Context: an optimization exercise on an open-source flow, tuned for small area, a short achievable clock period and few clock cycles per item. The choices shown serve that exercise and are no tape-out recipe.
RTL that was checked went through simulation tests only; none was proved equivalent to the original.
The series may have gaps, and a smaller design here may also do less where the tests do not look.
Only the layout flow was run in runs 4 and 5; the RTL was not checked for function there.

--- flow/design.v: outline only ---
// module nr_div: 1674 lines
module nr_div (
    input rstn,
    input clk,
    input [23:0] d,
    input in_valid,
    output in_ready,
    output reg [23:0] out,
    output reg out_valid,
    input out_ready
);
  // ...
==> flow/flow/run.sh <==
#!/bin/bash
# Standard layout, with one extra step between synthesis and floorplan:
# invopt.py re-polarises full adders (a full adder is self-dual) so that the
# netlist needs fewer inverters around them.  Registers are untouched.
set -euo pipefail
R=orfs/results/${FLOW_PLATFORM}/nr_div/base
bash standard.sh synth > synth.log 2>&1
cp "$R/1_2_yosys.v" "$R/1_2_yosys.std.v"
python3 flow/invopt.py "$R/1_2_yosys.std.v" "$R/1_2_yosys.v" > invopt.log 2>&1
rm -f "$R/1_synth.odb" "$R/1_synth.sdc"
bash standard.sh > layout.log 2>&1
==> flow/flow/invopt.py <==
#!/usr/bin/env python3
"""Remove inverters around full adders in a Yosys gate netlist.
A full adder is self-dual: complementing its three inputs complements both
outputs.  Each fa cell may therefore be 'flipped' (fed complemented inputs,
its outputs read as complemented); this pass picks flips that need the
fewest inverters and rewrites the netlist.  Usage: invopt.py in.v out.v"""
import re, sys, random
from collections import defaultdict

src = open(sys.argv[1]).read()
INV = re.compile(r'sky130_fd_sc_hd__(inv|clkinv)_\d+$')
cell_re = re.compile(r'^(\s*)(sky130_fd_sc_hd__\w+)\s+(\S+)\s*\((.*?)\);', re.S | re.M)
pin_re = re.compile(r'\.(\w+)\(\s*(.*?)\s*\)\s*(?:,|$)', re.S)
OUTPINS = {'X', 'Y', 'Q', 'Q_N', 'SUM', 'COUT', 'HI', 'LO'}

cells = []
for m in cell_re.finditer(src):
    pins = [(p, n.strip()) for p, n in pin_re.findall(m.group(4))]
    cells.append(dict(span=m.span(), indent=m.group(1), type=m.group(2), name=m.group(3), pins=pins))

driver = {}
loads = defaultdict(list)           # net -> [(cell idx, pin)]
for i, c in enumerate(cells):
    for p, n in c['pins']:
        if p in OUTPINS:
            driver[n] = (i, p)
        else:
            loads[n].append((i, p))

def is_inv(i):
    return bool(INV.match(cells[i]['type']))
def is_fa(i):
    return re.match(r'sky130_fd_sc_hd__fa_\d+$', cells[i]['type']) is not None
def is_ha(i):
    return re.match(r'sky130_fd_sc_hd__ha_\d+$', cells[i]['type']) is not None

# base signal of each net: follow inverter chains back to a non-inverter driver
def base(n):
    par = 0
    seen = 0
    while n in driver and is_inv(driver[n][0]) and seen < 50:
        i = driver[n][0]
        n = dict(cells[i]['pins'])['A']
        par ^= 1
        seen += 1
    return n, par

# groups: base net -> list of consumer pins with their polarity relative to base
groups = defaultdict(list)
inv_cells = set()
for i, c in enumerate(cells):
    if is_inv(i):
        inv_cells.add(i)
        continue
    for p, n in c['pins']:
        if p in OUTPINS:
            continue
        b, par = base(n)
        groups[b].append((i, p, par))
# nets used by module ports / assigns outside cells: keep their polarity fixed
other = src
for c in reversed(cells):
    s, e = c['span']
    other = other[:s] + other[e:]
extern = defaultdict(int)
for line in other.split(";"):
    l = line.strip()
    if l.startswith("assign") or l.startswith("output") or l.startswith("input"):
        for tok in re.findall(r'\\\S+|[A-Za-z_][\w$]*(?:\[\d+\])?', l):
            extern[tok] += 1
# inverter output nets referenced outside cells (e.g. output ports)
ext_need = defaultdict(set)
for n in list(driver):
    if n in extern and driver[n][0] in inv_cells:
        b, par = base(n)
        ext_need[b].add(par)
for n in extern:
    if n in driver and driver[n][0] not in inv_cells:
        ext_need[n].add(0)

fixed = set(driver[n][0] for n in extern if n in driver)
fa_idx = [i for i in range(len(cells)) if is_fa(i) and i not in fixed]
flip = defaultdict(int)
def drv_free(b):
    return b in driver and is_ha(driver[b][0])
def drv_pol(b):
    if b in driver and is_fa(driver[b][0]):
        return flip[driver[b][0]]
    return 0
def needs(b):
    need = set(ext_need.get(b, ()))
    for i, p, par in groups[b]:
        if is_ha(i):
            continue
        need.add(par ^ (flip[i] if is_fa(i) else 0))
    return need
def out_pol(b):
    """physical polarity of the driver's net after the rewrite"""
    if drv_free(b):
        need = needs(b)
        if len(need) == 1:
            return next(iter(need))
        if not need:
            return 0
        # mixed: majority
        cnt = [0, 0]
        for i, p, par in groups[b]:
            if not is_ha(i):
                cnt[par ^ (flip[i] if is_fa(i) else 0)] += 1
        return 0 if cnt[0] >= cnt[1] else 1
    return drv_pol(b)
def group_cost(b):
    need = needs(b)
    if drv_free(b):
        return 1 if len(need) > 1 else 0
    dp = drv_pol(b)
    return 1 if any(x != dp for x in need) else 0

# groups touched by each fa
touch = defaultdict(set)
for b, lst in groups.items():
    for i, p, par in lst:
        if is_fa(i):
            touch[i].add(b)
    if b in driver and is_fa(driver[b][0]):
        touch[driver[b][0]].add(b)
for b in ext_need:
    if b in driver and is_fa(driver[b][0]):
        touch[driver[b][0]].add(b)

allg = set(groups) | set(ext_need)
before = sum(1 for b in allg if any(True for _ in [0]) and group_cost(b))
import math
random.seed(1)
cur = sum(group_cost(b) for b in allg)
best = cur; bestflip = dict(flip)
T = 2.0
steps = 400 * max(1, len(fa_idx))
for k in range(steps):
    i = random.choice(fa_idx)
    gs = touch[i]
    c0 = sum(group_cost(b) for b in gs)
    flip[i] ^= 1
    c1 = sum(group_cost(b) for b in gs)
    d = c1 - c0
    if d <= 0 or random.random() < math.exp(-d / T):
        cur += d
        if cur < best:
            best = cur; bestflip = dict(flip)
    else:
        flip[i] ^= 1
    T = max(0.05, 2.0 * (1 - k / steps))
flip.clear(); flip.update(bestflip)
after = sum(group_cost(b) for b in allg)
nflip = sum(flip[i] for i in fa_idx)
sys.stderr.write(f"inverters: {len(inv_cells)} cells; groups needing one before {before}, after {after}; flipped {nflip} of {len(fa_idx)} fa\n")

if len(sys.argv) < 3:
    sys.exit(0)

# rewrite: one inverter per group that needs the other polarity
newnets = []
edits = {}                          # cell idx -> new pin list
repl_inv = []
cnt = 0
def pin_set(i, p, n):
    pl = edits.get(i, list(cells[i]['pins']))
    pl = [(pp, n if pp == p else nn) for pp, nn in pl]
    edits[i] = pl
hapol = {}                          # (ha idx, pin) -> physical polarity of the net it reads
for b in allg:
    dp = out_pol(b)
    consumers = groups.get(b, [])
    need_inv = any((par ^ (flip[i] if is_fa(i) else 0)) != dp for i, p, par in consumers if not is_ha(i)) or any(x != dp for x in ext_need.get(b, ()))
    invnet = None
    if need_inv:
        cnt += 1
        invnet = f"_invopt_{cnt}_"
        newnets.append(invnet)
        repl_inv.append((b, invnet))
    for i, p, par in consumers:
        if is_ha(i):
            # reads the driver's net as it is; the HA is rebuilt for that polarity
            hapol[(i, p)] = dp ^ par
            pin_set(i, p, b)
            continue
        want = par ^ (flip[i] if is_fa(i) else 0)
        pin_set(i, p, b if want == dp else invnet)
# output polarity of each HA output net
for i in range(len(cells)):
    if is_ha(i):
        for p, n in cells[i]['pins']:
            if p in OUTPINS:
                hapol[(i, p)] = out_pol(n) if n in allg else 0

# external nets that were inverter outputs: drive them from the new structure
assigns = []
for n in list(driver):
    if n in extern and driver[n][0] in inv_cells:
        b, par = base(n)
        dp = drv_pol(b)
        dp = out_pol(b)
        src_net = b if par == dp else [x for bb, x in repl_inv if bb == b][0]
        assigns.append((n, src_net))
for n in extern:
    if n in driver and driver[n][0] not in inv_cells and out_pol(n) == 1:
        # a flipped fa output drives a port/assign directly: not handled
        raise SystemExit("flipped fa output referenced outside cells: " + n)

out = []
pos = 0
for i, c in enumerate(cells):
    s, e = c['span']
    out.append(src[pos:s])
    pos = e
    if i in inv_cells:
        continue
    pl = edits.get(i, c['pins'])
    sp1 = lambda n: n + (' ' if n.startswith(chr(92)) else '')
    if is_ha(i):
        d = dict(pl)
        pa, pb = hapol[(i, 'A')], hapol[(i, 'B')]
        ps, pc = hapol[(i, 'SUM')], hapol[(i, 'COUT')]
        a, bb = d['A'], d['B']
        if 'SUM' in d:
            t = 'xor2_1' if (pa ^ pb ^ ps) == 0 else 'xnor2_1'
            o = 'X' if t == 'xor2_1' else 'Y'
            out.append(f"{c['indent']}sky130_fd_sc_hd__{t} {c['name']}_s (\n    .A({sp1(a)}),\n    .B({sp1(bb)}),\n    .{o}({sp1(d['SUM'])})\n  );")
        if 'COUT' in d:
            if pa == 0 and pb == 0:
                t, pins = ('and2_1', 'X') if pc == 0 else ('nand2_1', 'Y'), (('A', a), ('B', bb))
            elif pa == 1 and pb == 1:
                t, pins = ('nor2_1', 'Y') if pc == 0 else ('or2_1', 'X'), (('A', a), ('B', bb))
            else:
                an, bp = (a, bb) if pa == 1 else (bb, a)
                t, pins = ('and2b_1', 'X') if pc == 0 else ('nand2b_1', 'Y'), (('A_N', an), ('B', bp))
            body = "".join(f"    .{p}({sp1(n)}),\n" for p, n in pins)
            out.append(f"\n{c['indent']}sky130_fd_sc_hd__{t[0]} {c['name']}_c (\n{body}    .{t[1]}({sp1(d['COUT'])})\n  );")
        continue
    body = ",\n".join(f"    .{p}({n}{' ' if n.startswith(chr(92)) else ''})" for p, n in pl)
    out.append(f"{c['indent']}{c['type']} {c['name']} (\n{body}\n  );")
out.append(src[pos:])
txt = "".join(out)
decl = "".join(f"  wire {n};\n" for n in newnets)
sp = lambda n: n + (' ' if n.startswith(chr(92)) else '')
insts = "".join(f"  sky130_fd_sc_hd__inv_1 _invopt_cell_{k}_ (\n    .A({sp(b)}),\n    .Y({x})\n  );\n" for k, (b, x) in enumerate(repl_inv))
asg = "".join(f"  assign {sp(n)} = {sp(s)};\n" for n, s in assigns)
# wires of removed inverter outputs stay declared (unused) - harmless
txt = txt.replace("endmodule", decl + insts + asg + "endmodule", 1)
open(sys.argv[2], "w").write(txt)
sys.stderr.write(f"wrote {sys.argv[2]}: {len(repl_inv)} inverters\n")
==> flow/standard.sh <==
#!/bin/bash
# synth_recipe.tcl (not shown) runs the flow's synth.tcl, then flattens the netlist and writes it again
# the make line also repeats each setting of config.mk as NAME=value (left out here)
make -C /OpenROAD-flow-scripts/flow DESIGN_CONFIG=/design/flow/config.mk WORK_HOME=/design/flow/orfs CLKGATE_MAP_FILE= SYNTH_SCRIPT=/design/flow/synth_recipe.tcl "${@:-finish}"
==> flow/config.mk <==
export PLATFORM = sky130hd
export DESIGN_NAME = nr_div
export DESIGN_NICKNAME = nr_div
export VERILOG_FILES = /design/flow/design.v
export SDC_FILE = /design/flow/constraint.sdc
export NUM_CORES = 4
export LEC_CHECK = 0
export CAP_MARGIN = 20
export CORE_MARGIN = 2
export CORE_UTILIZATION = 40
export SETUP_SLACK_MARGIN = 4.4
export SLEW_MARGIN = 20
==> flow/constraint.sdc <==
create_clock -name core_clock -period 8.0 [get_ports {clk}]
set_input_delay 1.6000 -clock core_clock [delete_from_list [all_inputs] [get_ports {clk}]]
set_output_delay 1.6000 -clock core_clock [all_outputs]
set_load 0.01 [all_outputs]
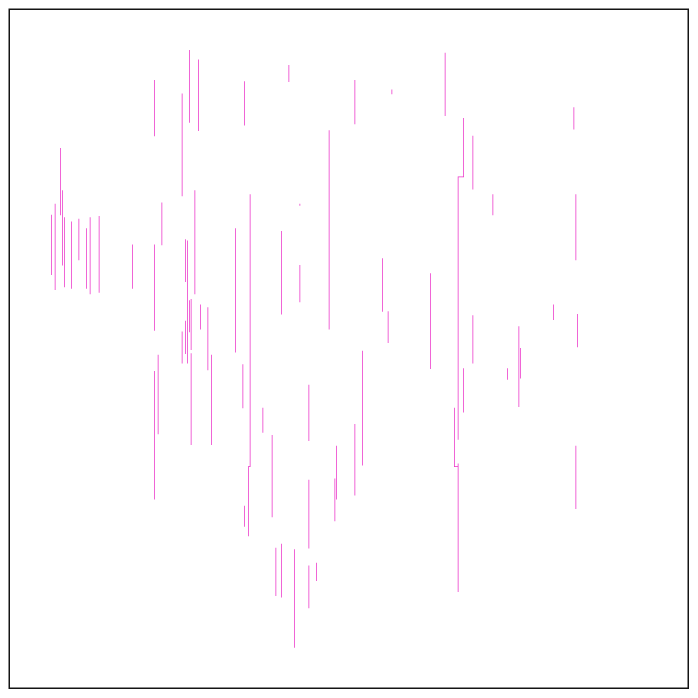
Fig. 1. Signal wires on met4 (run 1).
Drawn at 2 px/um.
wire length on this layer: 2,500 um
main direction: vertical
longest straight run: 136 um
nets with wire on the layer: 50
share of all routed wire: 2.5%

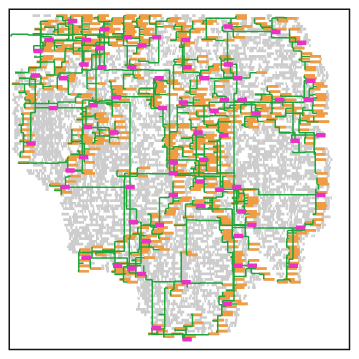
Fig. 2. Routed clock nets over the placement (run 1).
Drawn at 1 px/um.
legend:
  flip-flops:
    color: orange
    count: 604
  clock wires:
    color: green
    length: 8,570 um
  clock drivers:
    color: magenta
    count: 73
routed clock nets: 74
Clk Latency, worst-skew pair: 0.66 ns
Clock Skews: 0.0476 ns

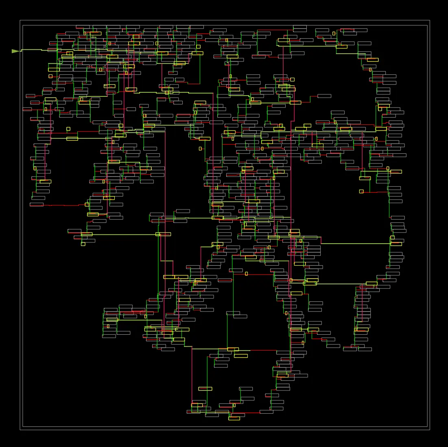
Fig. 3. The clock network (run 1).
FFs & Latches: 604
final-layout clock buffer total: 87

==> impl_metrics.toml, run 1 <==
[outcome]
status = "no timing/DRC/antenna violations"

[critical_path]
path_cells = "and2_4 > fa_2 > fa_2 > fa_2 > fa_2 > fa_2 > fa_2"
slowest_delay_ns = 0.56
crit_path_frequent_cell = "fa_2"
cp_max_fo = 7
crit_required_ns = 8.38
critPathSlowestCell = "fa_2"
cp_data_arrival_time_ns = 4.28
worst-r2r-cell-count = 7
reg2reg_slack_ns = 4.10
worstSetupPathType = "register to register"

[die]
die_y_um = 339
fp-row-count = 122
start_util_pct = 40.4
die_area_mm2 = 0.115
io_pins = 54
die_w_um = 339
fp.coreArea_mm2 = 0.111

[synthesis]
yosysWarnings = 1
synth_area_mm2 = 0.0448
syn-num-nets = 4419

[worst_hold_path]
whs_path_depth = 0
min_path_type = "register to register"

[sta]
worst_pin_slew_ns = 1.02
timing.setup.tns_ns = 0
finalSetupViolCount = 0
slew-limit-headroom_pct = 31.7
finalHoldViolations = 0
grt_setup_unrepaired = "true"
clock.fmax_mhz = 256
layout_setup_ws_ns = 4.10
fin_crit_sh_pct = 48.8
slew_viol_final = 0

[routing]
drt_first_iter_violations = 1685
viasPerCell = 4.94
vias = 27900
first_pass_iters = 8
drc = 0
ant_nets = 0

[global_routing]
grt_overflow = 0
grt_max_degree = 92
antenna_found_initial = 1
grt_usage_pct = 17.8
grt_pass1_vias = 29600

[cells_and_area]
layout.nets = 4716
largest_register_ffs = 32
n_fill_cell = 9896
drive_gt1_share_pct = 16.9
layout_commonest_cell = "and2_1"

[placement]
gp_congestion = 0.815
port-buffer-count = 53
place_ws_ns = 2.96

[clocking]
cts_tree = "built"
clk_pin_slew_ns = 0.06
cts_made_buffers = 73

[job]
drv_cap = 0
Testbench counts for the RTL of run 1, summed over its fixed seeds: cycles 2,128, items 2,048.
-- run 1: critical path, delay by kind of cell (launching register included) --
kind	cells	cell delay [ns]
simple gates	1	0.23
flops	1	0.53
fa+ha+maj	6	2.86
-- run 1: area by class of cell --
type / count / area [um2] / share of cell area [%]
Timing Repair Buffer: 341 / 3220 / 6.11
Clock buffer: 87 / 1900 / 3.60
Clock inverter: 48 / 444 / 0.843
Multi-Input combinational cell: 2843 / 26600 / 50.5
Inverter: 234 / 898 / 1.70
Tap cell: 1488 / 1860 / 3.53
Antenna cell: 1 / 2.50 / 0.00475
Sequential cell: 604 / 17800 / 33.7
Timing Repair inverter: 1 / 8.76 / 0.0166
-- run 1: layer usage --
metal  part of all wire, %  up-vias  global-route usage [%]
met3                   4.3      173                    2.52
met2                    49      558                    30.4
met1                    44    14100                    23.6
met5                 0.011        -                       0
met4                   2.5        2                    5.27
li1                      -    13000                       -
-- run 1: through the flow --
stage	instance area (um2)	hold slack [ns]	instances	utilization [%]
finish	52700	0.407	5647	47.5
global route	52700	0.412	5646	47.5
CTS	52000	0.408	5606	46.8
detailed placement	47300	0.405	5239	42.6
global placement	47300	0.400	5239	42.6
floorplan	45500	0.400	3801	-
-- run 1: repair_timing --
action	CTS	global route
gates resized for setup	135	124
gates cloned	2	1
hold buffers	0	0
buffers inserted	230	39
pin swaps	99	69
endpoints found under the setup margin	247	107
--- run 2 (diff from run 1) ---
--- a/flow/flow/run.sh
+++ b/flow/flow/run.sh
@@ -2,3 +2,3 @@
 # Standard layout, with one extra step between synthesis and floorplan:
-# invopt.py re-polarises full adders (a full adder is self-dual) so that the
+# invopt.py re-polarises full and half adders so that the
 # netlist needs fewer inverters around them.  Registers are untouched.
--- a/flow/flow/invopt.py
+++ b/flow/flow/invopt.py
@@ -1,7 +1,10 @@
 #!/usr/bin/env python3
-"""Remove inverters around full adders in a Yosys gate netlist.
+"""Remove inverters around full and half adders in a Yosys gate netlist.
 A full adder is self-dual: complementing its three inputs complements both
 outputs.  Each fa cell may therefore be 'flipped' (fed complemented inputs,
-its outputs read as complemented); this pass picks flips that need the
-fewest inverters and rewrites the netlist.  Usage: invopt.py in.v out.v"""
+its outputs read as complemented).  A half adder is rebuilt from an xor/xnor
+and an and/nand/nor/or/and2b/nand2b cell of the same area, so it can read
+and produce either polarity.  This pass picks the flips that need the fewest
+inverters and rewrites the netlist; registers are untouched.
+Usage: invopt.py in.v out.v"""
 import re, sys, random
--- a/flow/config.mk
+++ b/flow/config.mk
@@ -10,3 +10,5 @@
 export CORE_UTILIZATION = 40
-export SETUP_SLACK_MARGIN = 4.4
+export CTS_BUF_LIST = sky130_fd_sc_hd__clkbuf_8
+export CTS_CLUSTER_SIZE = 30
+export SETUP_SLACK_MARGIN = 4.0
 export SLEW_MARGIN = 20
==> run 2 against run 1 <==
  * Synthesized cell count unchanged
  * First-iteration DRC count up 2.8%
  * Non-clock buffer count down 147
  * Core utilization down 2.1 points
  * Fmax down 2.8%
  * Routed wire length down 2.2%
  * Critical path type unchanged
  * Highest routed layer is now met4
==> impl_metrics.toml, run 2 <==
[clocking]
cts_tree = "built"
worstSkewPairLatency_ns = 0.79
cts.path.max_buffers = 3
cts_made_buffers = 106
clk_pin_slew_ns = 0.06
ctsRootBufferMaster = "clkbuf_8"

[cells_and_area]
largest_register_ffs = 32
stdcell_count = 5560
layout.nets = 4601
layout_commonest_cell = "and2_1"
layout_common_cells = "and2_1 (629), edfxtp_1 (568), fa_1 (525)"
area_growth_pct = 12.3
drive_gt1_share_pct = 10.0

[die]
die_y_um = 339
die_w_um = 339
start_util_pct = 40.4
fp-row-count = 122
io_pins = 54
die_area_mm2 = 0.115
fp.coreArea_mm2 = 0.111

[routing]
first_pass_iters = 5
drc = 0
ant_nets = 0
viasPerCell = 4.93
drt_first_iter_violations = 1733

[critical_path]
worstSetupPathType = "register to register"
worst-r2r-cell-count = 8
cp_max_fo = 3
end_kind = "register"
crit_required_ns = 8.49
reg2reg_slack_ns = 3.99
cp_data_arrival_time_ns = 4.50

[placement]
hpwlAfterDp_um = 67100
place_ws_ns = 2.78
gp_congestion = 0.813
post-place-cells = 5241
port-buffer-count = 53

[sta]
grt_setup_unrepaired = "true"
finalSetupViolCount = 0
finalHoldViolations = 0
whs_ns = 0.409
clock.fmax_mhz = 249
fin_crit_sh_pct = 50.2
slew-limit-headroom_pct = 34.4
timing.setup.tns_ns = 0
fin_worst_skew_ns = 0.0604
worst_pin_slew_ns = 0.983
layout_setup_ws_ns = 3.99
min_period_ns = 4.01
slew_viol_final = 0

[synthesis]
synth_area_mm2 = 0.0448
yosysWarnings = 1
syn-num-nets = 4419

[global_routing]
grt_first_pass_wirelength_um = 160000
grt_max_degree = 147
antenna_found_initial = 2
grt_pass1_vias = 29300
grt_usage_pct = 17.4
grt_overflow = 0

[worst_hold_path]
min_path_type = "register to register"
whs_path_depth = 0

[job]
drv_cap = 0

[outcome]
status = "no timing/DRC/antenna violations"
-- run 2: changes by cell type in the layout (fill, tap and decap cells not counted), moves of 12 or more --
cell	delta
clkbuf_1	-12
inv_1	+34
buf_12	-15
buf_6	-46
clkinv_1	+16
clkbuf_16	-74
fa_2	-114
fa_1	+114
inv_2	-13
and2_1	+23
and2_4	-23
clkbuf_8	+104
buf_4	-84
-- run 2: cell type report --
type | instances | area (um2)
inverter | 234 | 897
fill | 10200 | 60600
timing repair buffer | 194 | 1690
clock buffer | 106 | 1460
antenna | 1 | 2.50
sequential | 604 | 17800
tap | 1488 | 1860
clock inverter | 90 | 594
multi-input combinational | 2843 | 26100
-- run 2: routing by layer --
layer	up-vias	GRT usage (%)	part of all wire [%]
met5	-	0	0
met4	0	4.69	2.3
met3	142	2.39	4.3
met2	499	29.4	49
met1	13900	23.5	45
li1	12800	-	-
-- run 2: critical path: stages (launching register included) --
cell and delay [ns]:
edfxtp_1 0.53, buf_6 0.18, and2_1 0.15, fa_2 0.58, fa_2 0.45, fa_2 0.36, fa_2 0.55, fa_2 0.44
fa_1 0.46
-- run 2: through the flow --
stage          cell area, um2  utilization [%]
3_3_place_gp            47000             42.3
5_1_grt                 50300             45.4
4_1_cts                 49800             44.9
3_5_place_dp            47000             42.3
6_report                50300             45.4
2_1_floorplan           44900                -
-- run 2: timing repair --
action / in CTS / in global routing
cloned: 0 / 0
resized for setup: 33 / 91
setup endpoints to repair: 265 / 273
hold buffers: 0 / 0
pin swaps: 12 / 48
setup buffers: 92 / 30
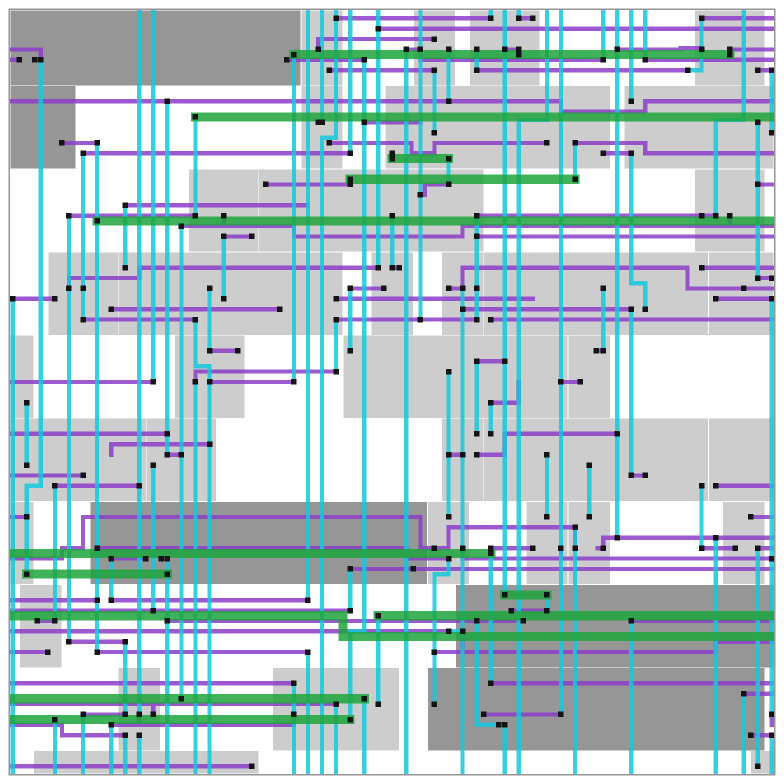
Fig. 4. Close-up of the layout (run 2).
Region (157, 89) to (182, 114) um. Cells in gray, sequential cells in the stronger gray; small squares are vias.
legend:
  metal 1:
    color: purple
  metal 2:
    color: cyan
  metal 3:
    color: green
most frequent: and2_1 (8), fa_1 (8), nand2_1 (7)
cells with their middle in the window: 34
sequential cells in the window: 4

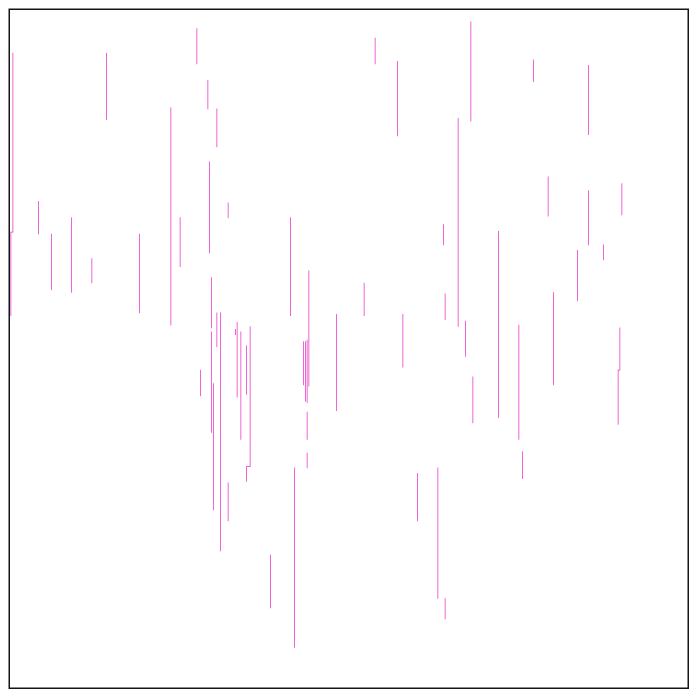
Fig. 5. Signal wires on met4 (run 2).
Drawn at 2 px/um.
final WL: 97,700 um
vias: 27,400

--- run 3 (diff from run 2) ---
--- a/flow/config.mk
+++ b/flow/config.mk
@@ -10,4 +10,2 @@
 export CORE_UTILIZATION = 40
-export CTS_BUF_LIST = sky130_fd_sc_hd__clkbuf_8
-export CTS_CLUSTER_SIZE = 30
 export SETUP_SLACK_MARGIN = 4.0
==> run 3 against run 2 <==
  * Synthesized cell count did not move
  * Still clean
  * Area after synthesis did not move
  * Core utilization rose by 0.069 points
  * Highest routed layer unchanged
  * Hold slack got worse by 0.014 ns
  * Fmax rose by 2.2%
==> impl_metrics.toml, run 3 <==
[placement]
port-buffer-count = 53
post_dp_cell_area_mm2 = 0.0470
hpwlAfterDp_um = 66600
gp_congestion = 0.815

[global_routing]
grt_usage_pct = 17.2
grt_pass1_vias = 28600
grt_overflow = 0
grt_max_degree = 179
antenna_found_initial = 0

[sta]
worst_pin_slew_ns = 1.08
min_period_ns = 3.93
finalSetupViolCount = 0
timing.setup.tns_ns = 0
fin_crit_sh_pct = 49.1
slew_viol_final = 0
finalHoldViolations = 0
grt_setup_unrepaired = "true"
slew-limit-headroom_pct = 27.9
clock.fmax_mhz = 255

[outcome]
status = "no timing/DRC/antenna violations"

[critical_path]
end_kind = "register"
crit_required_ns = 8.39
worstSetupPathType = "register to register"
cp_data_arrival_time_ns = 4.32
reg2reg_slack_ns = 4.07
worst-r2r-cell-count = 8
cp_max_fo = 6

[cells_and_area]
layout_common_cells = "and2_1 (634), edfxtp_1 (568), fa_1 (546)"
layout_commonest_cell = "and2_1"
largest_register_ffs = 32
layout.nets = 4552
area_growth_pct = 12.5
final_cell_area_mm2 = 0.0504
drive_gt1_share_pct = 8.39
diodes = 0

[worst_hold_path]
whs_path_depth = 0
min_path_type = "register to register"

[routing]
drt_first_iter_violations = 1612
drc = 0
vias = 27100
first_pass_iters = 5
wirelength_um = 96500
viasPerCell = 4.95
ant_nets = 0

[clocking]
clk_pin_slew_ns = 0.07
ctsRootBufferMaster = "clkbuf_16"
ctsHoldBuffers = 0
cts.path.max_buffers = 3
worstSkewPairLatency_ns = 0.66
cts_tree = "built"

[die]
die_y_um = 339
die_area_mm2 = 0.115
start_util_pct = 40.4
fp-row-count = 122
die_w_um = 339
io_pins = 54

[job]
drv_cap = 0

[synthesis]
syn-num-nets = 4419
yosysWarnings = 1
synth_area_mm2 = 0.0448
run 3: cell type report:
class,count,area (um2)
sequential,604,17800
clock buffer,77,1820
inverter,234,897
timing repair buffer,179,1530
fill,10100,60600
multi-input combinational,2843,26000
tap,1488,1860
clock inverter,56,559
run 3: metrics by stage:
step / hold WS, ns / worst slack [ns] / util [%] / std cells
after floorplan: 0.400 / 3.90 / - / 3801
after global placement: 0.400 / 2.72 / 42.3 / 5241
after detailed placement: 0.405 / 2.66 / 42.3 / 5242
after CTS: 0.395 / 4.00 / 45.1 / 5456
after global routing: 0.405 / 3.94 / 45.4 / 5481
final: 0.395 / 4.07 / 45.4 / 5481
run 3: timing repair:
item / 4_1_cts / 5_1_grt
endpoints found under the setup margin: 107 / 26
setup buffers: 81 / 25
pin swaps: 4 / 28
gates resized for setup: 26 / 58
run 3: layer usage:
metal,up-vias,track usage (%),part of all wire [%]
met1,13700,23.3,44
met5,-,0,0
met4,0,4.76,2.2
met3,144,2.22,4.3
li1,12700,-,-
met2,536,29.0,49
run 3: worst max-delay path, stage by stage (launching register included):
cell,delay (ns)
edfxtp_1,0.50
buf_4,0.19
and2_1,0.16
fa_1,0.48
fa_2,0.58
fa_2,0.45
fa_2,0.37
fa_1,0.53
fa_1,0.41
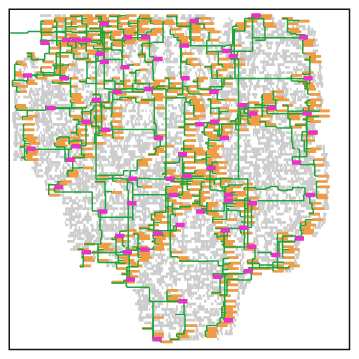
Fig. 6. Routed clock nets over the placement (run 3).
Drawn at 1 px/um.
Clock Skews: 0.0425 ns

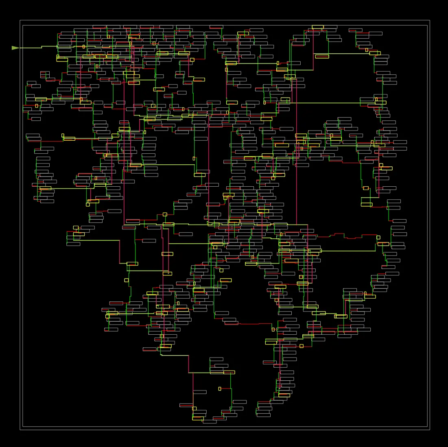
Fig. 7. The clock network (run 3).
total clock sinks: 604
number of buffers created by CTS: 72
final-layout clock buffer total: 77

--- run 4 (diff from run 3) ---
--- a/flow/design.v
+++ b/flow/design.v
@@ -23,8 +23,12 @@
     reg [13:0] mp2, mp3, mp4, mp5, mp6;
-    reg [26:0] pa3_a, pa3_b;
+    reg [26:8] pa3_a, pa3_b;
+    reg        pa3_c;
     reg [11:0] ea4;
-    reg [30:0] qb5_a, qb5_b;
-    reg [21:0] pb7_a, pb7_b;
+    reg [30:8] qb5_a, qb5_b;
+    reg        qb5_c;
+    reg [21:8] pb7_a, pb7_b;
+    reg        pb7_c;
     reg [6:0]  eb8;
-    reg [31:0] zc9_a, zc9_b;
+    reg [31:7] zc9_a, zc9_b;
+    reg        zc9_c;
     reg        sbusy;                    
@@ -597,3 +601,4 @@
     wire [26:0] pa_b = {pa_s553, pa_s551, pa_s549, pa_s547, pa_s545, pa_s543, pa_s541, pa_s539, pa_s537, pa_s535, pa_s533, pa_s531, pa_s529, pa_s527, pa_s525, pa_s523, pa_s521, pa_s519, pa_s517, pa_s515, pa_s513, pa_s511, pa_s509, pa_s507, pa_s505, 1'b1, 1'b1};
-    wire [26:0] pa3 = pa3_a + pa3_b;
+    wire [8:0]  pa_lo = pa_a[7:0] + pa_b[7:0];    
+    wire [26:8] pa3 = pa3_a + pa3_b + {18'd0, pa3_c};
     wire [11:0] e1n = ~pa3[26:15];
@@ -933,3 +938,4 @@
     wire [30:0] qb_b = {qb_s885, qb_s883, qb_s881, qb_s879, qb_s877, qb_s875, qb_s873, qb_s871, qb_s869, qb_s867, qb_s865, qb_s863, qb_s861, qb_s859, qb_s857, qb_s855, qb_s853, qb_s851, qb_s849, qb_s847, qb_s845, qb_s843, qb_s841, qb_s839, qb_s837, qb_s835, qb_s833, qb_s831, (z4[0] & ea4[2]), (z4[0] & ea4[1]), 1'b0};
-    wire [30:0] qb5 = qb5_a + qb5_b;
+    wire [8:0]  qb_lo = qb_a[7:0] + qb_b[7:0];
+    wire [30:8] qb5 = qb5_a + qb5_b + {22'd0, qb5_c};
     wire pb_s887 = (z6[12] & mp6[0]) ^ (z6[11] & mp6[1]);
@@ -1312,3 +1318,4 @@
     wire [21:0] pb_b = {pb_s1261, pb_s1259, pb_s1257, pb_s1255, pb_s1253, pb_s1251, pb_s1249, pb_s1247, pb_s1245, pb_s1243, pb_s1241, pb_s1239, pb_s1237, pb_s1235, pb_s1233, pb_s1231, pb_s1229, pb_s1227, pb_s1225, pb_s1223, 1'b1, 1'b1};
-    wire [21:0] pb7 = pb7_a + pb7_b;
+    wire [8:0]  pb_lo = pb_a[7:0] + pb_b[7:0];
+    wire [21:8] pb7 = pb7_a + pb7_b + {13'd0, pb7_c};
     wire [6:0]  e2n = ~pb7[21:15];
@@ -1590,3 +1597,4 @@
     wire [31:0] zc_b = {zc_s1535, zc_s1533, zc_s1531, zc_s1529, zc_s1527, zc_s1525, zc_s1523, zc_s1521, zc_s1519, zc_s1517, zc_s1515, zc_s1513, zc_s1511, zc_s1509, zc_s1507, zc_s1505, zc_s1503, zc_s1501, zc_s1499, zc_s1497, zc_s1495, zc_s1493, zc_s1491, zc_s1489, zc_s1487, zc_s1485, zc_s1483, zc_s1481, zc_s1479, zc_s1477, zc_s1475, 1'b1};
-    wire [31:0] zc9 = zc9_a + zc9_b;
+    wire [7:0]  zc_lo = zc_a[6:0] + zc_b[6:0];
+    wire [31:7] zc9 = zc9_a + zc9_b + {24'd0, zc9_c};
     wire [15:0] sm  = s9 ? (~sZ[16:1] + 16'd1) : sZ[16:1];
@@ -1602,9 +1610,9 @@
             s2 <= s1; ex2 <= 8'd1 - dl1; z2 <= z1[15:0]; mp2 <= m1[13:0]; z2h <= z1[16]; m2h <= m1[15:14];
-            s3 <= s2; ex3 <= ex2; z3 <= z2; mp3 <= mp2; pa3_a <= pa_a; pa3_b <= pa_b;
+            s3 <= s2; ex3 <= ex2; z3 <= z2; mp3 <= mp2; pa3_a <= pa_a[26:8]; pa3_b <= pa_b[26:8]; pa3_c <= pa_lo[8];
             s4 <= s3; ex4 <= ex3; z4 <= z3; mp4 <= mp3; ea4 <= e1n;
-            s5 <= s4; ex5 <= ex4; mp5 <= mp4; qb5_a <= qb_a; qb5_b <= qb_b;
+            s5 <= s4; ex5 <= ex4; mp5 <= mp4; qb5_a <= qb_a[30:8]; qb5_b <= qb_b[30:8]; qb5_c <= qb_lo[8];
             s6 <= s5; ex6 <= ex5; z6 <= qb5[30:15]; mp6 <= mp5;
-            s7 <= s6; ex7 <= ex6; z7 <= z6; pb7_a <= pb_a; pb7_b <= pb_b;
+            s7 <= s6; ex7 <= ex6; z7 <= z6; pb7_a <= pb_a[21:8]; pb7_b <= pb_b[21:8]; pb7_c <= pb_lo[8];
             s8 <= s7; ex8 <= ex7; zz8 <= z7 ^ {16{s7}}; eb8 <= e2n;
-            s9 <= s8; ex9 <= ex8; zc9_a <= zc_a; zc9_b <= zc_b;
+            s9 <= s8; ex9 <= ex8; zc9_a <= zc_a[31:7]; zc9_b <= zc_b[31:7]; zc9_c <= zc_lo[7];
         end
==> run 4 against run 3 <==
  * Still clean
  * Non-clock buffer count increased by 27
  * Worst setup slack got worse by 0.063 ns
  * Area after synthesis fell by 4.3%
  * Fmax shrank 1.6%
  * Largest cell class unchanged
  * Highest routed layer is now met5
==> impl_metrics.toml, run 4 <==
[outcome]
status = "no timing/DRC/antenna violations"

[sta]
min_period_ns = 3.99
slew-limit-headroom_pct = 31.4
grt_setup_unrepaired = "true"
fin_crit_sh_pct = 49.9
slew_viol_final = 0
clock.fmax_mhz = 250
worst_pin_slew_ns = 1.02
timing.setup.tns_ns = 0
finalHoldViolations = 0
fin_worst_skew_ns = 0.0372

[cells_and_area]
drive_gt1_share_pct = 9.91
finish.utilization_pct = 45.6
layout_commonest_cell = "and2_1"
diodes = 0
layout_common_cells = "and2_1 (620), fa_1 (545), edfxtp_1 (517)"
final-seq-area_mm2 = 0.0162
n_fill_cell = 9666

[die]
die_area_mm2 = 0.110
die_w_um = 332
die_y_um = 332
io_pins = 54

[critical_path]
worst-r2r-cell-count = 9
slowest_delay_ns = 0.58
critPathSlowestCell = "edfxtp_1"
reg2reg_slack_ns = 4.01
end_kind = "register"
cp_data_arrival_time_ns = 4.34
crit_required_ns = 8.34
path_cells = "buf_4 > nand2_2 > fa_1 > inv_1 > fa_1 > fa_2 > fa_2 > fa_2 > fa_1"

[clocking]
cts.path.max_buffers = 3
cts.sink_count = 553
cts_made_buffers = 67
clk_pin_slew_ns = 0.06
worstSkewPairLatency_ns = 0.63
cts_tree = "built"

[placement]
port-buffer-count = 53
gp_congestion = 0.819
hpwlAfterDp_um = 62800
post_dp_cell_area_mm2 = 0.0450

[routing]
drc = 0
first_pass_iters = 7
ant_nets = 0

[synthesis]
synth_area_mm2 = 0.0429
syn-num-nets = 4264
yosysWarnings = 1

[worst_hold_path]
min_path_type = "register to register"
whs_path_depth = 0

[global_routing]
grt_usage_pct = 16.8
grt_max_degree = 191
[run 4: what timing repair did]
item                       in CTS  in global routing
gates resized for setup        20                 87
setup endpoints to repair     426                 57
buffers inserted               80                 49
pin swaps                       1                 50
gates cloned                    1                  3
[run 4: final cells by class]
type / instances / area share, %
Clock buffer: 81 / 3.60
Clock inverter: 39 / 0.885
Inverter: 230 / 1.78
Multi-Input combinational cell: 2745 / 52.9
Sequential cell: 553 / 33.4
Tap cell: 1403 / 3.61
Timing Repair Buffer: 206 / 3.86
Timing Repair inverter: 1 / 0.0103
[run 4: through the flow]
step	instances	hold WS [ns]
floorplan	3646	0.400
global placement	5005	0.400
detailed placement	5005	0.405
CTS	5206	0.399
global route	5258	0.399
finish	5258	0.407
[run 4: worst max-delay path: cells and delay by family, from the launching register on]
family                     cells  cell delay [ns]
DFF                            1             0.58
and+or+nand+nor                1             0.05
adders and majority gates      6             2.84
buffers and inverters          2             0.23
[run 4: layer usage]
metal  up-vias  global-route usage, %  wire (um)
li1      12200                      -          -
met1     13200                   22.3      40300
met2       429                   28.6      44500
met3       123                   2.62       3390
met4         4                   4.39       2120
met5         -                      0         31
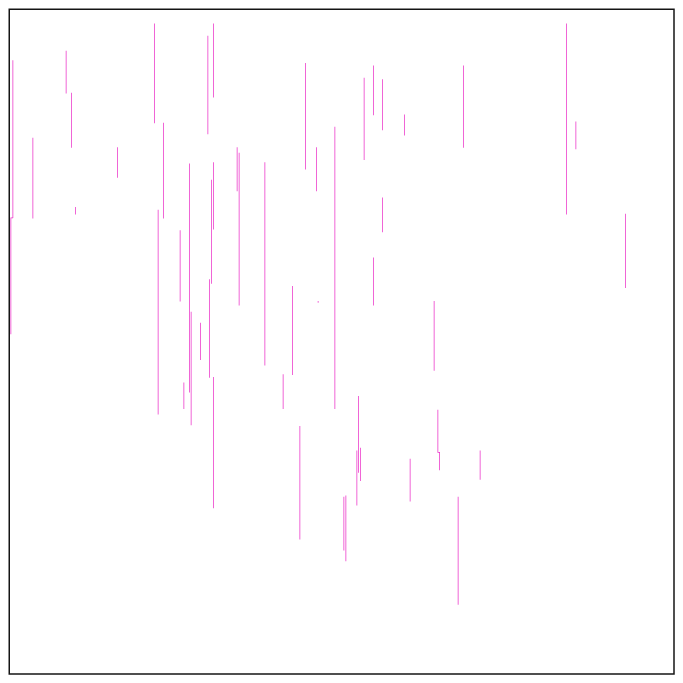
Fig. 8. Signal wires on met4 (run 4).
Drawn at 2 px/um.
longest straight run: 141 um
share of all routed wire: 2.4%
final WL: 90,400 um
vias: 26,000

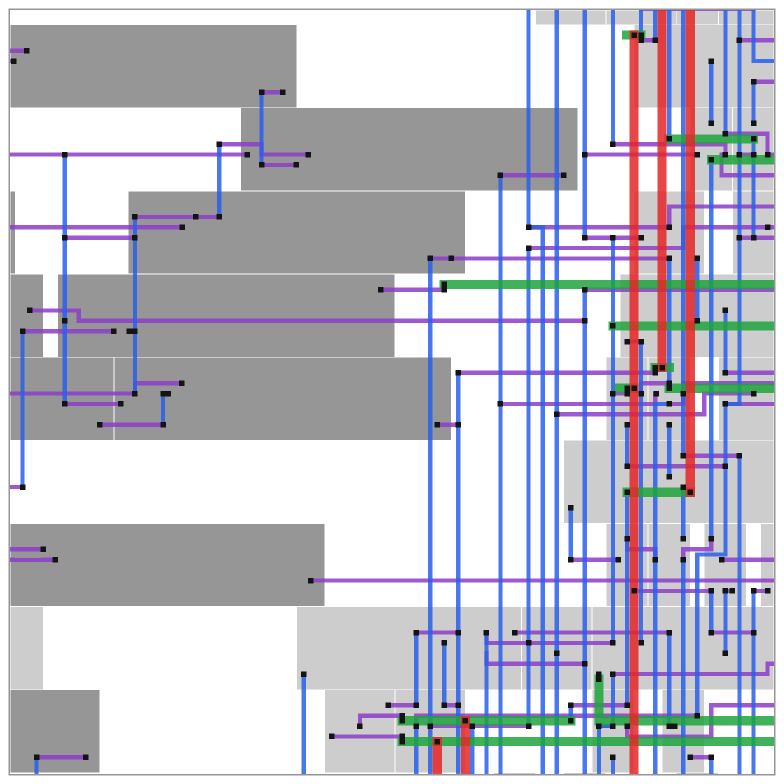
Fig. 9. Close-up of the layout (run 4).
Region (153, 87) to (178, 112) um. Cells in gray, sequential cells in the stronger gray; small squares are vias.
legend:
  metal 1:
    color: purple
  metal 3:
    color: green
  metal 4:
    color: red
  metal 2:
    color: blue
most frequent: and2_1 (6), nand2_1 (6), edfxtp_1 (6)
cells with their middle in the window: 26
sequential cells in the window: 6

--- run 5 (diff from run 4) ---
--- a/flow/config.mk
+++ b/flow/config.mk
@@ -9,3 +9,3 @@
 export CORE_MARGIN = 2
-export CORE_UTILIZATION = 40
+export CORE_UTILIZATION = 60
 export SETUP_SLACK_MARGIN = 4.0
==> run 5 against run 4 <==
  * Flip-flop and latch count unchanged
  * First-iteration DRC count grew 17%
  * Register-to-register slack improved by 0.06 ns
  * Cell count is 9.0% lower
  * Fmax up 1.5%
  * Synthesized cell count did not move
==> impl_metrics.toml, run 5 <==
[outcome]
status = "no timing/DRC/antenna violations"

[sta]
clock.fmax_mhz = 254
grt_setup_unrepaired = "true"
min_period_ns = 3.93
timing.setup.tns_ns = 0
worst_pin_slew_ns = 1.06
slew_viol_final = 0
finalHoldViolations = 0
slew-limit-headroom_pct = 29.6
fin_crit_sh_pct = 49.1

[critical_path]
path_cells = "buf_4 > and2_1 > fa_1 > fa_2 > fa_1 > fa_1 > fa_2 > fa_1"
slowest_delay_ns = 0.57
path_buf_inv = 1
critPathSlowestCell = "fa_1"
worst-r2r-cell-count = 8
cp_data_arrival_time_ns = 4.32
end_kind = "register"
worstSetupPathType = "register to register"
crit_required_ns = 8.39
reg2reg_slack_ns = 4.07
crit_path_start_kind = "register"
crit_cells = 8
path_delay_family = "adder cells"

[routing]
dr_wl_met3_um = 4920
wl_per_cell_um = 19.4
drt_first_iter_violations = 1738
vias = 26500
ant_nets = 0
first_pass_iters = 5
met2_length_um = 45100
top_layer = "met5"
wirelength_um = 92700
met1_length_um = 39500
viasPerCell = 5.54
drc = 0

[cells_and_area]
layout_commonest_cell = "and2_1"
n_fill_cell = 5351
stdcell_count = 4787
diodes = 0
layout_common_cells = "and2_1 (620), fa_1 (548), edfxtp_1 (517)"
final-seq-area_mm2 = 0.0162
drive_gt1_share_pct = 9.49
multi_input_area_mm2 = 0.0257

[global_routing]
grt_overflow = 0
grt_first_pass_wirelength_um = 152000
antenna_found_initial = 3
grt_usage_pct = 26.2
grt_max_degree = 189

[synthesis]
yosysWarnings = 1
synth_area_mm2 = 0.0429
avgSynthCellArea_um2 = 11.8
syn-num-nets = 4264

[placement]
post-place-cells = 4545
hpwlAfterDp_um = 64600
port-buffer-count = 53
gp_congestion = 0.863

[clocking]
cts.path.max_buffers = 3
ctsRootBufferMaster = "clkbuf_16"
clk_pin_slew_ns = 0.06
worstSkewPairLatency_ns = 0.66
cts_tree = "built"

[worst_hold_path]
min_path_type = "register to register"
whs_path_depth = 0

[die]
die_area_mm2 = 0.0737
fp.coreArea_mm2 = 0.0711
start_util_pct = 60.4
die_y_um = 271
fp-row-count = 98
die_w_um = 271
io_pins = 54
==> run 5: repair_timing <==
action,4_1_cts,5_1_grt
setup endpoints to repair,219,222
resized for setup,15,67
pin swaps,1,32
cloned,0,1
buffers inserted,87,40
==> run 5: stage by stage <==
step           setup slack (ns)  util [%]  hold slack [ns]  cell area, um2
2_1_floorplan             -1.63         -            0.400           43100
3_3_place_gp               3.30      62.5            0.400           44400
3_5_place_dp               3.19      62.5            0.405           44400
4_1_cts                    3.87      66.4            0.416           47200
5_1_grt                    3.96      67.1            0.423           47700
6_report                   4.07      67.1            0.417           47700
==> run 5: routing by layer <==
layer  global-route usage [%]  vias up
li1                         -    12100
met3                     3.72      216
met5                        0        -
met1                     36.1    13500
met4                     9.30        4
met2                     43.2      728
==> run 5: worst reg2reg max path, cell delays in order, from the launching register on <==
cell and delay (ns):
edfxtp_1 0.46, buf_4 0.18, and2_1 0.16, fa_1 0.57
fa_2 0.48, fa_1 0.42, fa_1 0.48, fa_2 0.55
fa_1 0.41
==> run 5: cell type report <==
type,instances,area share (%)
clock buffer,80,3.46
clock inverter,34,0.892
tap,950,2.49
multi-input combinational,2745,53.8
inverter,230,1.82
timing repair buffer,194,3.44
timing repair inverter,1,0.0105
sequential,553,34.0
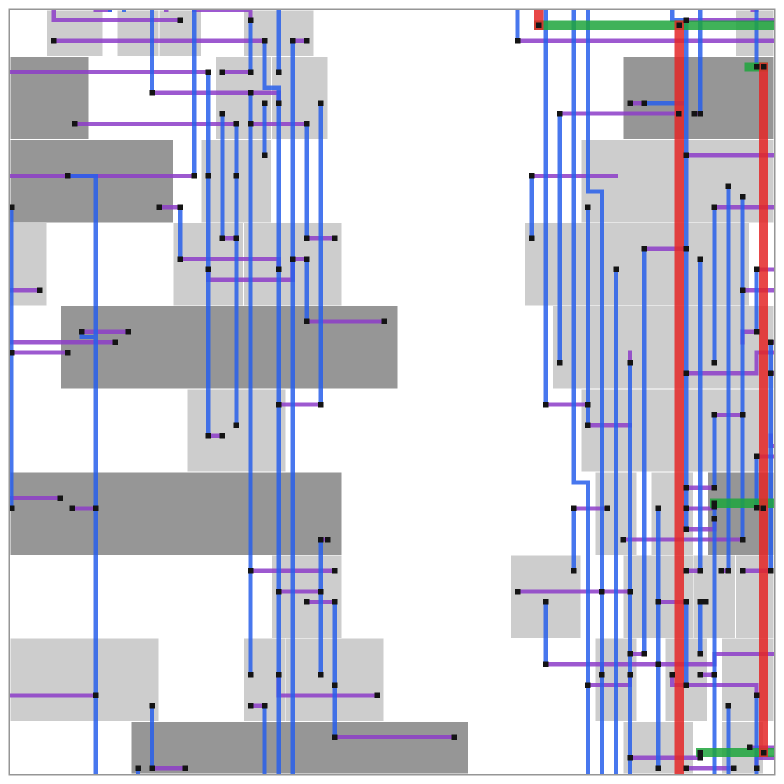
Fig. 10. Close-up of the layout (run 5).
Region (123, 69) to (148, 94) um. Cells in gray, sequential cells in the stronger gray; small squares are vias.
legend:
  metal 1:
    color: purple
  metal 4:
    color: red
  metal 2:
    color: blue
  metal 3:
    color: green
most frequent: and2_1 (7), fa_1 (5)
cells with their middle in the window: 31
sequential cells in the window: 3

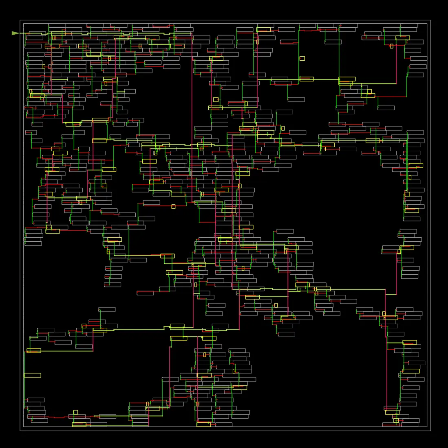
Fig. 11. The clock network (run 5).
Clock Skews: 0.0528 ns
FFs & Latches: 553
number of buffers created by CTS: 61
total clock sinks: 553

--- run 6 (diff from run 5) ---
--- a/flow/design.v
+++ b/flow/design.v
@@ -36,4 +36,7 @@
     reg [4:0]  cnt;
-    reg [16:0] sZ, sB, sA;
-    wire sdone = (ph == 3'd0);
+    wire [16:0] sZ = {mp3[0], z3};
+    wire [16:0] sB = {mp3[1], z4};
+    wire [16:0] sA = {mp3[4:2], mp4};
+    reg  [16:0] sZ_n, sB_n, sA_n;
+    wire sdone = (ph == 3'd5);
     wire en = (!out_valid | out_ready) & !(v9 & f9 & !sdone);
@@ -1617,2 +1620,6 @@
             s9 <= s8; ex9 <= ex8; zc9_a <= zc_a[31:7]; zc9_b <= zc_b[31:7]; zc9_c <= zc_lo[7];
+        end else if (srun) begin
+            {mp3[0], z3} <= sZ_n;
+            {mp3[1], z4} <= sB_n;
+            {mp3[4:2], mp4} <= sA_n;
         end
@@ -1642,3 +1649,4 @@
     end
-    wire        sstart = en & v2 & f2;
+    wire        sstart = v9 & f9 & (ph == 3'd0);
+    wire        srun = sstart | (ph != 3'd0 && ph != 3'd5);
     wire [15:0] m2 = {m2h, mp2};
@@ -1647,2 +1655,16 @@
     wire [16:0] sT = (~sH + {16'd0, ~|sB[14:0]}) ^ 17'h10000;
+    always @(*) begin
+        sZ_n = sZ; sB_n = {ssum[0], sB[16:1]}; sA_n = ssum[17:1];
+        if (sstart) begin
+            sZ_n = {z2h, z2}; sB_n = {1'b0, m2}; sA_n = 17'd0;
+        end else if (cnt == 5'd17) begin
+            sA_n = 17'd0;
+            if (ph[0]) begin
+                sB_n = sT;
+            end else begin
+                sZ_n = sH;
+                sB_n = {1'b0, m2};
+            end
+        end
+    end
     always @(posedge clk) begin
@@ -1653,28 +1675,8 @@
             ph <= 1;
-        end else if (ph != 0 && cnt == 5'd17) begin
-            ph <= (ph == 3'd4) ? 3'd0 : ph + 3'd1;
-        end
-        if (rstn) begin
-            if (sstart) cnt <= 0;
-            else if (ph != 0) cnt <= (cnt == 5'd17) ? 5'd0 : cnt + 5'd1;
-        end
-    end
-    always @(posedge clk) begin
-        if (!rstn) begin
-            sA <= 0;                     
-        end else if (sstart) begin
-            sZ <= {z2h, z2}; sB <= {1'b0, m2}; sA <= 0;
-        end else if (ph != 0) begin
-            if (cnt == 5'd17) begin
-                sA <= 0;
-                if (ph[0]) begin
-                    sB <= sT;
-                end else begin
-                    sZ <= sH;
-                    sB <= {1'b0, m2};
-                end
-            end else begin
-                sA <= ssum[17:1];
-                sB <= {ssum[0], sB[16:1]};
-            end
+            cnt <= 0;
+        end else if (srun) begin
+            cnt <= (cnt == 5'd17) ? 5'd0 : cnt + 5'd1;
+            if (cnt == 5'd17) ph <= ph + 3'd1;
+        end else if (sdone & push) begin
+            ph <= 0;
         end
--- a/flow/config.mk
+++ b/flow/config.mk
@@ -9,3 +9,3 @@
 export CORE_MARGIN = 2
-export CORE_UTILIZATION = 60
+export CORE_UTILIZATION = 72
 export SETUP_SLACK_MARGIN = 4.0
==> run 6 against run 5 <==
  * Global-route usage grew 7.0 points
  * Cell count shrank 4.7%
  * Die area shrank 19%
  * Synthesized cell count shrank 0.71%
  * Hold slack lost 0.016 ns
  * Non-clock buffer count grew 3
  * Cell area shrank 3.5%
  * Area after synthesis shrank 3.1%
  * Worst setup slack lost 0.18 ns
  * Critical endpoint is now z2[14]$_DFFE_PP_
==> impl_metrics.toml, run 6 <==
[sta]
clock.fmax_mhz = 243
slew-limit-headroom_pct = 31.7
min_period_ns = 4.11
timing.setup.tns_ns = 0
fin_crit_sh_pct = 51.4
finalHoldViolations = 0
slew_viol_final = 0
whs_ns = 0.401
grt_setup_unrepaired = "true"

[cells_and_area]
drive_gt1_share_pct = 9.22
final-seq-area_mm2 = 0.0149
final_cell_area_mm2 = 0.0461
layout_common_cells = "and2_1 (620), fa_1 (542), edfxtp_1 (483)"
layout_commonest_cell = "and2_1"
n_fill_cell = 3328

[placement]
gp_congestion = 0.937
hpwlAfterDp_um = 66500
port-buffer-count = 53

[routing]
ant_nets = 0
vias = 27500
drc = 0
drt_first_iter_violations = 2369
wl_per_cell_um = 21.5

[critical_path]
worst-r2r-cell-count = 14
reg2reg_slack_ns = 3.89
crit_required_ns = 8.36
worstSetupPathType = "register to register"

[global_routing]
grt_overflow = 0
antenna_found_initial = 1
grt_max_degree = 175
grt_usage_pct = 33.3

[die]
fp.coreArea_mm2 = 0.0574
start_util_pct = 72.5
die_y_um = 244
die_w_um = 244

[synthesis]
yosysWarnings = 1
avgSynthCellArea_um2 = 11.5
syn-num-nets = 4238

[clocking]
clk_pin_slew_ns = 0.06
cts_made_buffers = 54
worstSkewPairLatency_ns = 0.62
ctsRootBufferMaster = "clkbuf_16"
cts_tree = "built"
cts.path.max_buffers = 3

[outcome]
status = "no timing/DRC/antenna violations"

[worst_hold_path]
whs_path_depth = 0
Testbench counts for the RTL of run 6, summed over its fixed seeds: cycles 2,128, items 2,048.
run 6: repair_timing:
| item | CTS | global route |
|---|---|---|
| pin swaps | 13 | 49 |
| setup endpoints to repair | 429 | 71 |
| resized for setup | 36 | 80 |
| cloned | 1 | 0 |
| buffers inserted | 92 | 36 |
run 6: area by class of cell:
class / count / area share, %
multi-input cells: 2766 / 55.8
repair buffers: 197 / 3.74
clock inverters: 37 / 1.05
well taps: 765 / 2.08
repair inverters: 1 / 0.0190
flip-flops and latches: 502 / 32.3
inverters: 230 / 1.94
diodes: 1 / 0.00543
clock buffers: 65 / 3.09
run 6: worst max-delay path, cell delays in order, from the launching register on:
cell and delay (ns):
edfxtp_1 0.41, inv_2 0.11, fa_2 0.48, fa_2 0.37
fa_2 0.58, xor2_2 0.18, nand4_1 0.22, nor3_2 0.29
nor2_2 0.10, a41oi_2 0.30, a21boi_2 0.12, a21oi_2 0.18
a221o_1 0.28, nand2_2 0.10, xnor2_1 0.15
run 6: stage by stage:
| step | util (%) | worst slack (ns) | cells |
|---|---|---|---|
| 2_1_floorplan | - | 4.02 | 3620 |
| 3_3_place_gp | 74.6 | 2.58 | 4331 |
| 3_5_place_dp | 74.6 | 2.48 | 4332 |
| 4_1_cts | 79.3 | 3.98 | 4527 |
| 5_1_grt | 80.3 | 3.74 | 4563 |
| 6_report | 80.3 | 3.89 | 4564 |
run 6: per-layer routing:
layer | global-route usage, % | vias to the layer above | wire length (um)
li1 | - | 12000 | -
met1 | 41.7 | 13800 | 36000
met3 | 5.20 | 378 | 7430
met4 | 14.0 | 0 | 4580
met2 | 58.0 | 1327 | 49900
met5 | 0 | - | 0
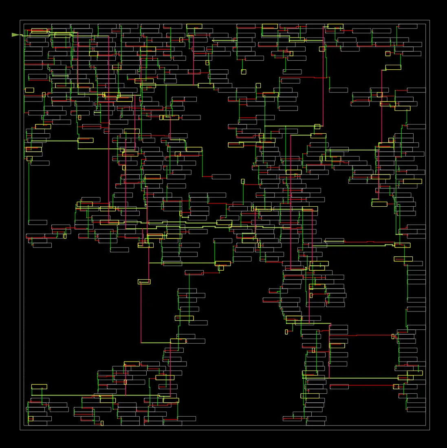
Fig. 12. The clock network (run 6).
Clock Skews: 0.0231 ns
FFs & Latches: 502

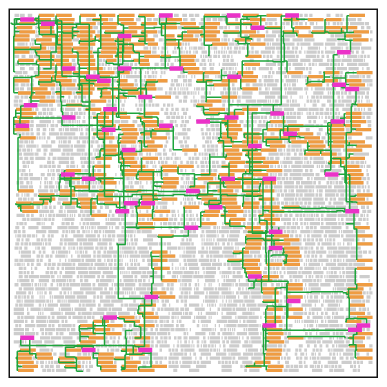
Fig. 13. Routed clock nets over the placement (run 6).
Drawn at 1.5 px/um.
legend:
  clock wires:
    color: green
    length: 6,220 um
  flip-flops:
    color: orange
    count: 502
  clock drivers:
    color: magenta
    count: 54
flops lie: all over the die

--- run 7 (diff from run 6) ---
--- a/flow/config.mk
+++ b/flow/config.mk
@@ -9,3 +9,3 @@
 export CORE_MARGIN = 2
-export CORE_UTILIZATION = 72
+export CORE_UTILIZATION = 60
 export SETUP_SLACK_MARGIN = 4.0
==> run 7 against run 6 <==
  * Non-clock buffer count increased by 18
  * Sequential share of layout area decreased by 0.27 points
  * Hold slack better by 0.013 ns
  * Core utilization down 13 points
  * Register-to-register slack gained 0.07 ns
  * Critical path depth did not move
  * Global-route usage fell by 5.3 points
  * Clock-buffer cell count decreased by 2
==> impl_metrics.toml, run 7 <==
[routing]
vias = 26700
drc = 0
wl_per_cell_um = 20.4
viasPerCell = 5.62
ant_nets = 0
first_pass_iters = 5
wirelength_um = 97000
drt_first_iter_violations = 1820

[synthesis]
avgSynthCellArea_um2 = 11.5
synth_area_mm2 = 0.0416
syn-num-nets = 4238
yosysWarnings = 1
synthCells = 3620

[die]
fp.coreArea_mm2 = 0.0686
fp-row-count = 96
io_pins = 54
die_y_um = 267
start_util_pct = 60.7
die_w_um = 267

[cells_and_area]
n_fill_cell = 5207
diodes = 0
layout.nets = 4389
layout_commonest_cell = "and2_1"
area_growth_pct = 11.7
final_cell_area_mm2 = 0.0465
drive_gt1_share_pct = 10.3
layout_common_cells = "and2_1 (617), fa_1 (519), edfxtp_1 (483)"

[clocking]
cts.path.max_buffers = 3
worstSkewPairLatency_ns = 0.66
clk_pin_slew_ns = 0.06
cts_max_level = 2
cts_made_buffers = 55
cts_tree = "built"
ctsRootBufferMaster = "clkbuf_16"
cts.sink_count = 502

[sta]
finalSetupViolCount = 0
clock.fmax_mhz = 247
worst_pin_slew_ns = 0.978
fin_crit_sh_pct = 50.6
timing.setup.tns_ns = 0
grt_setup_unrepaired = "true"
slew_viol_final = 0
min_period_ns = 4.05
finalHoldViolations = 0
fin_worst_skew_ns = 0.0521
slew-limit-headroom_pct = 33.1

[critical_path]
worst-r2r-cell-count = 14
crit_path_start_kind = "register"
crit_required_ns = 8.40
worstSetupPathType = "register to register"
cp_max_fo = 4
reg2reg_slack_ns = 3.95
cp_data_arrival_time_ns = 4.45
end_kind = "register"

[global_routing]
grt_first_pass_wirelength_um = 154000
antenna_found_initial = 1
grt_max_degree = 164
grt_overflow = 0
grt_usage_pct = 27.9
grt_pass1_vias = 28500

[worst_hold_path]
whs_path_depth = 0
min_path_type = "register to register"

[placement]
port-buffer-count = 53
gp_congestion = 0.889
post_dp_cell_area_mm2 = 0.0430
hpwlAfterDp_um = 67300

[outcome]
status = "no timing/DRC/antenna violations"

[job]
drv_cap = 0
==> run 7: layout make-up <==
class / instances / area [um2] / share of cell area [%]
repair buffers: 215 / 1880 / 4.05
clock buffers: 63 / 1410 / 3.03
flip-flops and latches: 502 / 14900 / 32.0
inverters: 230 / 892 / 1.92
multi-input cells: 2766 / 25800 / 55.5
repair inverters: 1 / 8.76 / 0.0189
well taps: 931 / 1160 / 2.51
clock inverters: 38 / 445 / 0.959
==> run 7: routing by layer <==
| metal | share of wire (%) | GRT usage, % | wire [um] |
|---|---|---|---|
| met1 | 40 | 36.1 | 39200 |
| met3 | 5.1 | 3.52 | 4990 |
| met2 | 52 | 49.0 | 50200 |
| met4 | 2.7 | 9.14 | 2640 |
| met5 | 0 | 0 | 0 |
==> run 7: worst max-delay path, cell delays in order, from the launching register on <==
cell      delay [ns]
edfxtp_1        0.41
inv_2           0.08
fa_1            0.59
fa_1            0.48
xor2_2          0.18
xnor2_1         0.17
a211oi_1        0.35
o22ai_2         0.15
nor2_2          0.18
a41oi_4         0.18
a21boi_2        0.21
a21oi_2         0.08
a221o_1         0.46
a21oi_2         0.19
xnor2_1         0.09
==> run 7: stage by stage <==
| step | worst slack (ns) | hold slack, ns | utilization [%] | instances |
|---|---|---|---|---|
| floorplan | 4.02 | 0.400 | - | 3620 |
| global placement | 2.73 | 0.401 | 62.7 | 4499 |
| detailed placement | 2.61 | 0.405 | 62.7 | 4499 |
| CTS | 3.97 | 0.413 | 66.6 | 4693 |
| global route | 3.79 | 0.422 | 67.7 | 4746 |
| finish | 3.95 | 0.413 | 67.7 | 4746 |
==> run 7: what timing repair did <==
action                     4_1_cts  5_1_grt
buffers inserted                92       52
hold buffers                     0        0
pin swaps                       10       82
resized for setup               42      107
gates cloned                     1        1
setup endpoints to repair      438      265
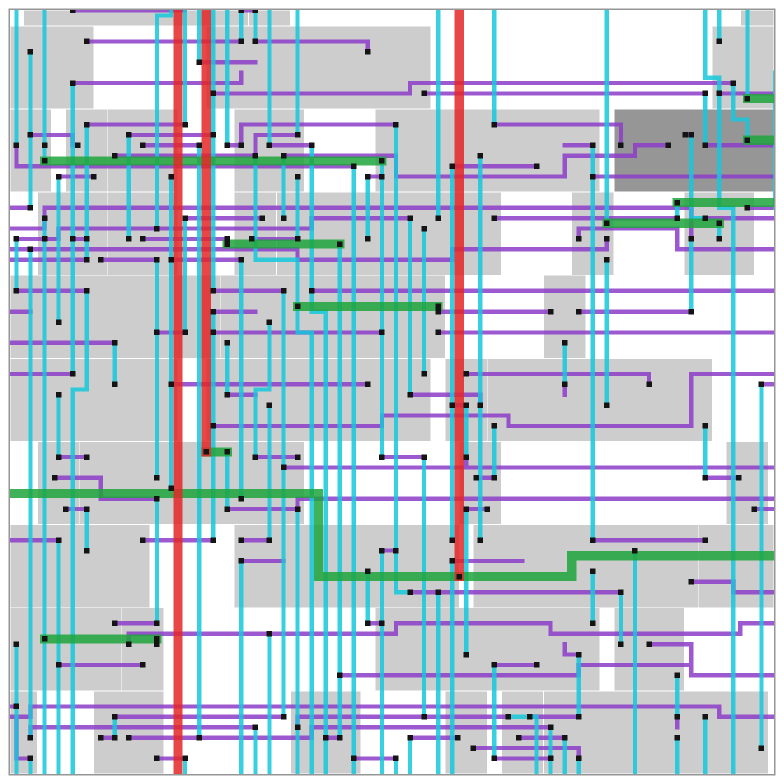
Fig. 14. Close-up of the layout (run 7).
Region (121, 68) to (146, 93) um. Cells in gray, sequential cells in the stronger gray; small squares are vias.
legend:
  metal 2:
    color: cyan
  metal 1:
    color: purple
  metal 4:
    color: red
  metal 3:
    color: green
most frequent: fa_1 (14), and2_1 (8), inv_1 (7)
cells with their middle in the window: 35
sequential cells in the window: 0

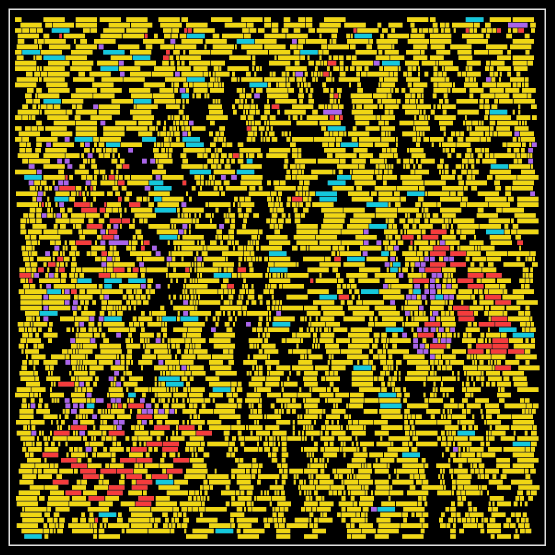
Fig. 15. Sizing map (run 7).
Drawn at 2 px/um.
legend:
  _0 and _1 cells:
    color: yellow
    cells: 3,422
    share: 90%
    most_used: and2_1
  _2 cells:
    color: red
    cells: 131
    share: 3.4%
    most_used: fa_2
  _3 and _4 cells:
    color: purple
    cells: 178
    share: 4.7%
    most_used: buf_4
  _6 and larger:
    color: cyan
    cells: 84
    share: 2.2%
    most_used: clkbuf_16

--- run 8 (diff from run 7) ---
--- a/flow/config.mk
+++ b/flow/config.mk
@@ -9,3 +9,3 @@
 export CORE_MARGIN = 2
-export CORE_UTILIZATION = 60
+export CORE_UTILIZATION = 40
 export SETUP_SLACK_MARGIN = 4.0
==> run 8 against run 7 <==
  * Still clean on timing, DRC and antenna
  * Sequential share of layout area down 0.35 points
  * Cell area up 1.1%
  * Routed wire length decreased by 4.0%
  * Clock skew shrank 0.0099 ns
  * Fmax is 0.31% higher
  * First-iteration DRC count fell by 15%
  * Flip-flop and latch count is the same
==> impl_metrics.toml, run 8 <==
[critical_path]
end_kind = "register"
worstSetupPathType = "register to register"
crit_required_ns = 8.40
reg2reg_slack_ns = 3.96
worst-r2r-cell-count = 14
cp_data_arrival_time_ns = 4.43
cp_max_fo = 5
crit_path_start_kind = "register"

[clocking]
worstSkewPairLatency_ns = 0.65
ctsRootBufferMaster = "clkbuf_16"
cts_tree = "built"
clk_pin_slew_ns = 0.06
cts_max_level = 2
cts.path.max_buffers = 3
ctsHoldBuffers = 0
cts.sink_count = 502
cts_made_buffers = 59

[routing]
wl_per_cell_um = 18.0
vias = 25800
drt_first_iter_violations = 1545
ant_nets = 0
drc = 0
first_pass_iters = 5
viasPerCell = 4.97
wirelength_um = 93200

[sta]
whs_ns = 0.413
finalHoldViolations = 0
worst_pin_slew_ns = 0.978
layout_setup_ws_ns = 3.96
slew-limit-headroom_pct = 34.8
fin_crit_sh_pct = 50.4
timing.setup.tns_ns = 0
finalSetupViolCount = 0
grt_setup_unrepaired = "true"
fin_worst_skew_ns = 0.0422
min_period_ns = 4.04
slew_viol_final = 0
clock.fmax_mhz = 248

[global_routing]
grt_pass1_vias = 27100
grt_overflow = 0
grt_first_pass_wirelength_um = 150000
grt_usage_pct = 17.7
antenna_found_initial = 0
grt_max_degree = 101

[cells_and_area]
layout_common_cells = "and2_1 (619), fa_1 (542), edfxtp_1 (483)"
n_fill_cell = 9552
area_growth_pct = 12.9
layout.nets = 4374
diodes = 0
layout_commonest_cell = "and2_1"
drive_gt1_share_pct = 8.85

[synthesis]
synth_area_mm2 = 0.0416
avgSynthCellArea_um2 = 11.5
syn-num-nets = 4238
synthCells = 3620
yosysWarnings = 1

[die]
fp-row-count = 118
die_area_mm2 = 0.107
start_util_pct = 40.3
die_y_um = 326
io_pins = 54
die_w_um = 326
fp.coreArea_mm2 = 0.103

[job]
drv_cap = 0

[outcome]
status = "no timing/DRC/antenna violations"

[placement]
gp_congestion = 0.820
place_ws_ns = 2.38
hpwlAfterDp_um = 65300
port-buffer-count = 53

[worst_hold_path]
min_path_type = "register to register"
whs_path_depth = 0
==> run 8: cell count changes in the layout (fill, tap and decap cells not counted), moves of 3 or more <==
cell,delta
o21ai_2,-4
inv_1,+3
clkinv_4,-4
buf_4,-18
and2_4,-4
inv_2,-4
clkinv_1,+5
fa_1,+23
buf_6,-5
clkbuf_1,+5
fa_2,-23
clkbuf_16,+4
==> run 8: final cells by class <==
class / count / area [um2] / share of cell area [%]
Multi-Input combinational cell: 2766 / 25700 / 54.7
Sequential cell: 502 / 14900 / 31.7
Timing Repair Buffer: 197 / 1800 / 3.84
Tap cell: 1380 / 1730 / 3.68
Clock buffer: 73 / 1540 / 3.28
Inverter: 230 / 881 / 1.88
Clock inverter: 38 / 444 / 0.946
==> run 8: critical path, stage by stage, from the launching register on <==
cell      delay [ns]
edfxtp_1        0.45
inv_4           0.14
fa_2            0.48
fa_1            0.50
fa_1            0.46
and2_1          0.17
a21o_1          0.17
a21oi_1         0.20
nor2_1          0.07
a21oi_1         0.12
a21boi_4        0.22
a21oi_2         0.09
a221o_1         0.43
buf_4           0.17
xnor2_2         0.12
==> run 8: metal layers <==
metal,routed length (um),share of wire (%),GRT usage [%]
met2,44800,48,29.8
met3,4110,4.4,2.19
met1,42200,45,24.5
met5,0,0,0
met4,2090,2.2,4.38
==> run 8: timing repair <==
item / 4_1_cts / 5_1_grt
setup endpoints to repair: 299 / 42
pin swaps: 12 / 56
hold endpoints to repair: 0 / 0
resized for setup: 39 / 74
gates cloned: 1 / 1
buffers inserted: 81 / 37
==> run 8: metrics by stage <==
stage               instances  instance area (um2)  utilization [%]
floorplan                3620                41600                -
global placement         4955                43600             42.2
detailed placement       4955                43600             42.2
CTS                      5148                46400             44.9
global route             5186                47000             45.4
finish                   5186                47000             45.4
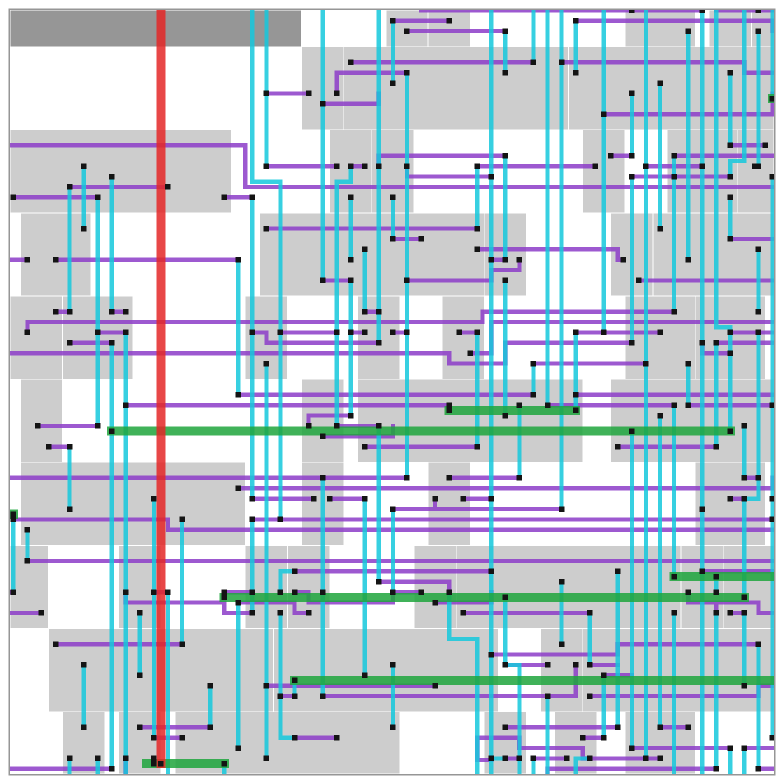
Fig. 16. Close-up of the layout (run 8).
Region (151, 85) to (176, 110) um. Cells in gray, sequential cells in the stronger gray; small squares are vias.
legend:
  metal 4:
    color: red
  metal 3:
    color: green
  metal 2:
    color: cyan
  metal 1:
    color: purple
sequential cells in the window: 0
most frequent: nand2_1 (17), fa_1 (13), and2_1 (9)
cells with their middle in the window: 46

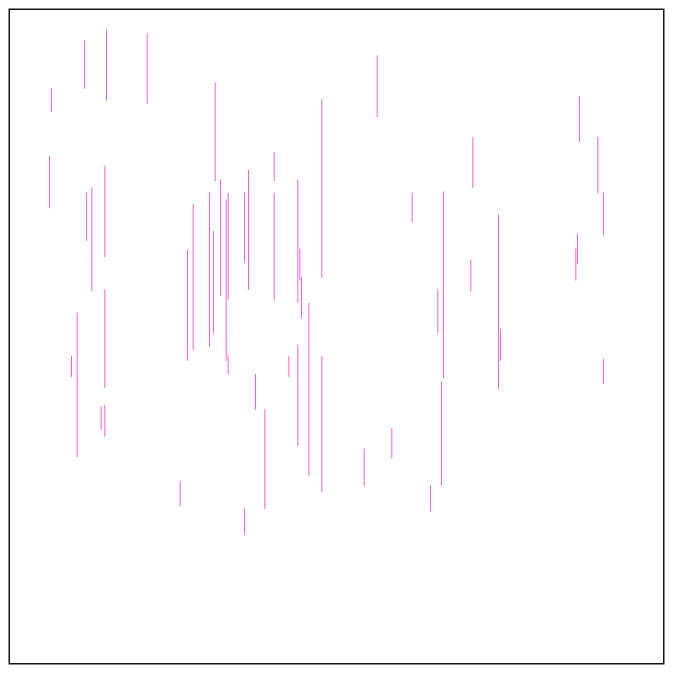
Fig. 17. Signal wires on met4 (run 8).
Drawn at 2 px/um.
longest straight run: 93.2 um
wire length on this layer: 2,090 um

--- run 9 (diff from run 8) ---
--- a/flow/flow/run.sh
+++ b/flow/flow/run.sh
@@ -2,3 +2,3 @@
 # Standard layout, with one extra step between synthesis and floorplan:
-# invopt.py re-polarises full and half adders so that the
+# invopt.py re-polarises full and half adders and simple gates so that the
 # netlist needs fewer inverters around them.  Registers are untouched.
--- a/flow/flow/invopt.py
+++ b/flow/flow/invopt.py
@@ -6,4 +6,5 @@
 and an and/nand/nor/or/and2b/nand2b cell of the same area, so it can read
-and produce either polarity.  This pass picks the flips that need the fewest
-inverters and rewrites the netlist; registers are untouched.
+and produce either polarity, and a two-input and/nand/or/nor/xor/xnor gate
+may be swapped for its complement.  This pass picks the flips that need the
+least inverter and gate area and rewrites the netlist; registers are untouched.
 Usage: invopt.py in.v out.v"""
@@ -86,4 +87,14 @@
 flip = defaultdict(int)
+COMPL = {'and2_1': ('nand2_1', 'X', 'Y'), 'nand2_1': ('and2_1', 'Y', 'X'),
+         'or2_1': ('nor2_1', 'X', 'Y'), 'nor2_1': ('or2_1', 'Y', 'X'),
+         'xor2_1': ('xnor2_1', 'X', 'Y'), 'xnor2_1': ('xor2_1', 'Y', 'X')}
+AREA = {'and2_1': 6.256, 'nand2_1': 3.7536, 'or2_1': 6.256, 'nor2_1': 3.7536,
+        'xor2_1': 8.7584, 'xnor2_1': 8.7584}
+INVA = 3.7536
+def gtype(i):
+    return cells[i]['type'][len('sky130_fd_sc_hd__'):]
+def is_g2(i):
+    return gtype(i) in COMPL and i not in fixed
 def drv_free(b):
-    return b in driver and is_ha(driver[b][0])
+    return b in driver and (is_ha(driver[b][0]) or is_g2(driver[b][0]))
 def drv_pol(b):
@@ -99,2 +110,9 @@
     return need
+def free_cost(b, q, need):
+    c = INVA if any(x != q for x in need) else 0.0
+    i = driver[b][0]
+    if is_g2(i):
+        t = gtype(i)
+        c += AREA[t] if q == 0 else AREA[COMPL[t][0]]
+    return c
 def out_pol(b):
@@ -103,12 +121,4 @@
         need = needs(b)
-        if len(need) == 1:
-            return next(iter(need))
-        if not need:
-            return 0
-        # mixed: majority
-        cnt = [0, 0]
-        for i, p, par in groups[b]:
-            if not is_ha(i):
-                cnt[par ^ (flip[i] if is_fa(i) else 0)] += 1
-        return 0 if cnt[0] >= cnt[1] else 1
+        c0, c1 = free_cost(b, 0, need), free_cost(b, 1, need)
+        return 0 if c0 <= c1 else 1
     return drv_pol(b)
@@ -117,5 +127,5 @@
     if drv_free(b):
-        return 1 if len(need) > 1 else 0
+        return min(free_cost(b, 0, need), free_cost(b, 1, need))
     dp = drv_pol(b)
-    return 1 if any(x != dp for x in need) else 0
+    return INVA if any(x != dp for x in need) else 0.0
 
@@ -134,3 +144,3 @@
 allg = set(groups) | set(ext_need)
-before = sum(1 for b in allg if any(True for _ in [0]) and group_cost(b))
+before = sum(group_cost(b) for b in allg)
 import math
@@ -148,3 +158,3 @@
     d = c1 - c0
-    if d <= 0 or random.random() < math.exp(-d / T):
+    if d <= 0 or random.random() < math.exp(-d / (INVA * T)):
         cur += d
@@ -158,3 +168,3 @@
 nflip = sum(flip[i] for i in fa_idx)
-sys.stderr.write(f"inverters: {len(inv_cells)} cells; groups needing one before {before}, after {after}; flipped {nflip} of {len(fa_idx)} fa\n")
+sys.stderr.write(f"inverters: {len(inv_cells)} cells; cost before {before:.1f}, after {after:.1f}; flipped {nflip} of {len(fa_idx)} fa\n")
 
@@ -242,4 +252,11 @@
         continue
+    ctype = c['type']
+    if is_g2(i):
+        onet = [n for p, n in pl if p in OUTPINS][0]
+        if onet in allg and out_pol(onet) == 1:
+            t2, op, np_ = COMPL[gtype(i)]
+            ctype = 'sky130_fd_sc_hd__' + t2
+            pl = [(np_ if p == op else p, n) for p, n in pl]
     body = ",\n".join(f"    .{p}({n}{' ' if n.startswith(chr(92)) else ''})" for p, n in pl)
-    out.append(f"{c['indent']}{c['type']} {c['name']} (\n{body}\n  );")
+    out.append(f"{c['indent']}{ctype} {c['name']} (\n{body}\n  );")
 out.append(src[pos:])
==> run 9 against run 8 <==
  * Fmax decreased by 0.70%
  * Non-clock buffer count increased by 37
  * Critical endpoint unchanged
==> impl_metrics.toml, run 9 <==
[outcome]
status = "no timing/DRC/antenna violations"

[critical_path]
crit_required_ns = 8.39
path_buf_inv = 1
worstSetupPathType = "register to register"
crit_path_frequent_cell = "fa_2"
reg2reg_slack_ns = 3.94
end_kind = "register"
crit_cells = 13
cp_data_arrival_time_ns = 4.45
worst-r2r-cell-count = 13
path_cells = "fa_2 > fa_2 > xor2_2 > xor2_1 > a211oi_2 > o22ai_2 > nor2_2 > a41oi_4 > a21boi_2 > a21oi_2 > a221o_1 > buf_6 > xnor2_2"
crit_path_start_kind = "register"
path_delay_family = "compound AO/OA/AOI/OAI gates"
slowest_delay_ns = 0.67
cp_max_fo = 4
critPathSlowestCell = "fa_2"

[die]
start_util_pct = 40.4
fp.coreArea_mm2 = 0.100
die_y_um = 322
io_pins = 54
die_area_mm2 = 0.104
die_w_um = 322
fp-row-count = 116

[placement]
gp_congestion = 0.835
port-buffer-count = 53
hpwlAfterDp_um = 64800

[synthesis]
syn-num-nets = 4225
synth_area_mm2 = 0.0405
yosysWarnings = 1
synthCells = 3607
avgSynthCellArea_um2 = 11.2

[sta]
finalSetupViolCount = 0
timing.setup.tns_ns = 0
clock.fmax_mhz = 246
min_period_ns = 4.06
worst_pin_slew_ns = 1.05
slew-limit-headroom_pct = 27.9
slew_viol_final = 0
fin_worst_skew_ns = 0.0266
fin_crit_sh_pct = 50.8
grt_setup_unrepaired = "true"
finalHoldViolations = 0

[global_routing]
grt_usage_pct = 18.2
grt_pass1_vias = 27400
antenna_found_initial = 0
grt_first_pass_wirelength_um = 149000
grt_max_degree = 198
grt_overflow = 0

[clocking]
ctsRootBufferMaster = "clkbuf_16"
cts_tree = "built"
clk_pin_slew_ns = 0.06
worstSkewPairLatency_ns = 0.65
cts.path.max_buffers = 3
cts_max_level = 2

[cells_and_area]
layout_common_cells = "nand2_1 (859), fa_1 (552), edfxtp_1 (483)"
layout_commonest_cell = "nand2_1"
drive_gt1_share_pct = 9.67
area_growth_pct = 14.0
diodes = 0
layout.nets = 4397

[job]
drv_cap = 0

[routing]
drc = 0
viasPerCell = 5.09
drt_first_iter_violations = 1643
first_pass_iters = 5
ant_nets = 0
wl_per_cell_um = 18.0

[worst_hold_path]
whs_path_depth = 0
min_path_type = "register to register"
run 9: repair_timing:
item                                    in CTS  in global routing
gates resized for setup                     30                 87
setup buffers                               77                 75
hold buffers                                 0                  0
pin swaps                                    6                 38
endpoints found under the setup margin      52                 48
endpoints found under the hold margin        0                  0
run 9: area by class of cell:
class,count,area (um2)
clock buffer,65,1480
clock inverter,44,568
tap,1298,1620
timing repair buffer,234,2180
fill,9226,54000
inverter,217,827
multi-input combinational,2766,24600
sequential,502,14900
run 9: routing by layer:
metal	vias to the layer above	track usage (%)	part of all wire [%]
met5	-	0	0
met1	13300	24.9	44
met3	133	2.24	4.7
li1	12000	-	-
met4	0	4.99	2.4
met2	598	30.6	49
run 9: worst register-to-register path, cell delays in order (launching register included):
cell	delay [ns]
edfxtp_1	0.42
fa_2	0.67
fa_2	0.49
xor2_2	0.17
xor2_1	0.21
a211oi_2	0.29
o22ai_2	0.14
nor2_2	0.18
a41oi_4	0.19
a21boi_2	0.23
a21oi_2	0.09
a221o_1	0.46
buf_6	0.16
xnor2_2	0.11
run 9: through the flow:
step	instances	hold WS (ns)	cell area (um2)	setup WS [ns]	util, %
2_1_floorplan	3607	0.400	40500	4.01	-
3_3_place_gp	4865	0.401	42400	2.99	42.4
3_5_place_dp	4865	0.405	42400	2.93	42.4
4_1_cts	5051	0.418	45200	3.98	45.1
5_1_grt	5126	0.423	46200	3.77	46.1
6_report	5126	0.416	46200	3.94	46.1
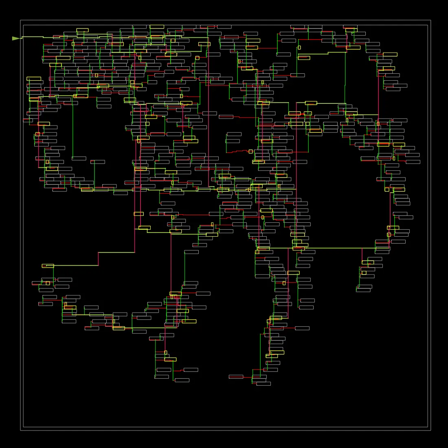
Fig. 18. The clock network (run 9).
total clock sinks: 502
final-layout clock buffer total: 65
number of buffers created by CTS: 58

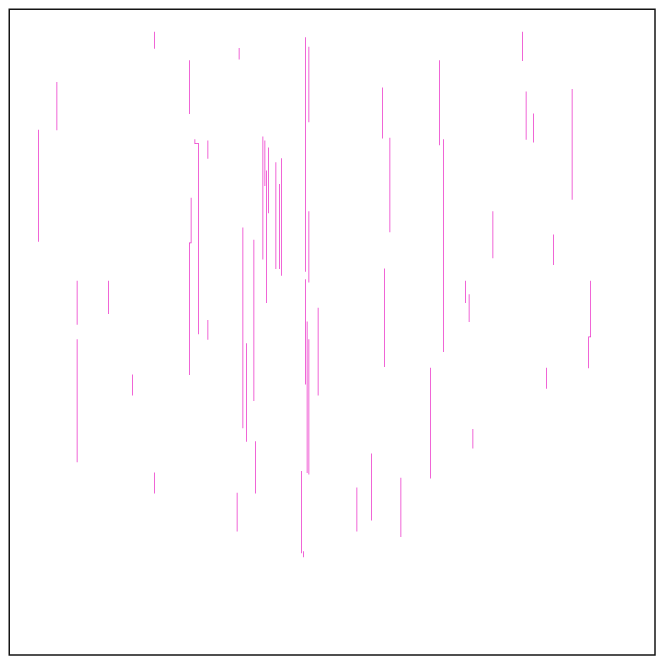
Fig. 19. Signal wires on met4 (run 9).
Drawn at 2 px/um.
final WL: 92,200 um
vias: 26,100

--- run 10 (diff from run 9) ---
--- a/flow/config.mk
+++ b/flow/config.mk
@@ -7,2 +7,3 @@
 export LEC_CHECK = 0
+export ABC_AREA = 1
 export CAP_MARGIN = 20
==> run 10 against run 9 <==
  * Critical endpoint is now pa3_b[16]$_DFFE_PP_
  * Non-clock buffer count is 22 lower
  * Critical path depth is 5 lower
  * First-iteration DRC count is 52% higher
==> impl_metrics.toml, run 10 <==
[clocking]
ctsRootBufferMaster = "clkbuf_16"
cts_tree = "built"
ctsHoldBuffers = 0
cts_made_buffers = 55
cts_max_level = 2
cts.sink_count = 502
cts.path.max_buffers = 3

[placement]
post_dp_cell_area_mm2 = 0.0454
hpwlAfterDp_um = 83500
post-place-cells = 5856
port-buffer-count = 53

[critical_path]
worstSetupPathType = "register to register"
crit_path_frequent_cell = "fa_1"
worst-r2r-cell-count = 8
path_buf_inv = 1
path_cells = "nand2_2 > fa_1 > fa_2 > fa_1 > fa_1 > fa_2 > fa_1 > inv_1"
crit_path_start_kind = "register"
path_delay_family = "adder cells"
critPathSlowestCell = "edfxtp_1"
reg2reg_slack_ns = 4.06
crit_required_ns = 8.39

[global_routing]
grt_pass1_vias = 32500
antenna_found_initial = 4
grt_overflow = 0
grt_max_degree = 181
grt_first_pass_wirelength_um = 182000

[sta]
grt_setup_unrepaired = "true"
timing.setup.tns_ns = 0
clock.fmax_mhz = 254
slew-limit-headroom_pct = 29.7
finalSetupViolCount = 0
fin_crit_sh_pct = 49.3

[job]
drv_cap = 0

[cells_and_area]
drive_gt1_share_pct = 6.64
layout_commonest_cell = "nand2_1"
layout_common_cells = "nand2_1 (1,295), fa_1 (563), edfxtp_1 (483)"
layout.nets = 5260
n_fill_cell = 10300
finish.utilization_pct = 44.8
diodes = 0
stdcell_count = 6099

[synthesis]
syn-num-nets = 5167
synth_area_mm2 = 0.0436
synthCells = 4549
yosysWarnings = 1

[outcome]
status = "no timing/DRC/antenna violations"

[routing]
wl_per_cell_um = 18.8
vias = 31700
drc = 0
drt_first_iter_violations = 2496
ant_nets = 0
viasPerCell = 5.19

[die]
fp.coreArea_mm2 = 0.109
fp-row-count = 121
die_area_mm2 = 0.112
die_w_um = 334
io_pins = 54
start_util_pct = 40.2
die_y_um = 334

[worst_hold_path]
whs_path_depth = 0
min_path_type = "register to register"
run 10: per-stage QoR:
stage                     hold slack, ns  setup WS [ns]
after global placement             0.401           2.99
after floorplan                    0.400           4.01
final                              0.409           4.06
after detailed placement           0.405           2.98
after global routing               0.414           3.84
after CTS                          0.415           3.94
run 10: cell type report:
| type | count | area (um2) | share of cell area (%) |
|---|---|---|---|
| inverter | 392 | 1490 | 3.06 |
| clock inverter | 37 | 409 | 0.841 |
| clock buffer | 63 | 1410 | 2.89 |
| sequential | 502 | 14900 | 30.6 |
| multi-input combinational | 3479 | 26700 | 55.0 |
| tap | 1414 | 1770 | 3.64 |
| timing repair buffer | 212 | 1940 | 3.99 |
run 10: timing repair:
| action | in CTS | in global routing |
|---|---|---|
| cloned | 0 | 1 |
| resized for setup | 17 | 45 |
| pin swaps | 0 | 14 |
| endpoints found under the hold margin | 0 | 0 |
| endpoints found under the setup margin | 313 | 160 |
| setup buffers | 106 | 36 |
run 10: metal layers:
layer  GRT usage [%]  part of all wire [%]  up-vias  routed length (um)
li1                -                     -    14700                   -
met1            28.2                    43    15800               49400
met2            34.6                    48      947               55200
met3            2.91                   5.8      211                6710
met4            6.34                   3.1        4                3510
met5               0                 0.024        -                  27
run 10: worst reg2reg max path, delay by kind of cell, from the launching register on:
family,cells,cell delay [ns]
adder cells (fa/ha/maj),6,2.95
flip-flops,1,0.61
AND/OR/NAND/NOR,1,0.11
buffers and inverters,1,0.04
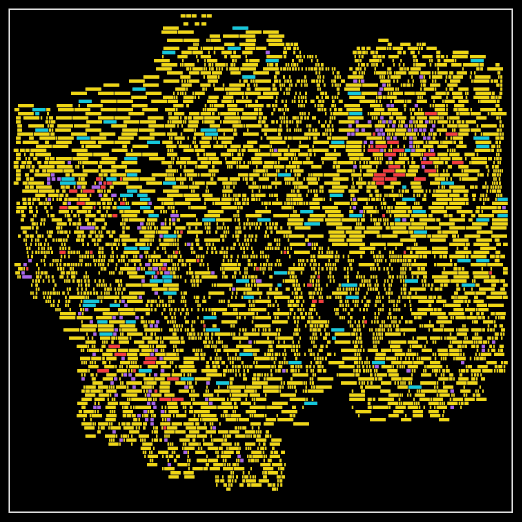
Fig. 20. Sizing map (run 10).
Drawn at 1.5 px/um.
post-layout instance area: 0.0486 mm2
area delta synth->final: 11.4%
layout buffer count excluding clock buffers: 212
slack of the critical path: 4.06 ns

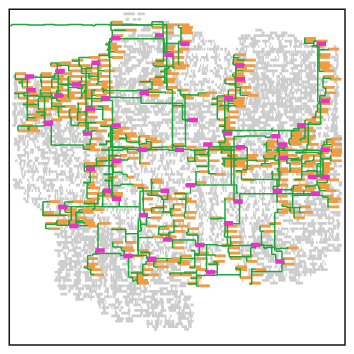
Fig. 21. Routed clock nets over the placement (run 10).
Drawn at 1 px/um.
legend:
  flip-flops:
    color: orange
    count: 502
  clock wires:
    color: green
    length: 7,180 um
  clock drivers:
    color: magenta
    count: 55
routed clock nets: 56
Clock Skews: 0.0245 ns
Clk Latency, worst-skew pair: 0.64 ns

--- run 11 (diff from run 10) ---
--- a/flow/config.mk
+++ b/flow/config.mk
@@ -7,3 +7,2 @@
 export LEC_CHECK = 0
-export ABC_AREA = 1
 export CAP_MARGIN = 20
@@ -11,3 +10,3 @@
 export CORE_UTILIZATION = 40
-export SETUP_SLACK_MARGIN = 4.0
+export SETUP_SLACK_MARGIN = 4.2
 export SLEW_MARGIN = 20
==> run 11 against run 10 <==
  * Still clean on timing, DRC and antenna
  * Cell area fell by 3.1%
  * Clock-buffer cell count fell by 1
  * Core utilization rose by 2.3 points
  * Hold slack improved by 0.0029 ns
  * First-iteration DRC count fell by 31%
  * Cell count fell by 15%
  * Global-route usage fell by 2.2 points
  * Fmax barely moved
  * Highest routed layer is now met4
==> impl_metrics.toml, run 11 <==
[clocking]
cts.sink_count = 502
cts_max_level = 2
worstSkewPairLatency_ns = 0.66
cts.path.max_buffers = 3
clk_pin_slew_ns = 0.06
cts_made_buffers = 57
cts_tree = "built"
ctsRootBufferMaster = "clkbuf_16"

[synthesis]
yosysWarnings = 1
syn-num-nets = 4225
avgSynthCellArea_um2 = 11.2
synth_area_mm2 = 0.0405
synthCells = 3607

[cells_and_area]
area_growth_pct = 16.4
layout.nets = 4486
diodes = 0
drive_gt1_share_pct = 13.4
final_cell_area_mm2 = 0.0471
layout_commonest_cell = "nand2_1"
layout_common_cells = "nand2_1 (844), fa_1 (495), edfxtp_1 (483)"

[critical_path]
critPathSlowestCell = "fa_1"
reg2reg_slack_ns = 4.05
crit_required_ns = 8.40
cp_data_arrival_time_ns = 4.34
crit_path_start_kind = "register"
worstSetupPathType = "register to register"
cp_max_fo = 3
end_kind = "register"
path_cells = "inv_2 > fa_2 > fa_2 > fa_1 > xnor2_2 > nand4_1 > buf_4 > nor3_2 > nor2_2 > a41oi_4 > buf_4 > o21ai_4 > o21ai_2 > o41ai_2 > o21bai_1 > xor2_1"
slowest_delay_ns = 0.52
worst-r2r-cell-count = 16

[sta]
clock.fmax_mhz = 253
whs_ns = 0.412
slew-limit-headroom_pct = 30.2
slew_viol_final = 0
fin_crit_sh_pct = 49.3
finalSetupViolCount = 0
min_period_ns = 3.95
worst_pin_slew_ns = 1.05
finalHoldViolations = 0
timing.setup.tns_ns = 0
fin_worst_skew_ns = 0.0471
grt_setup_unrepaired = "true"

[die]
die_y_um = 322
die_area_mm2 = 0.104
fp.coreArea_mm2 = 0.100
fp-row-count = 116
die_w_um = 322
start_util_pct = 40.4
io_pins = 54

[outcome]
status = "no timing/DRC/antenna violations"

[routing]
wl_per_cell_um = 18.1
first_pass_iters = 5
vias = 26700
wirelength_um = 94600
ant_nets = 0
drt_first_iter_violations = 1711
viasPerCell = 5.12
drc = 0

[placement]
gp_congestion = 0.829
port-buffer-count = 53
hpwlAfterDp_um = 65100
post_dp_cell_area_mm2 = 0.0425

[global_routing]
antenna_found_initial = 1
grt_max_degree = 126
grt_usage_pct = 18.6
grt_first_pass_wirelength_um = 152000
grt_overflow = 0
grt_pass1_vias = 27600

[worst_hold_path]
min_path_type = "register to register"
whs_path_depth = 0

[job]
drv_cap = 0
-- run 11: cell types whose count changed in the layout (fill, tap and decap cells not counted), sizes merged, moves of 14 or more --
cell    delta
o21ai     -66
xnor2     +67
a21oi    -112
nor2     -138
nor2b     +18
nand4     -37
inv      -176
buf      +113
nand3    -128
nand2    -444
a22o      +14
nor3      -20
a21o      +26
nand2b    +20
-- run 11: final cells by class --
class,instances,area (um2)
clock inverter,45,437
tap,1298,1620
sequential,502,14900
multi-input combinational,2766,24800
clock buffer,62,1450
inverter,217,827
fill,9081,53000
timing repair buffer,324,3110
-- run 11: metal layers --
metal	wire, um	up-vias	global-route usage, %
met5	0	-	0
met4	2630	0	5.40
met3	4700	175	2.25
met2	46000	705	31.4
met1	41300	13600	25.4
li1	-	12200	-
-- run 11: stage by stage --
| stage | worst slack, ns | util, % | cells |
|---|---|---|---|
| after global placement | 3.10 | 42.5 | 4865 |
| after detailed placement | 3.04 | 42.5 | 4865 |
| after CTS | 4.11 | 46.4 | 5164 |
| after global routing | 3.87 | 47.1 | 5214 |
| final | 4.05 | 47.1 | 5214 |
| after floorplan | 4.19 | - | 3607 |
-- run 11: critical path, delay by kind of cell (launching register included) --
kind / cells / cell delay, ns
compound gates: 5 / 0.87
xor+xnor: 2 / 0.32
fa+ha+maj: 3 / 1.34
buf+inv: 3 / 0.42
flops: 1 / 0.41
simple gates: 3 / 0.33
-- run 11: what timing repair did --
| action | 4_1_cts | 5_1_grt |
|---|---|---|
| gates resized for setup | 113 | 59 |
| pin swaps | 76 | 79 |
| setup endpoints to repair | 196 | 105 |
| buffers inserted | 192 | 50 |
| hold buffers | 0 | 0 |
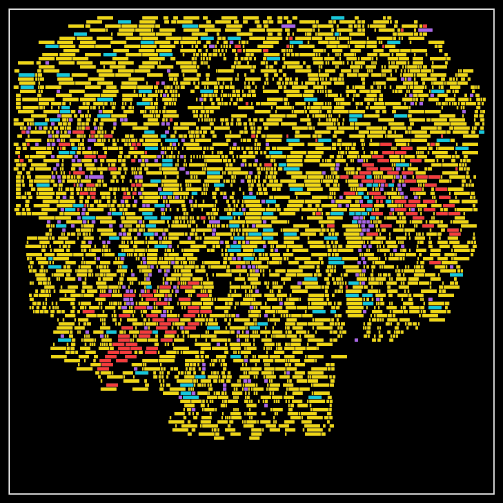
Fig. 22. Sizing map (run 11).
Drawn at 1.5 px/um.
legend:
  _3 and _4 cells:
    color: purple
    cells: 240
    share: 6.1%
    most_used: buf_4
  _0 and _1 cells:
    color: yellow
    cells: 3,390
    share: 87%
    most_used: nand2_1
  _6 and larger:
    color: cyan
    cells: 129
    share: 3.3%
    most_used: clkbuf_16
  _2 cells:
    color: red
    cells: 157
    share: 4.0%
    most_used: fa_2

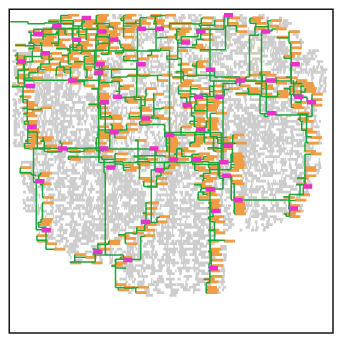
Fig. 23. Routed clock nets over the placement (run 11).
Drawn at 1 px/um.
legend:
  clock wires:
    color: green
    length: 6,950 um
  clock drivers:
    color: magenta
    count: 57
  flip-flops:
    color: orange
    count: 502
routed clock nets: 58

--- run 12 (diff from run 11) ---
--- a/flow/config.mk
+++ b/flow/config.mk
@@ -10,3 +10,4 @@
 export CORE_UTILIZATION = 40
-export SETUP_SLACK_MARGIN = 4.2
+export PLACE_DENSITY = 0.75
+export SETUP_SLACK_MARGIN = 4.0
 export SLEW_MARGIN = 20
==> run 12 against run 11 <==
  * Hold slack gained 0.0020 ns
  * Critical path depth shrank 4
  * Synthesized cell count did not move
  * Fmax fell by 2.5%
  * Highest routed layer unchanged
  * Still clean on timing, DRC and antenna
==> impl_metrics.toml, run 12 <==
[cells_and_area]
drive_gt1_share_pct = 8.90
diodes = 0
multi_input_area_mm2 = 0.0246
area_growth_pct = 13.0
layout_commonest_cell = "nand2_1"
layout_common_cells = "nand2_1 (854), fa_1 (546), edfxtp_1 (483)"

[synthesis]
synthCells = 3607
synth_area_mm2 = 0.0405
avgSynthCellArea_um2 = 11.2
yosysWarnings = 1
syn-num-nets = 4225

[job]
drv_cap = 0

[die]
fp.coreArea_mm2 = 0.100
fp-row-count = 116
die_y_um = 322
io_pins = 54
die_w_um = 322

[sta]
fin_crit_sh_pct = 50.6
clock.fmax_mhz = 247
whs_ns = 0.414
worst_pin_slew_ns = 1.06
min_period_ns = 4.05
slew-limit-headroom_pct = 29.4
finalHoldViolations = 0
timing.setup.tns_ns = 0
finalSetupViolCount = 0

[routing]
vias = 26900
drc = 0
wirelength_um = 91700
wl_per_cell_um = 18.0
ant_nets = 0
viasPerCell = 5.29
drt_first_iter_violations = 2349
first_pass_iters = 5

[global_routing]
grt_max_degree = 171
grt_first_pass_wirelength_um = 147000
grt_usage_pct = 17.7
grt_pass1_vias = 27900
antenna_found_initial = 0

[critical_path]
cp_max_fo = 6
path_buf_inv = 0
worstSetupPathType = "register to register"
slowest_delay_ns = 0.63
worst-r2r-cell-count = 12
critPathSlowestCell = "fa_1"
crit_path_start_kind = "register"
path_delay_family = "adder cells"
cp_data_arrival_time_ns = 4.41
end_kind = "register"

[clocking]
cts_tree = "built"
cts_made_buffers = 51
worstSkewPairLatency_ns = 0.62
cts.sink_count = 502
cts.path.max_buffers = 3
ctsHoldBuffers = 0
clk_pin_slew_ns = 0.06

[outcome]
status = "no timing/DRC/antenna violations"

[placement]
port-buffer-count = 53
hpwlAfterDp_um = 63400
[run 12: routing by layer]
metal | vias to the layer above | share of wire [%] | track usage (%)
met5 | - | 0 | 0
met4 | 0 | 3.6 | 5.62
met3 | 257 | 8.5 | 3.37
met2 | 1269 | 49 | 29.7
met1 | 13400 | 39 | 23.2
li1 | 12000 | - | -
[run 12: area by class of cell]
cell class                      count  share of cell area [%]
Timing Repair Buffer              218                    4.54
Multi-Input combinational cell   2766                    53.7
Sequential cell                   502                    32.5
Clock inverter                     30                   0.892
Inverter                          217                    1.80
Tap cell                         1298                    3.55
Clock buffer                       66                    3.00
[run 12: per-stage QoR]
stage / instances / worst slack (ns) / instance area (um2) / utilization [%]
final: 5097 / 3.95 / 45800 / 45.7
after global placement: 4859 / 3.19 / 42400 / 42.3
after CTS: 5030 / 3.92 / 44800 / 44.7
after floorplan: 3607 / 4.01 / 40500 / -
after global routing: 5097 / 3.80 / 45800 / 45.7
after detailed placement: 4859 / 3.08 / 42400 / 42.3
[run 12: timing repair]
item,in CTS,in global routing
setup endpoints to repair,63,37
gates resized for setup,25,82
setup buffers,75,65
pin swaps,8,53
hold endpoints to repair,0,0
[run 12: worst register-to-register path: stages (launching register included)]
cell      delay, ns
edfxtp_1       0.55
fa_1           0.63
fa_1           0.46
fa_1           0.46
xnor2_1        0.34
nand2_1        0.09
nor2_1         0.26
a21oi_1        0.14
a21boi_4       0.17
a21oi_2        0.17
a221o_1        0.26
nand2_2        0.10
xnor2_1        0.16
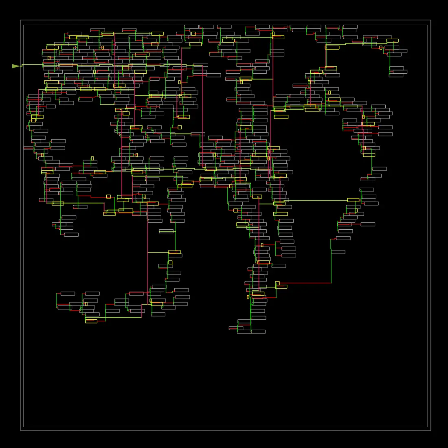
Fig. 24. The clock network (run 12).
final-layout clock buffer total: 66
Clock Skews: 0.0166 ns

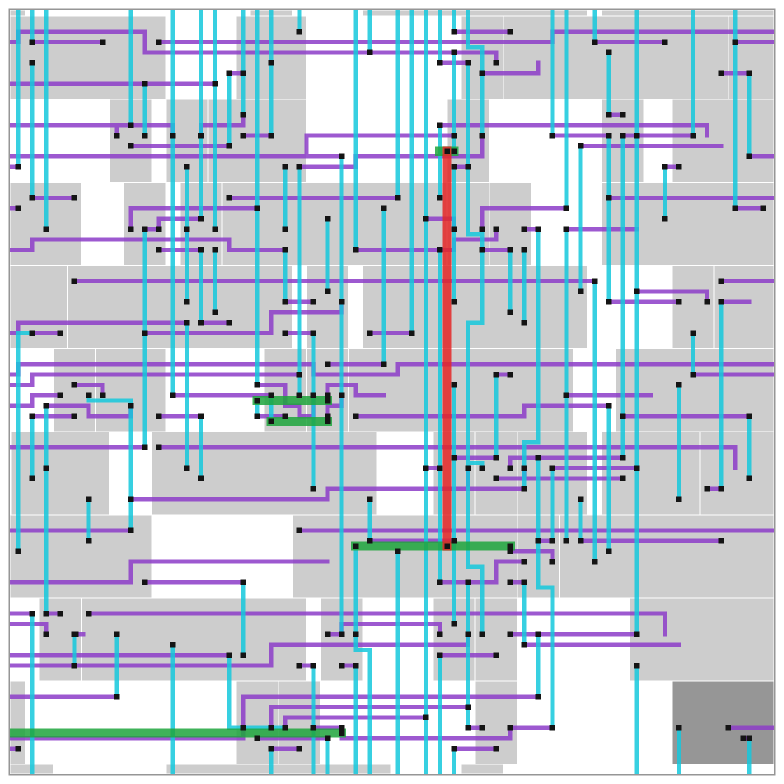
Fig. 25. Close-up of the layout (run 12).
Region (149, 84) to (174, 109) um. Cells in gray, sequential cells in the stronger gray; small squares are vias.

--- run 13 (diff from run 12) ---
--- a/flow/config.mk
+++ b/flow/config.mk
@@ -10,2 +10,4 @@
 export CORE_UTILIZATION = 40
+export CTS_BUF_LIST = sky130_fd_sc_hd__clkbuf_8
+export CTS_CLUSTER_SIZE = 30
 export PLACE_DENSITY = 0.75
==> run 13 against run 12 <==
  * Cell count increased by 1.5%
  * Fmax down 0.43%
  * Core utilization about the same
  * Critical path depth rose by 2
  * Via count grew 1.3%
  * Global-route usage is 0.14 points higher
  * Critical path type unchanged
==> impl_metrics.toml, run 13 <==
[outcome]
status = "no timing/DRC/antenna violations"

[die]
fp-row-count = 116
fp.coreArea_mm2 = 0.100
die_area_mm2 = 0.104
start_util_pct = 40.4
io_pins = 54
die_w_um = 322
die_y_um = 322

[critical_path]
reg2reg_slack_ns = 3.93
path_cells = "inv_2 > fa_2 > fa_2 > xor2_1 > xor2_1 > nand4_1 > nor3_2 > nor2_4 > a41oi_4 > a21boi_2 > a21oi_2 > a221o_1 > nand2_2 > xnor2_1"
cp_data_arrival_time_ns = 4.51
worst-r2r-cell-count = 14
crit_required_ns = 8.44
path_delay_family = "adder cells"
critPathSlowestCell = "fa_2"
path_buf_inv = 1
crit_cells = 14
slowest_delay_ns = 0.58
cp_max_fo = 4
end_kind = "register"
crit_path_start_kind = "register"
worstSetupPathType = "register to register"

[routing]
vias = 27300
first_pass_iters = 7
wirelength_um = 92600
ant_nets = 0
wl_per_cell_um = 17.9
drc = 0
drt_first_iter_violations = 2426
viasPerCell = 5.28

[sta]
timing.setup.tns_ns = 0
grt_setup_unrepaired = "true"
finalHoldViolations = 0
finalSetupViolCount = 0
worst_pin_slew_ns = 0.980
clock.fmax_mhz = 246
slew-limit-headroom_pct = 34.5
slew_viol_final = 0
min_period_ns = 4.07
fin_crit_sh_pct = 50.8

[clocking]
cts_tree = "built"
cts.path.max_buffers = 3
ctsRootBufferMaster = "clkbuf_8"
cts_max_level = 3
cts.sink_count = 502
worstSkewPairLatency_ns = 0.69
clk_pin_slew_ns = 0.06

[global_routing]
antenna_found_initial = 0
grt_usage_pct = 17.8
grt_first_pass_wirelength_um = 147000
grt_pass1_vias = 27900
grt_overflow = 0
grt_max_degree = 171

[placement]
place_ws_ns = 2.39
port-buffer-count = 53
hpwlAfterDp_um = 63200
gp_congestion = 0.870

[worst_hold_path]
min_path_type = "register to register"
whs_path_depth = 0

[cells_and_area]
layout_commonest_cell = "nand2_1"
layout_common_cells = "nand2_1 (858), fa_1 (564), edfxtp_1 (483)"
diodes = 0
drive_gt1_share_pct = 9.60
final-seq-area_mm2 = 0.0149
multi_input_area_mm2 = 0.0246
n_fill_cell = 8752
layout.nets = 4423

[job]
drv_cap = 0

[synthesis]
synthCells = 3607
yosysWarnings = 1
avgSynthCellArea_um2 = 11.2
syn-num-nets = 4225
synth_area_mm2 = 0.0405
run 13: cell count changes in the layout (fill, tap and decap cells not counted), moves of 3 or more:
cell / delta
buf_4: +26
fa_2: -18
buf_12: -6
inv_1: +29
xor2_1: -3
clkinv_4: -3
clkbuf_16: -51
nand2_1: +4
buf_6: -6
clkinv_1: +12
fa_1: +18
clkbuf_1: -11
nand2_2: -3
clkbuf_8: +83
run 13: metal layers:
| layer | share of wire (%) | track usage, % |
|---|---|---|
| met1 | 38 | 22.8 |
| met4 | 3.8 | 6.23 |
| met2 | 49 | 30.2 |
| met3 | 8.3 | 3.46 |
| met5 | 0 | 0 |
run 13: what timing repair did:
action / 4_1_cts / 5_1_grt
hold endpoints to repair: 0 / 0
gates resized for setup: 33 / 66
hold buffers: 0 / 0
buffers inserted: 97 / 65
pin swaps: 8 / 32
endpoints found under the setup margin: 199 / 285
cloned: 0 / 1
run 13: through the flow:
step | utilization [%] | instance area, um2 | std cells | hold slack (ns)
detailed placement | 42.3 | 42300 | 4854 | 0.405
global placement | 42.3 | 42300 | 4854 | 0.401
global route | 45.7 | 45700 | 5173 | 0.416
finish | 45.7 | 45700 | 5173 | 0.407
floorplan | - | 40500 | 3607 | 0.400
CTS | 44.9 | 44900 | 5107 | 0.412
run 13: cell type report:
cell class	count	share of cell area (%)
clock buffer	87	2.62
tap	1298	3.55
sequential	502	32.6
timing repair inverter	1	0.0192
multi-input combinational	2766	53.8
timing repair buffer	233	4.60
clock inverter	69	0.985
inverter	217	1.84
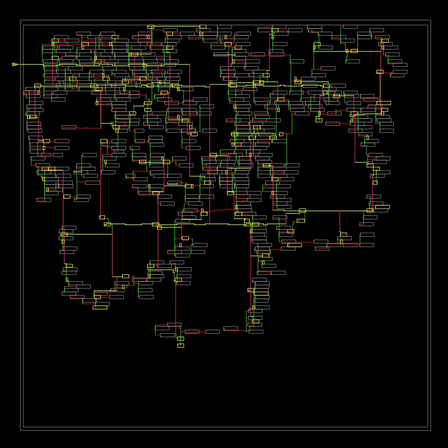
Fig. 26. The clock network (run 13).
final-layout clock buffer total: 87
number of buffers created by CTS: 84
Clock Skews: 0.0369 ns

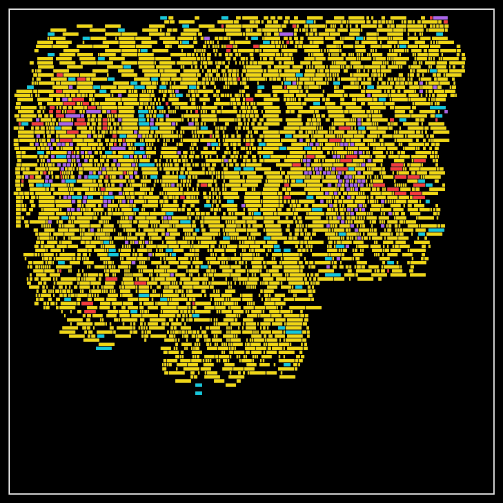
Fig. 27. Sizing map (run 13).
Drawn at 1.5 px/um.
slack of the critical path: 3.93 ns
post-layout instance area: 0.0457 mm2
area delta synth->final: 12.9%
layout buffer count excluding clock buffers: 233

--- run 14 (diff from run 13) ---
--- a/flow/config.mk
+++ b/flow/config.mk
@@ -12,3 +12,2 @@
 export CTS_CLUSTER_SIZE = 30
-export PLACE_DENSITY = 0.75
 export SETUP_SLACK_MARGIN = 4.0
==> run 14 against run 13 <==
  * Area after synthesis unchanged
  * Critical endpoint is now z2[13]$_DFFE_PP_
  * Routed wire length shrank 0.16%
  * Register-to-register slack gained 0.02 ns
  * Highest routed layer unchanged
  * First-iteration DRC count fell by 31%
  * Cell area barely moved
  * Clock skew rose by 0.013 ns
  * Core utilization hardly changed
==> impl_metrics.toml, run 14 <==
[outcome]
status = "no timing/DRC/antenna violations"

[critical_path]
crit_cells = 15
worstSetupPathType = "register to register"
path_cells = "inv_2 > fa_2 > fa_2 > fa_1 > xnor2_2 > nand4_1 > nor3_1 > o21ai_1 > a41oi_2 > buf_4 > a21boi_4 > a21oi_2 > a221o_1 > buf_4 > xnor2_1"
cp_data_arrival_time_ns = 4.48
critPathSlowestCell = "fa_1"
path_delay_family = "adder cells"
slowest_delay_ns = 0.52
path_buf_inv = 3
worst-r2r-cell-count = 15
cp_max_fo = 3
reg2reg_slack_ns = 3.95
crit_required_ns = 8.44
end_kind = "register"
crit_path_start_kind = "register"

[routing]
ant_nets = 0
wl_per_cell_um = 17.9
drt_first_iter_violations = 1665
drc = 0
viasPerCell = 5.08
vias = 26300
wirelength_um = 92500
first_pass_iters = 7

[sta]
finalSetupViolCount = 0
grt_setup_unrepaired = "true"
worst_pin_slew_ns = 1.09
fin_crit_sh_pct = 50.6
slew_viol_final = 0
timing.setup.tns_ns = 0
slew-limit-headroom_pct = 27.4
min_period_ns = 4.05
clock.fmax_mhz = 247
fin_worst_skew_ns = 0.0503
whs_ns = 0.407

[die]
die_area_mm2 = 0.104
start_util_pct = 40.4
fp-row-count = 116
die_y_um = 322
io_pins = 54
fp.coreArea_mm2 = 0.100
die_w_um = 322

[global_routing]
grt_usage_pct = 18.2
grt_max_degree = 141
grt_first_pass_wirelength_um = 149000
grt_overflow = 0
grt_pass1_vias = 27400
antenna_found_initial = 1

[clocking]
cts_tree = "built"
cts_made_buffers = 86
ctsRootBufferMaster = "clkbuf_8"
cts.path.max_buffers = 3
cts.sink_count = 502
clk_pin_slew_ns = 0.06
ctsHoldBuffers = 0
cts_max_level = 3
worstSkewPairLatency_ns = 0.71

[worst_hold_path]
whs_path_depth = 0
min_path_type = "register to register"

[placement]
hpwlAfterDp_um = 65000
post-place-cells = 4864
place_ws_ns = 2.78
port-buffer-count = 53
gp_congestion = 0.842

[synthesis]
synthCells = 3607
synth_area_mm2 = 0.0405
avgSynthCellArea_um2 = 11.2
yosysWarnings = 1
syn-num-nets = 4225

[job]
drv_cap = 0

[cells_and_area]
layout_common_cells = "nand2_1 (855), fa_1 (565), edfxtp_1 (483)"
layout.nets = 4427
layout_commonest_cell = "nand2_1"
drive_gt1_share_pct = 9.57
## run 14: layer usage
metal  vias up  part of all wire, %  track usage [%]
met2       714                   48             30.3
met1     13300                   43             24.3
met5         -                    0                0
li1      12100                    -                -
met4         0                  2.9             5.57
met3       177                  5.9             3.30
## run 14: worst reg2reg max path, stage by stage, from the launching register on
cell      delay (ns)
edfxtp_1        0.41
inv_2           0.11
fa_2            0.46
fa_2            0.37
fa_1            0.52
xnor2_2         0.16
nand4_1         0.19
nor3_1          0.08
o21ai_1         0.17
a41oi_2         0.21
buf_4           0.19
a21boi_4        0.15
a21oi_2         0.08
a221o_1         0.43
buf_4           0.16
xnor2_1         0.11
## run 14: metrics by stage
step / util [%] / cell area (um2)
after floorplan: - / 40500
after global placement: 42.3 / 42400
after detailed placement: 42.3 / 42400
after CTS: 44.8 / 44800
after global routing: 45.6 / 45700
final: 45.6 / 45700
## run 14: timing repair
action	in CTS	in global routing
setup endpoints to repair	217	156
cloned	0	0
buffers inserted	86	69
pin swaps	8	25
resized for setup	37	64
## run 14: layout make-up
cell class                 count  area (um2)
clock buffer                  89        1220
tap                         1298        1620
inverter                     217         822
clock inverter                67         378
fill                        9183       54400
antenna                        1        2.50
multi-input combinational   2766       24500
sequential                   502       14900
timing repair buffer         236        2220
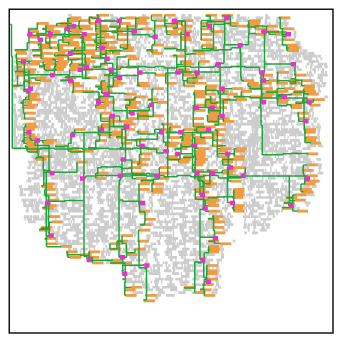
Fig. 28. Routed clock nets over the placement (run 14).
Drawn at 1 px/um.
legend:
  clock wires:
    color: green
    length: 7,430 um
  clock drivers:
    color: magenta
    count: 86
  flip-flops:
    color: orange
    count: 502
routed clock nets: 87

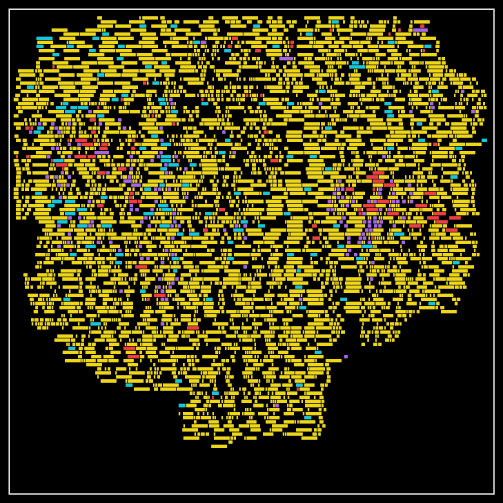
Fig. 29. Sizing map (run 14).
Drawn at 1.5 px/um.
legend:
  _0 and _1 cells:
    color: yellow
    cells: 3,506
    share: 90%
    most_used: nand2_1
  _3 and _4 cells:
    color: purple
    cells: 160
    share: 4.1%
    most_used: buf_4
  _2 cells:
    color: red
    cells: 83
    share: 2.1%
    most_used: fa_2
  _6 and larger:
    color: cyan
    cells: 128
    share: 3.3%
    most_used: clkbuf_8
slack of the critical path: 3.95 ns
layout buffer count excluding clock buffers: 236
post-layout instance area: 0.0457 mm2
area delta synth->final: 12.9%

--- run 15 (diff from run 14) ---
--- a/flow/flow/run.sh
+++ b/flow/flow/run.sh
@@ -6,2 +6,3 @@
 R=orfs/results/${FLOW_PLATFORM}/nr_div/base
+export PYTHONHASHSEED=0
 bash standard.sh synth > synth.log 2>&1
--- a/flow/config.mk
+++ b/flow/config.mk
@@ -12,3 +12,3 @@
 export CTS_CLUSTER_SIZE = 30
-export SETUP_SLACK_MARGIN = 4.0
+export SETUP_SLACK_MARGIN = 4.1
 export SLEW_MARGIN = 20
==> run 15 against run 14 <==
  * Area after synthesis stayed put
  * Fmax is 2.8% higher
  * Via count is 0.52% higher
  * Register-to-register slack better by 0.11 ns
  * Largest cell class unchanged
==> impl_metrics.toml, run 15 <==
[cells_and_area]
layout_commonest_cell = "nand2_1"
area_growth_pct = 15.0
finish.utilization_pct = 46.5
multi_input_area_mm2 = 0.0247
n_fill_cell = 9179
final-seq-area_mm2 = 0.0149
layout_common_cells = "nand2_1 (839), fa_1 (514), edfxtp_1 (483)"
layout.nets = 4464

[clocking]
cts_max_level = 3
cts.sink_count = 502
clk_pin_slew_ns = 0.06
cts_tree = "built"
worstSkewPairLatency_ns = 0.74
cts.path.max_buffers = 3
cts_made_buffers = 89

[synthesis]
yosysWarnings = 1
synthCells = 3607
syn-num-nets = 4225
avgSynthCellArea_um2 = 11.2
synth_area_mm2 = 0.0405

[die]
io_pins = 54
fp-row-count = 116
die_w_um = 322
start_util_pct = 40.4
die_y_um = 322

[sta]
fin_worst_skew_ns = 0.0534
fin_crit_sh_pct = 49.2
worst_pin_slew_ns = 1.05
slew_viol_final = 0
min_period_ns = 3.94
timing.setup.tns_ns = 0
clock.fmax_mhz = 254
slew-limit-headroom_pct = 27.9
grt_setup_unrepaired = "true"

[outcome]
status = "no timing/DRC/antenna violations"

[routing]
drt_first_iter_violations = 1819
drc = 0
wl_per_cell_um = 18.0
ant_nets = 0
vias = 26400
wirelength_um = 94100
viasPerCell = 5.07

[critical_path]
reg2reg_slack_ns = 4.06
critPathSlowestCell = "fa_1"
worst-r2r-cell-count = 14
worstSetupPathType = "register to register"
crit_path_start_kind = "register"
crit_cells = 14
cp_data_arrival_time_ns = 4.41
cp_max_fo = 4
crit_required_ns = 8.47
slowest_delay_ns = 0.53
path_delay_family = "adder cells"
path_buf_inv = 2

[global_routing]
antenna_found_initial = 1
grt_overflow = 0
grt_max_degree = 93
grt_first_pass_wirelength_um = 151000

[job]
drv_cap = 0

[worst_hold_path]
whs_path_depth = 0
min_path_type = "register to register"

[placement]
hpwlAfterDp_um = 65300
port-buffer-count = 53
gp_congestion = 0.864
place_ws_ns = 3.06
run 15: changes by cell type in the layout (fill, tap and decap cells not counted), moves of 5 or more:
cell,change
buf_4,+17
buf_12,+7
nand2_2,+12
inv_1,-5
bufinv_16,+10
fa_1,-51
nand2_1,-16
buf_6,+8
fa_2,+51
run 15: final cells by class:
type                       count  share of cell area [%]
antenna                        1                 0.00538
clock buffer                  90                    2.66
clock inverter                72                    1.39
inverter                     217                    1.77
multi-input combinational   2766                    53.1
sequential                   502                    32.0
tap                         1298                    3.49
timing repair buffer         270                    5.62
run 15: timing repair:
action,in CTS,in global routing
endpoints found under the setup margin,107,95
pin swaps,28,95
buffers inserted,114,73
gates resized for setup,77,98
run 15: per-stage QoR:
step           cells  area, um2
3_3_place_gp    4866      42400
2_1_floorplan   3607      40600
4_1_cts         5142      45500
3_5_place_dp    4866      42400
6_report        5216      46500
5_1_grt         5216      46500
run 15: metal layers:
metal | track usage, % | part of all wire, % | vias to the layer above | wire length [um]
met1 | 24.7 | 43 | 13300 | 40400
met4 | 6.83 | 3.2 | 0 | 3020
li1 | - | - | 12200 | -
met2 | 30.7 | 48 | 738 | 45500
met3 | 2.85 | 5.5 | 179 | 5170
met5 | 0 | 0 | - | 0
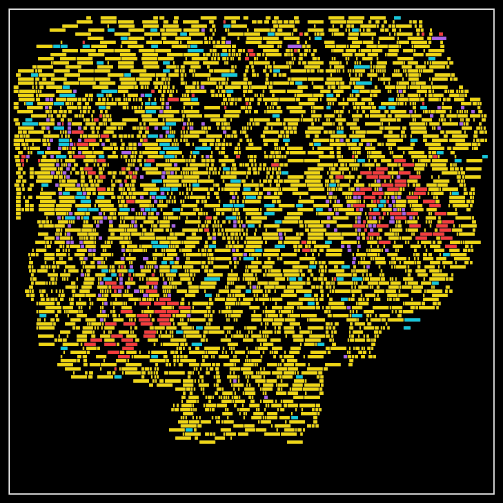
Fig. 30. Sizing map (run 15).
Drawn at 1.5 px/um.
legend:
  _0 and _1 cells:
    color: yellow
    cells: 3,439
    share: 88%
    most_used: nand2_1
  _2 cells:
    color: red
    cells: 143
    share: 3.7%
    most_used: fa_2
  _3 and _4 cells:
    color: purple
    cells: 178
    share: 4.5%
    most_used: buf_4
  _6 and larger:
    color: cyan
    cells: 157
    share: 4.0%
    most_used: clkbuf_8
slack of the critical path: 4.06 ns
layout buffer count excluding clock buffers: 270
post-layout instance area: 0.0465 mm2

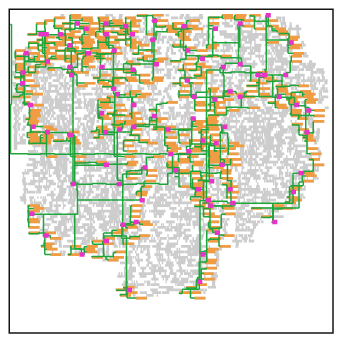
Fig. 31. Routed clock nets over the placement (run 15).
Drawn at 1 px/um.
legend:
  clock wires:
    color: green
    length: 7,780 um
  flip-flops:
    color: orange
    count: 502
  clock drivers:
    color: magenta
    count: 89
routed clock nets: 90

[separate check: timing with driven ports]
No port has a modelled driver above. Below, the same layouts with a new extraction and two added sets of constraints. Step 1, drivers: a clkbuf_16 drives clk and a buf_2 each remaining input, both assumed. Step 2 adds t to the input delays and takes it off the output delays; t is the mean of the earliest and latest rising clock arrival at the registers after step 1. Input paths then give back, and output paths get back, about the clock's delay inside the block. Slacks: ideal ports / drivers / drivers and shift; pairs: ideal ports / drivers.
run | t, ns | setup slack, ns | worst setup path at the end
run 1 | 0.702 | 4.098 / 4.098 / 4.098 | register to register
run 2 | 0.819 | 3.986 / 3.986 / 3.746 | input to register
run 3 | 0.717 | 4.071 / 4.071 / 3.672 | input to register
run 4 | 0.673 | 4.008 / 4.008 / 4.008 | register to register
run 5 | 0.701 | 4.068 / 4.068 / 3.842 | input to register
run 6 | 0.673 | 3.886 / 3.886 / 3.720 | input to register
run 7 | 0.699 | 3.952 / 3.952 / 3.865 | input to register
run 8 | 0.700 | 3.964 / 3.964 / 3.570 | input to register
run 9 | 0.702 | 3.936 / 3.936 / 3.698 | input to register
run 10 | 0.688 | 4.056 / 4.056 / 3.913 | input to register
run 11 | 0.705 | 4.054 / 4.054 / 3.920 | input to register
run 12 | 0.674 | 3.952 / 3.952 / 3.616 | input to register
run 13 | 0.736 | 3.935 / 3.935 / 3.811 | input to register
run 14 | 0.756 | 3.952 / 3.952 / 3.399 | input to register
run 15 | 0.782 | 4.062 / 4.062 / 3.882 | input to register
After both steps setup and hold are still met in every run listed. The setup slack of run 14, which loses most, moves by 0.000 ns with the drivers and by -0.553 ns with both steps.
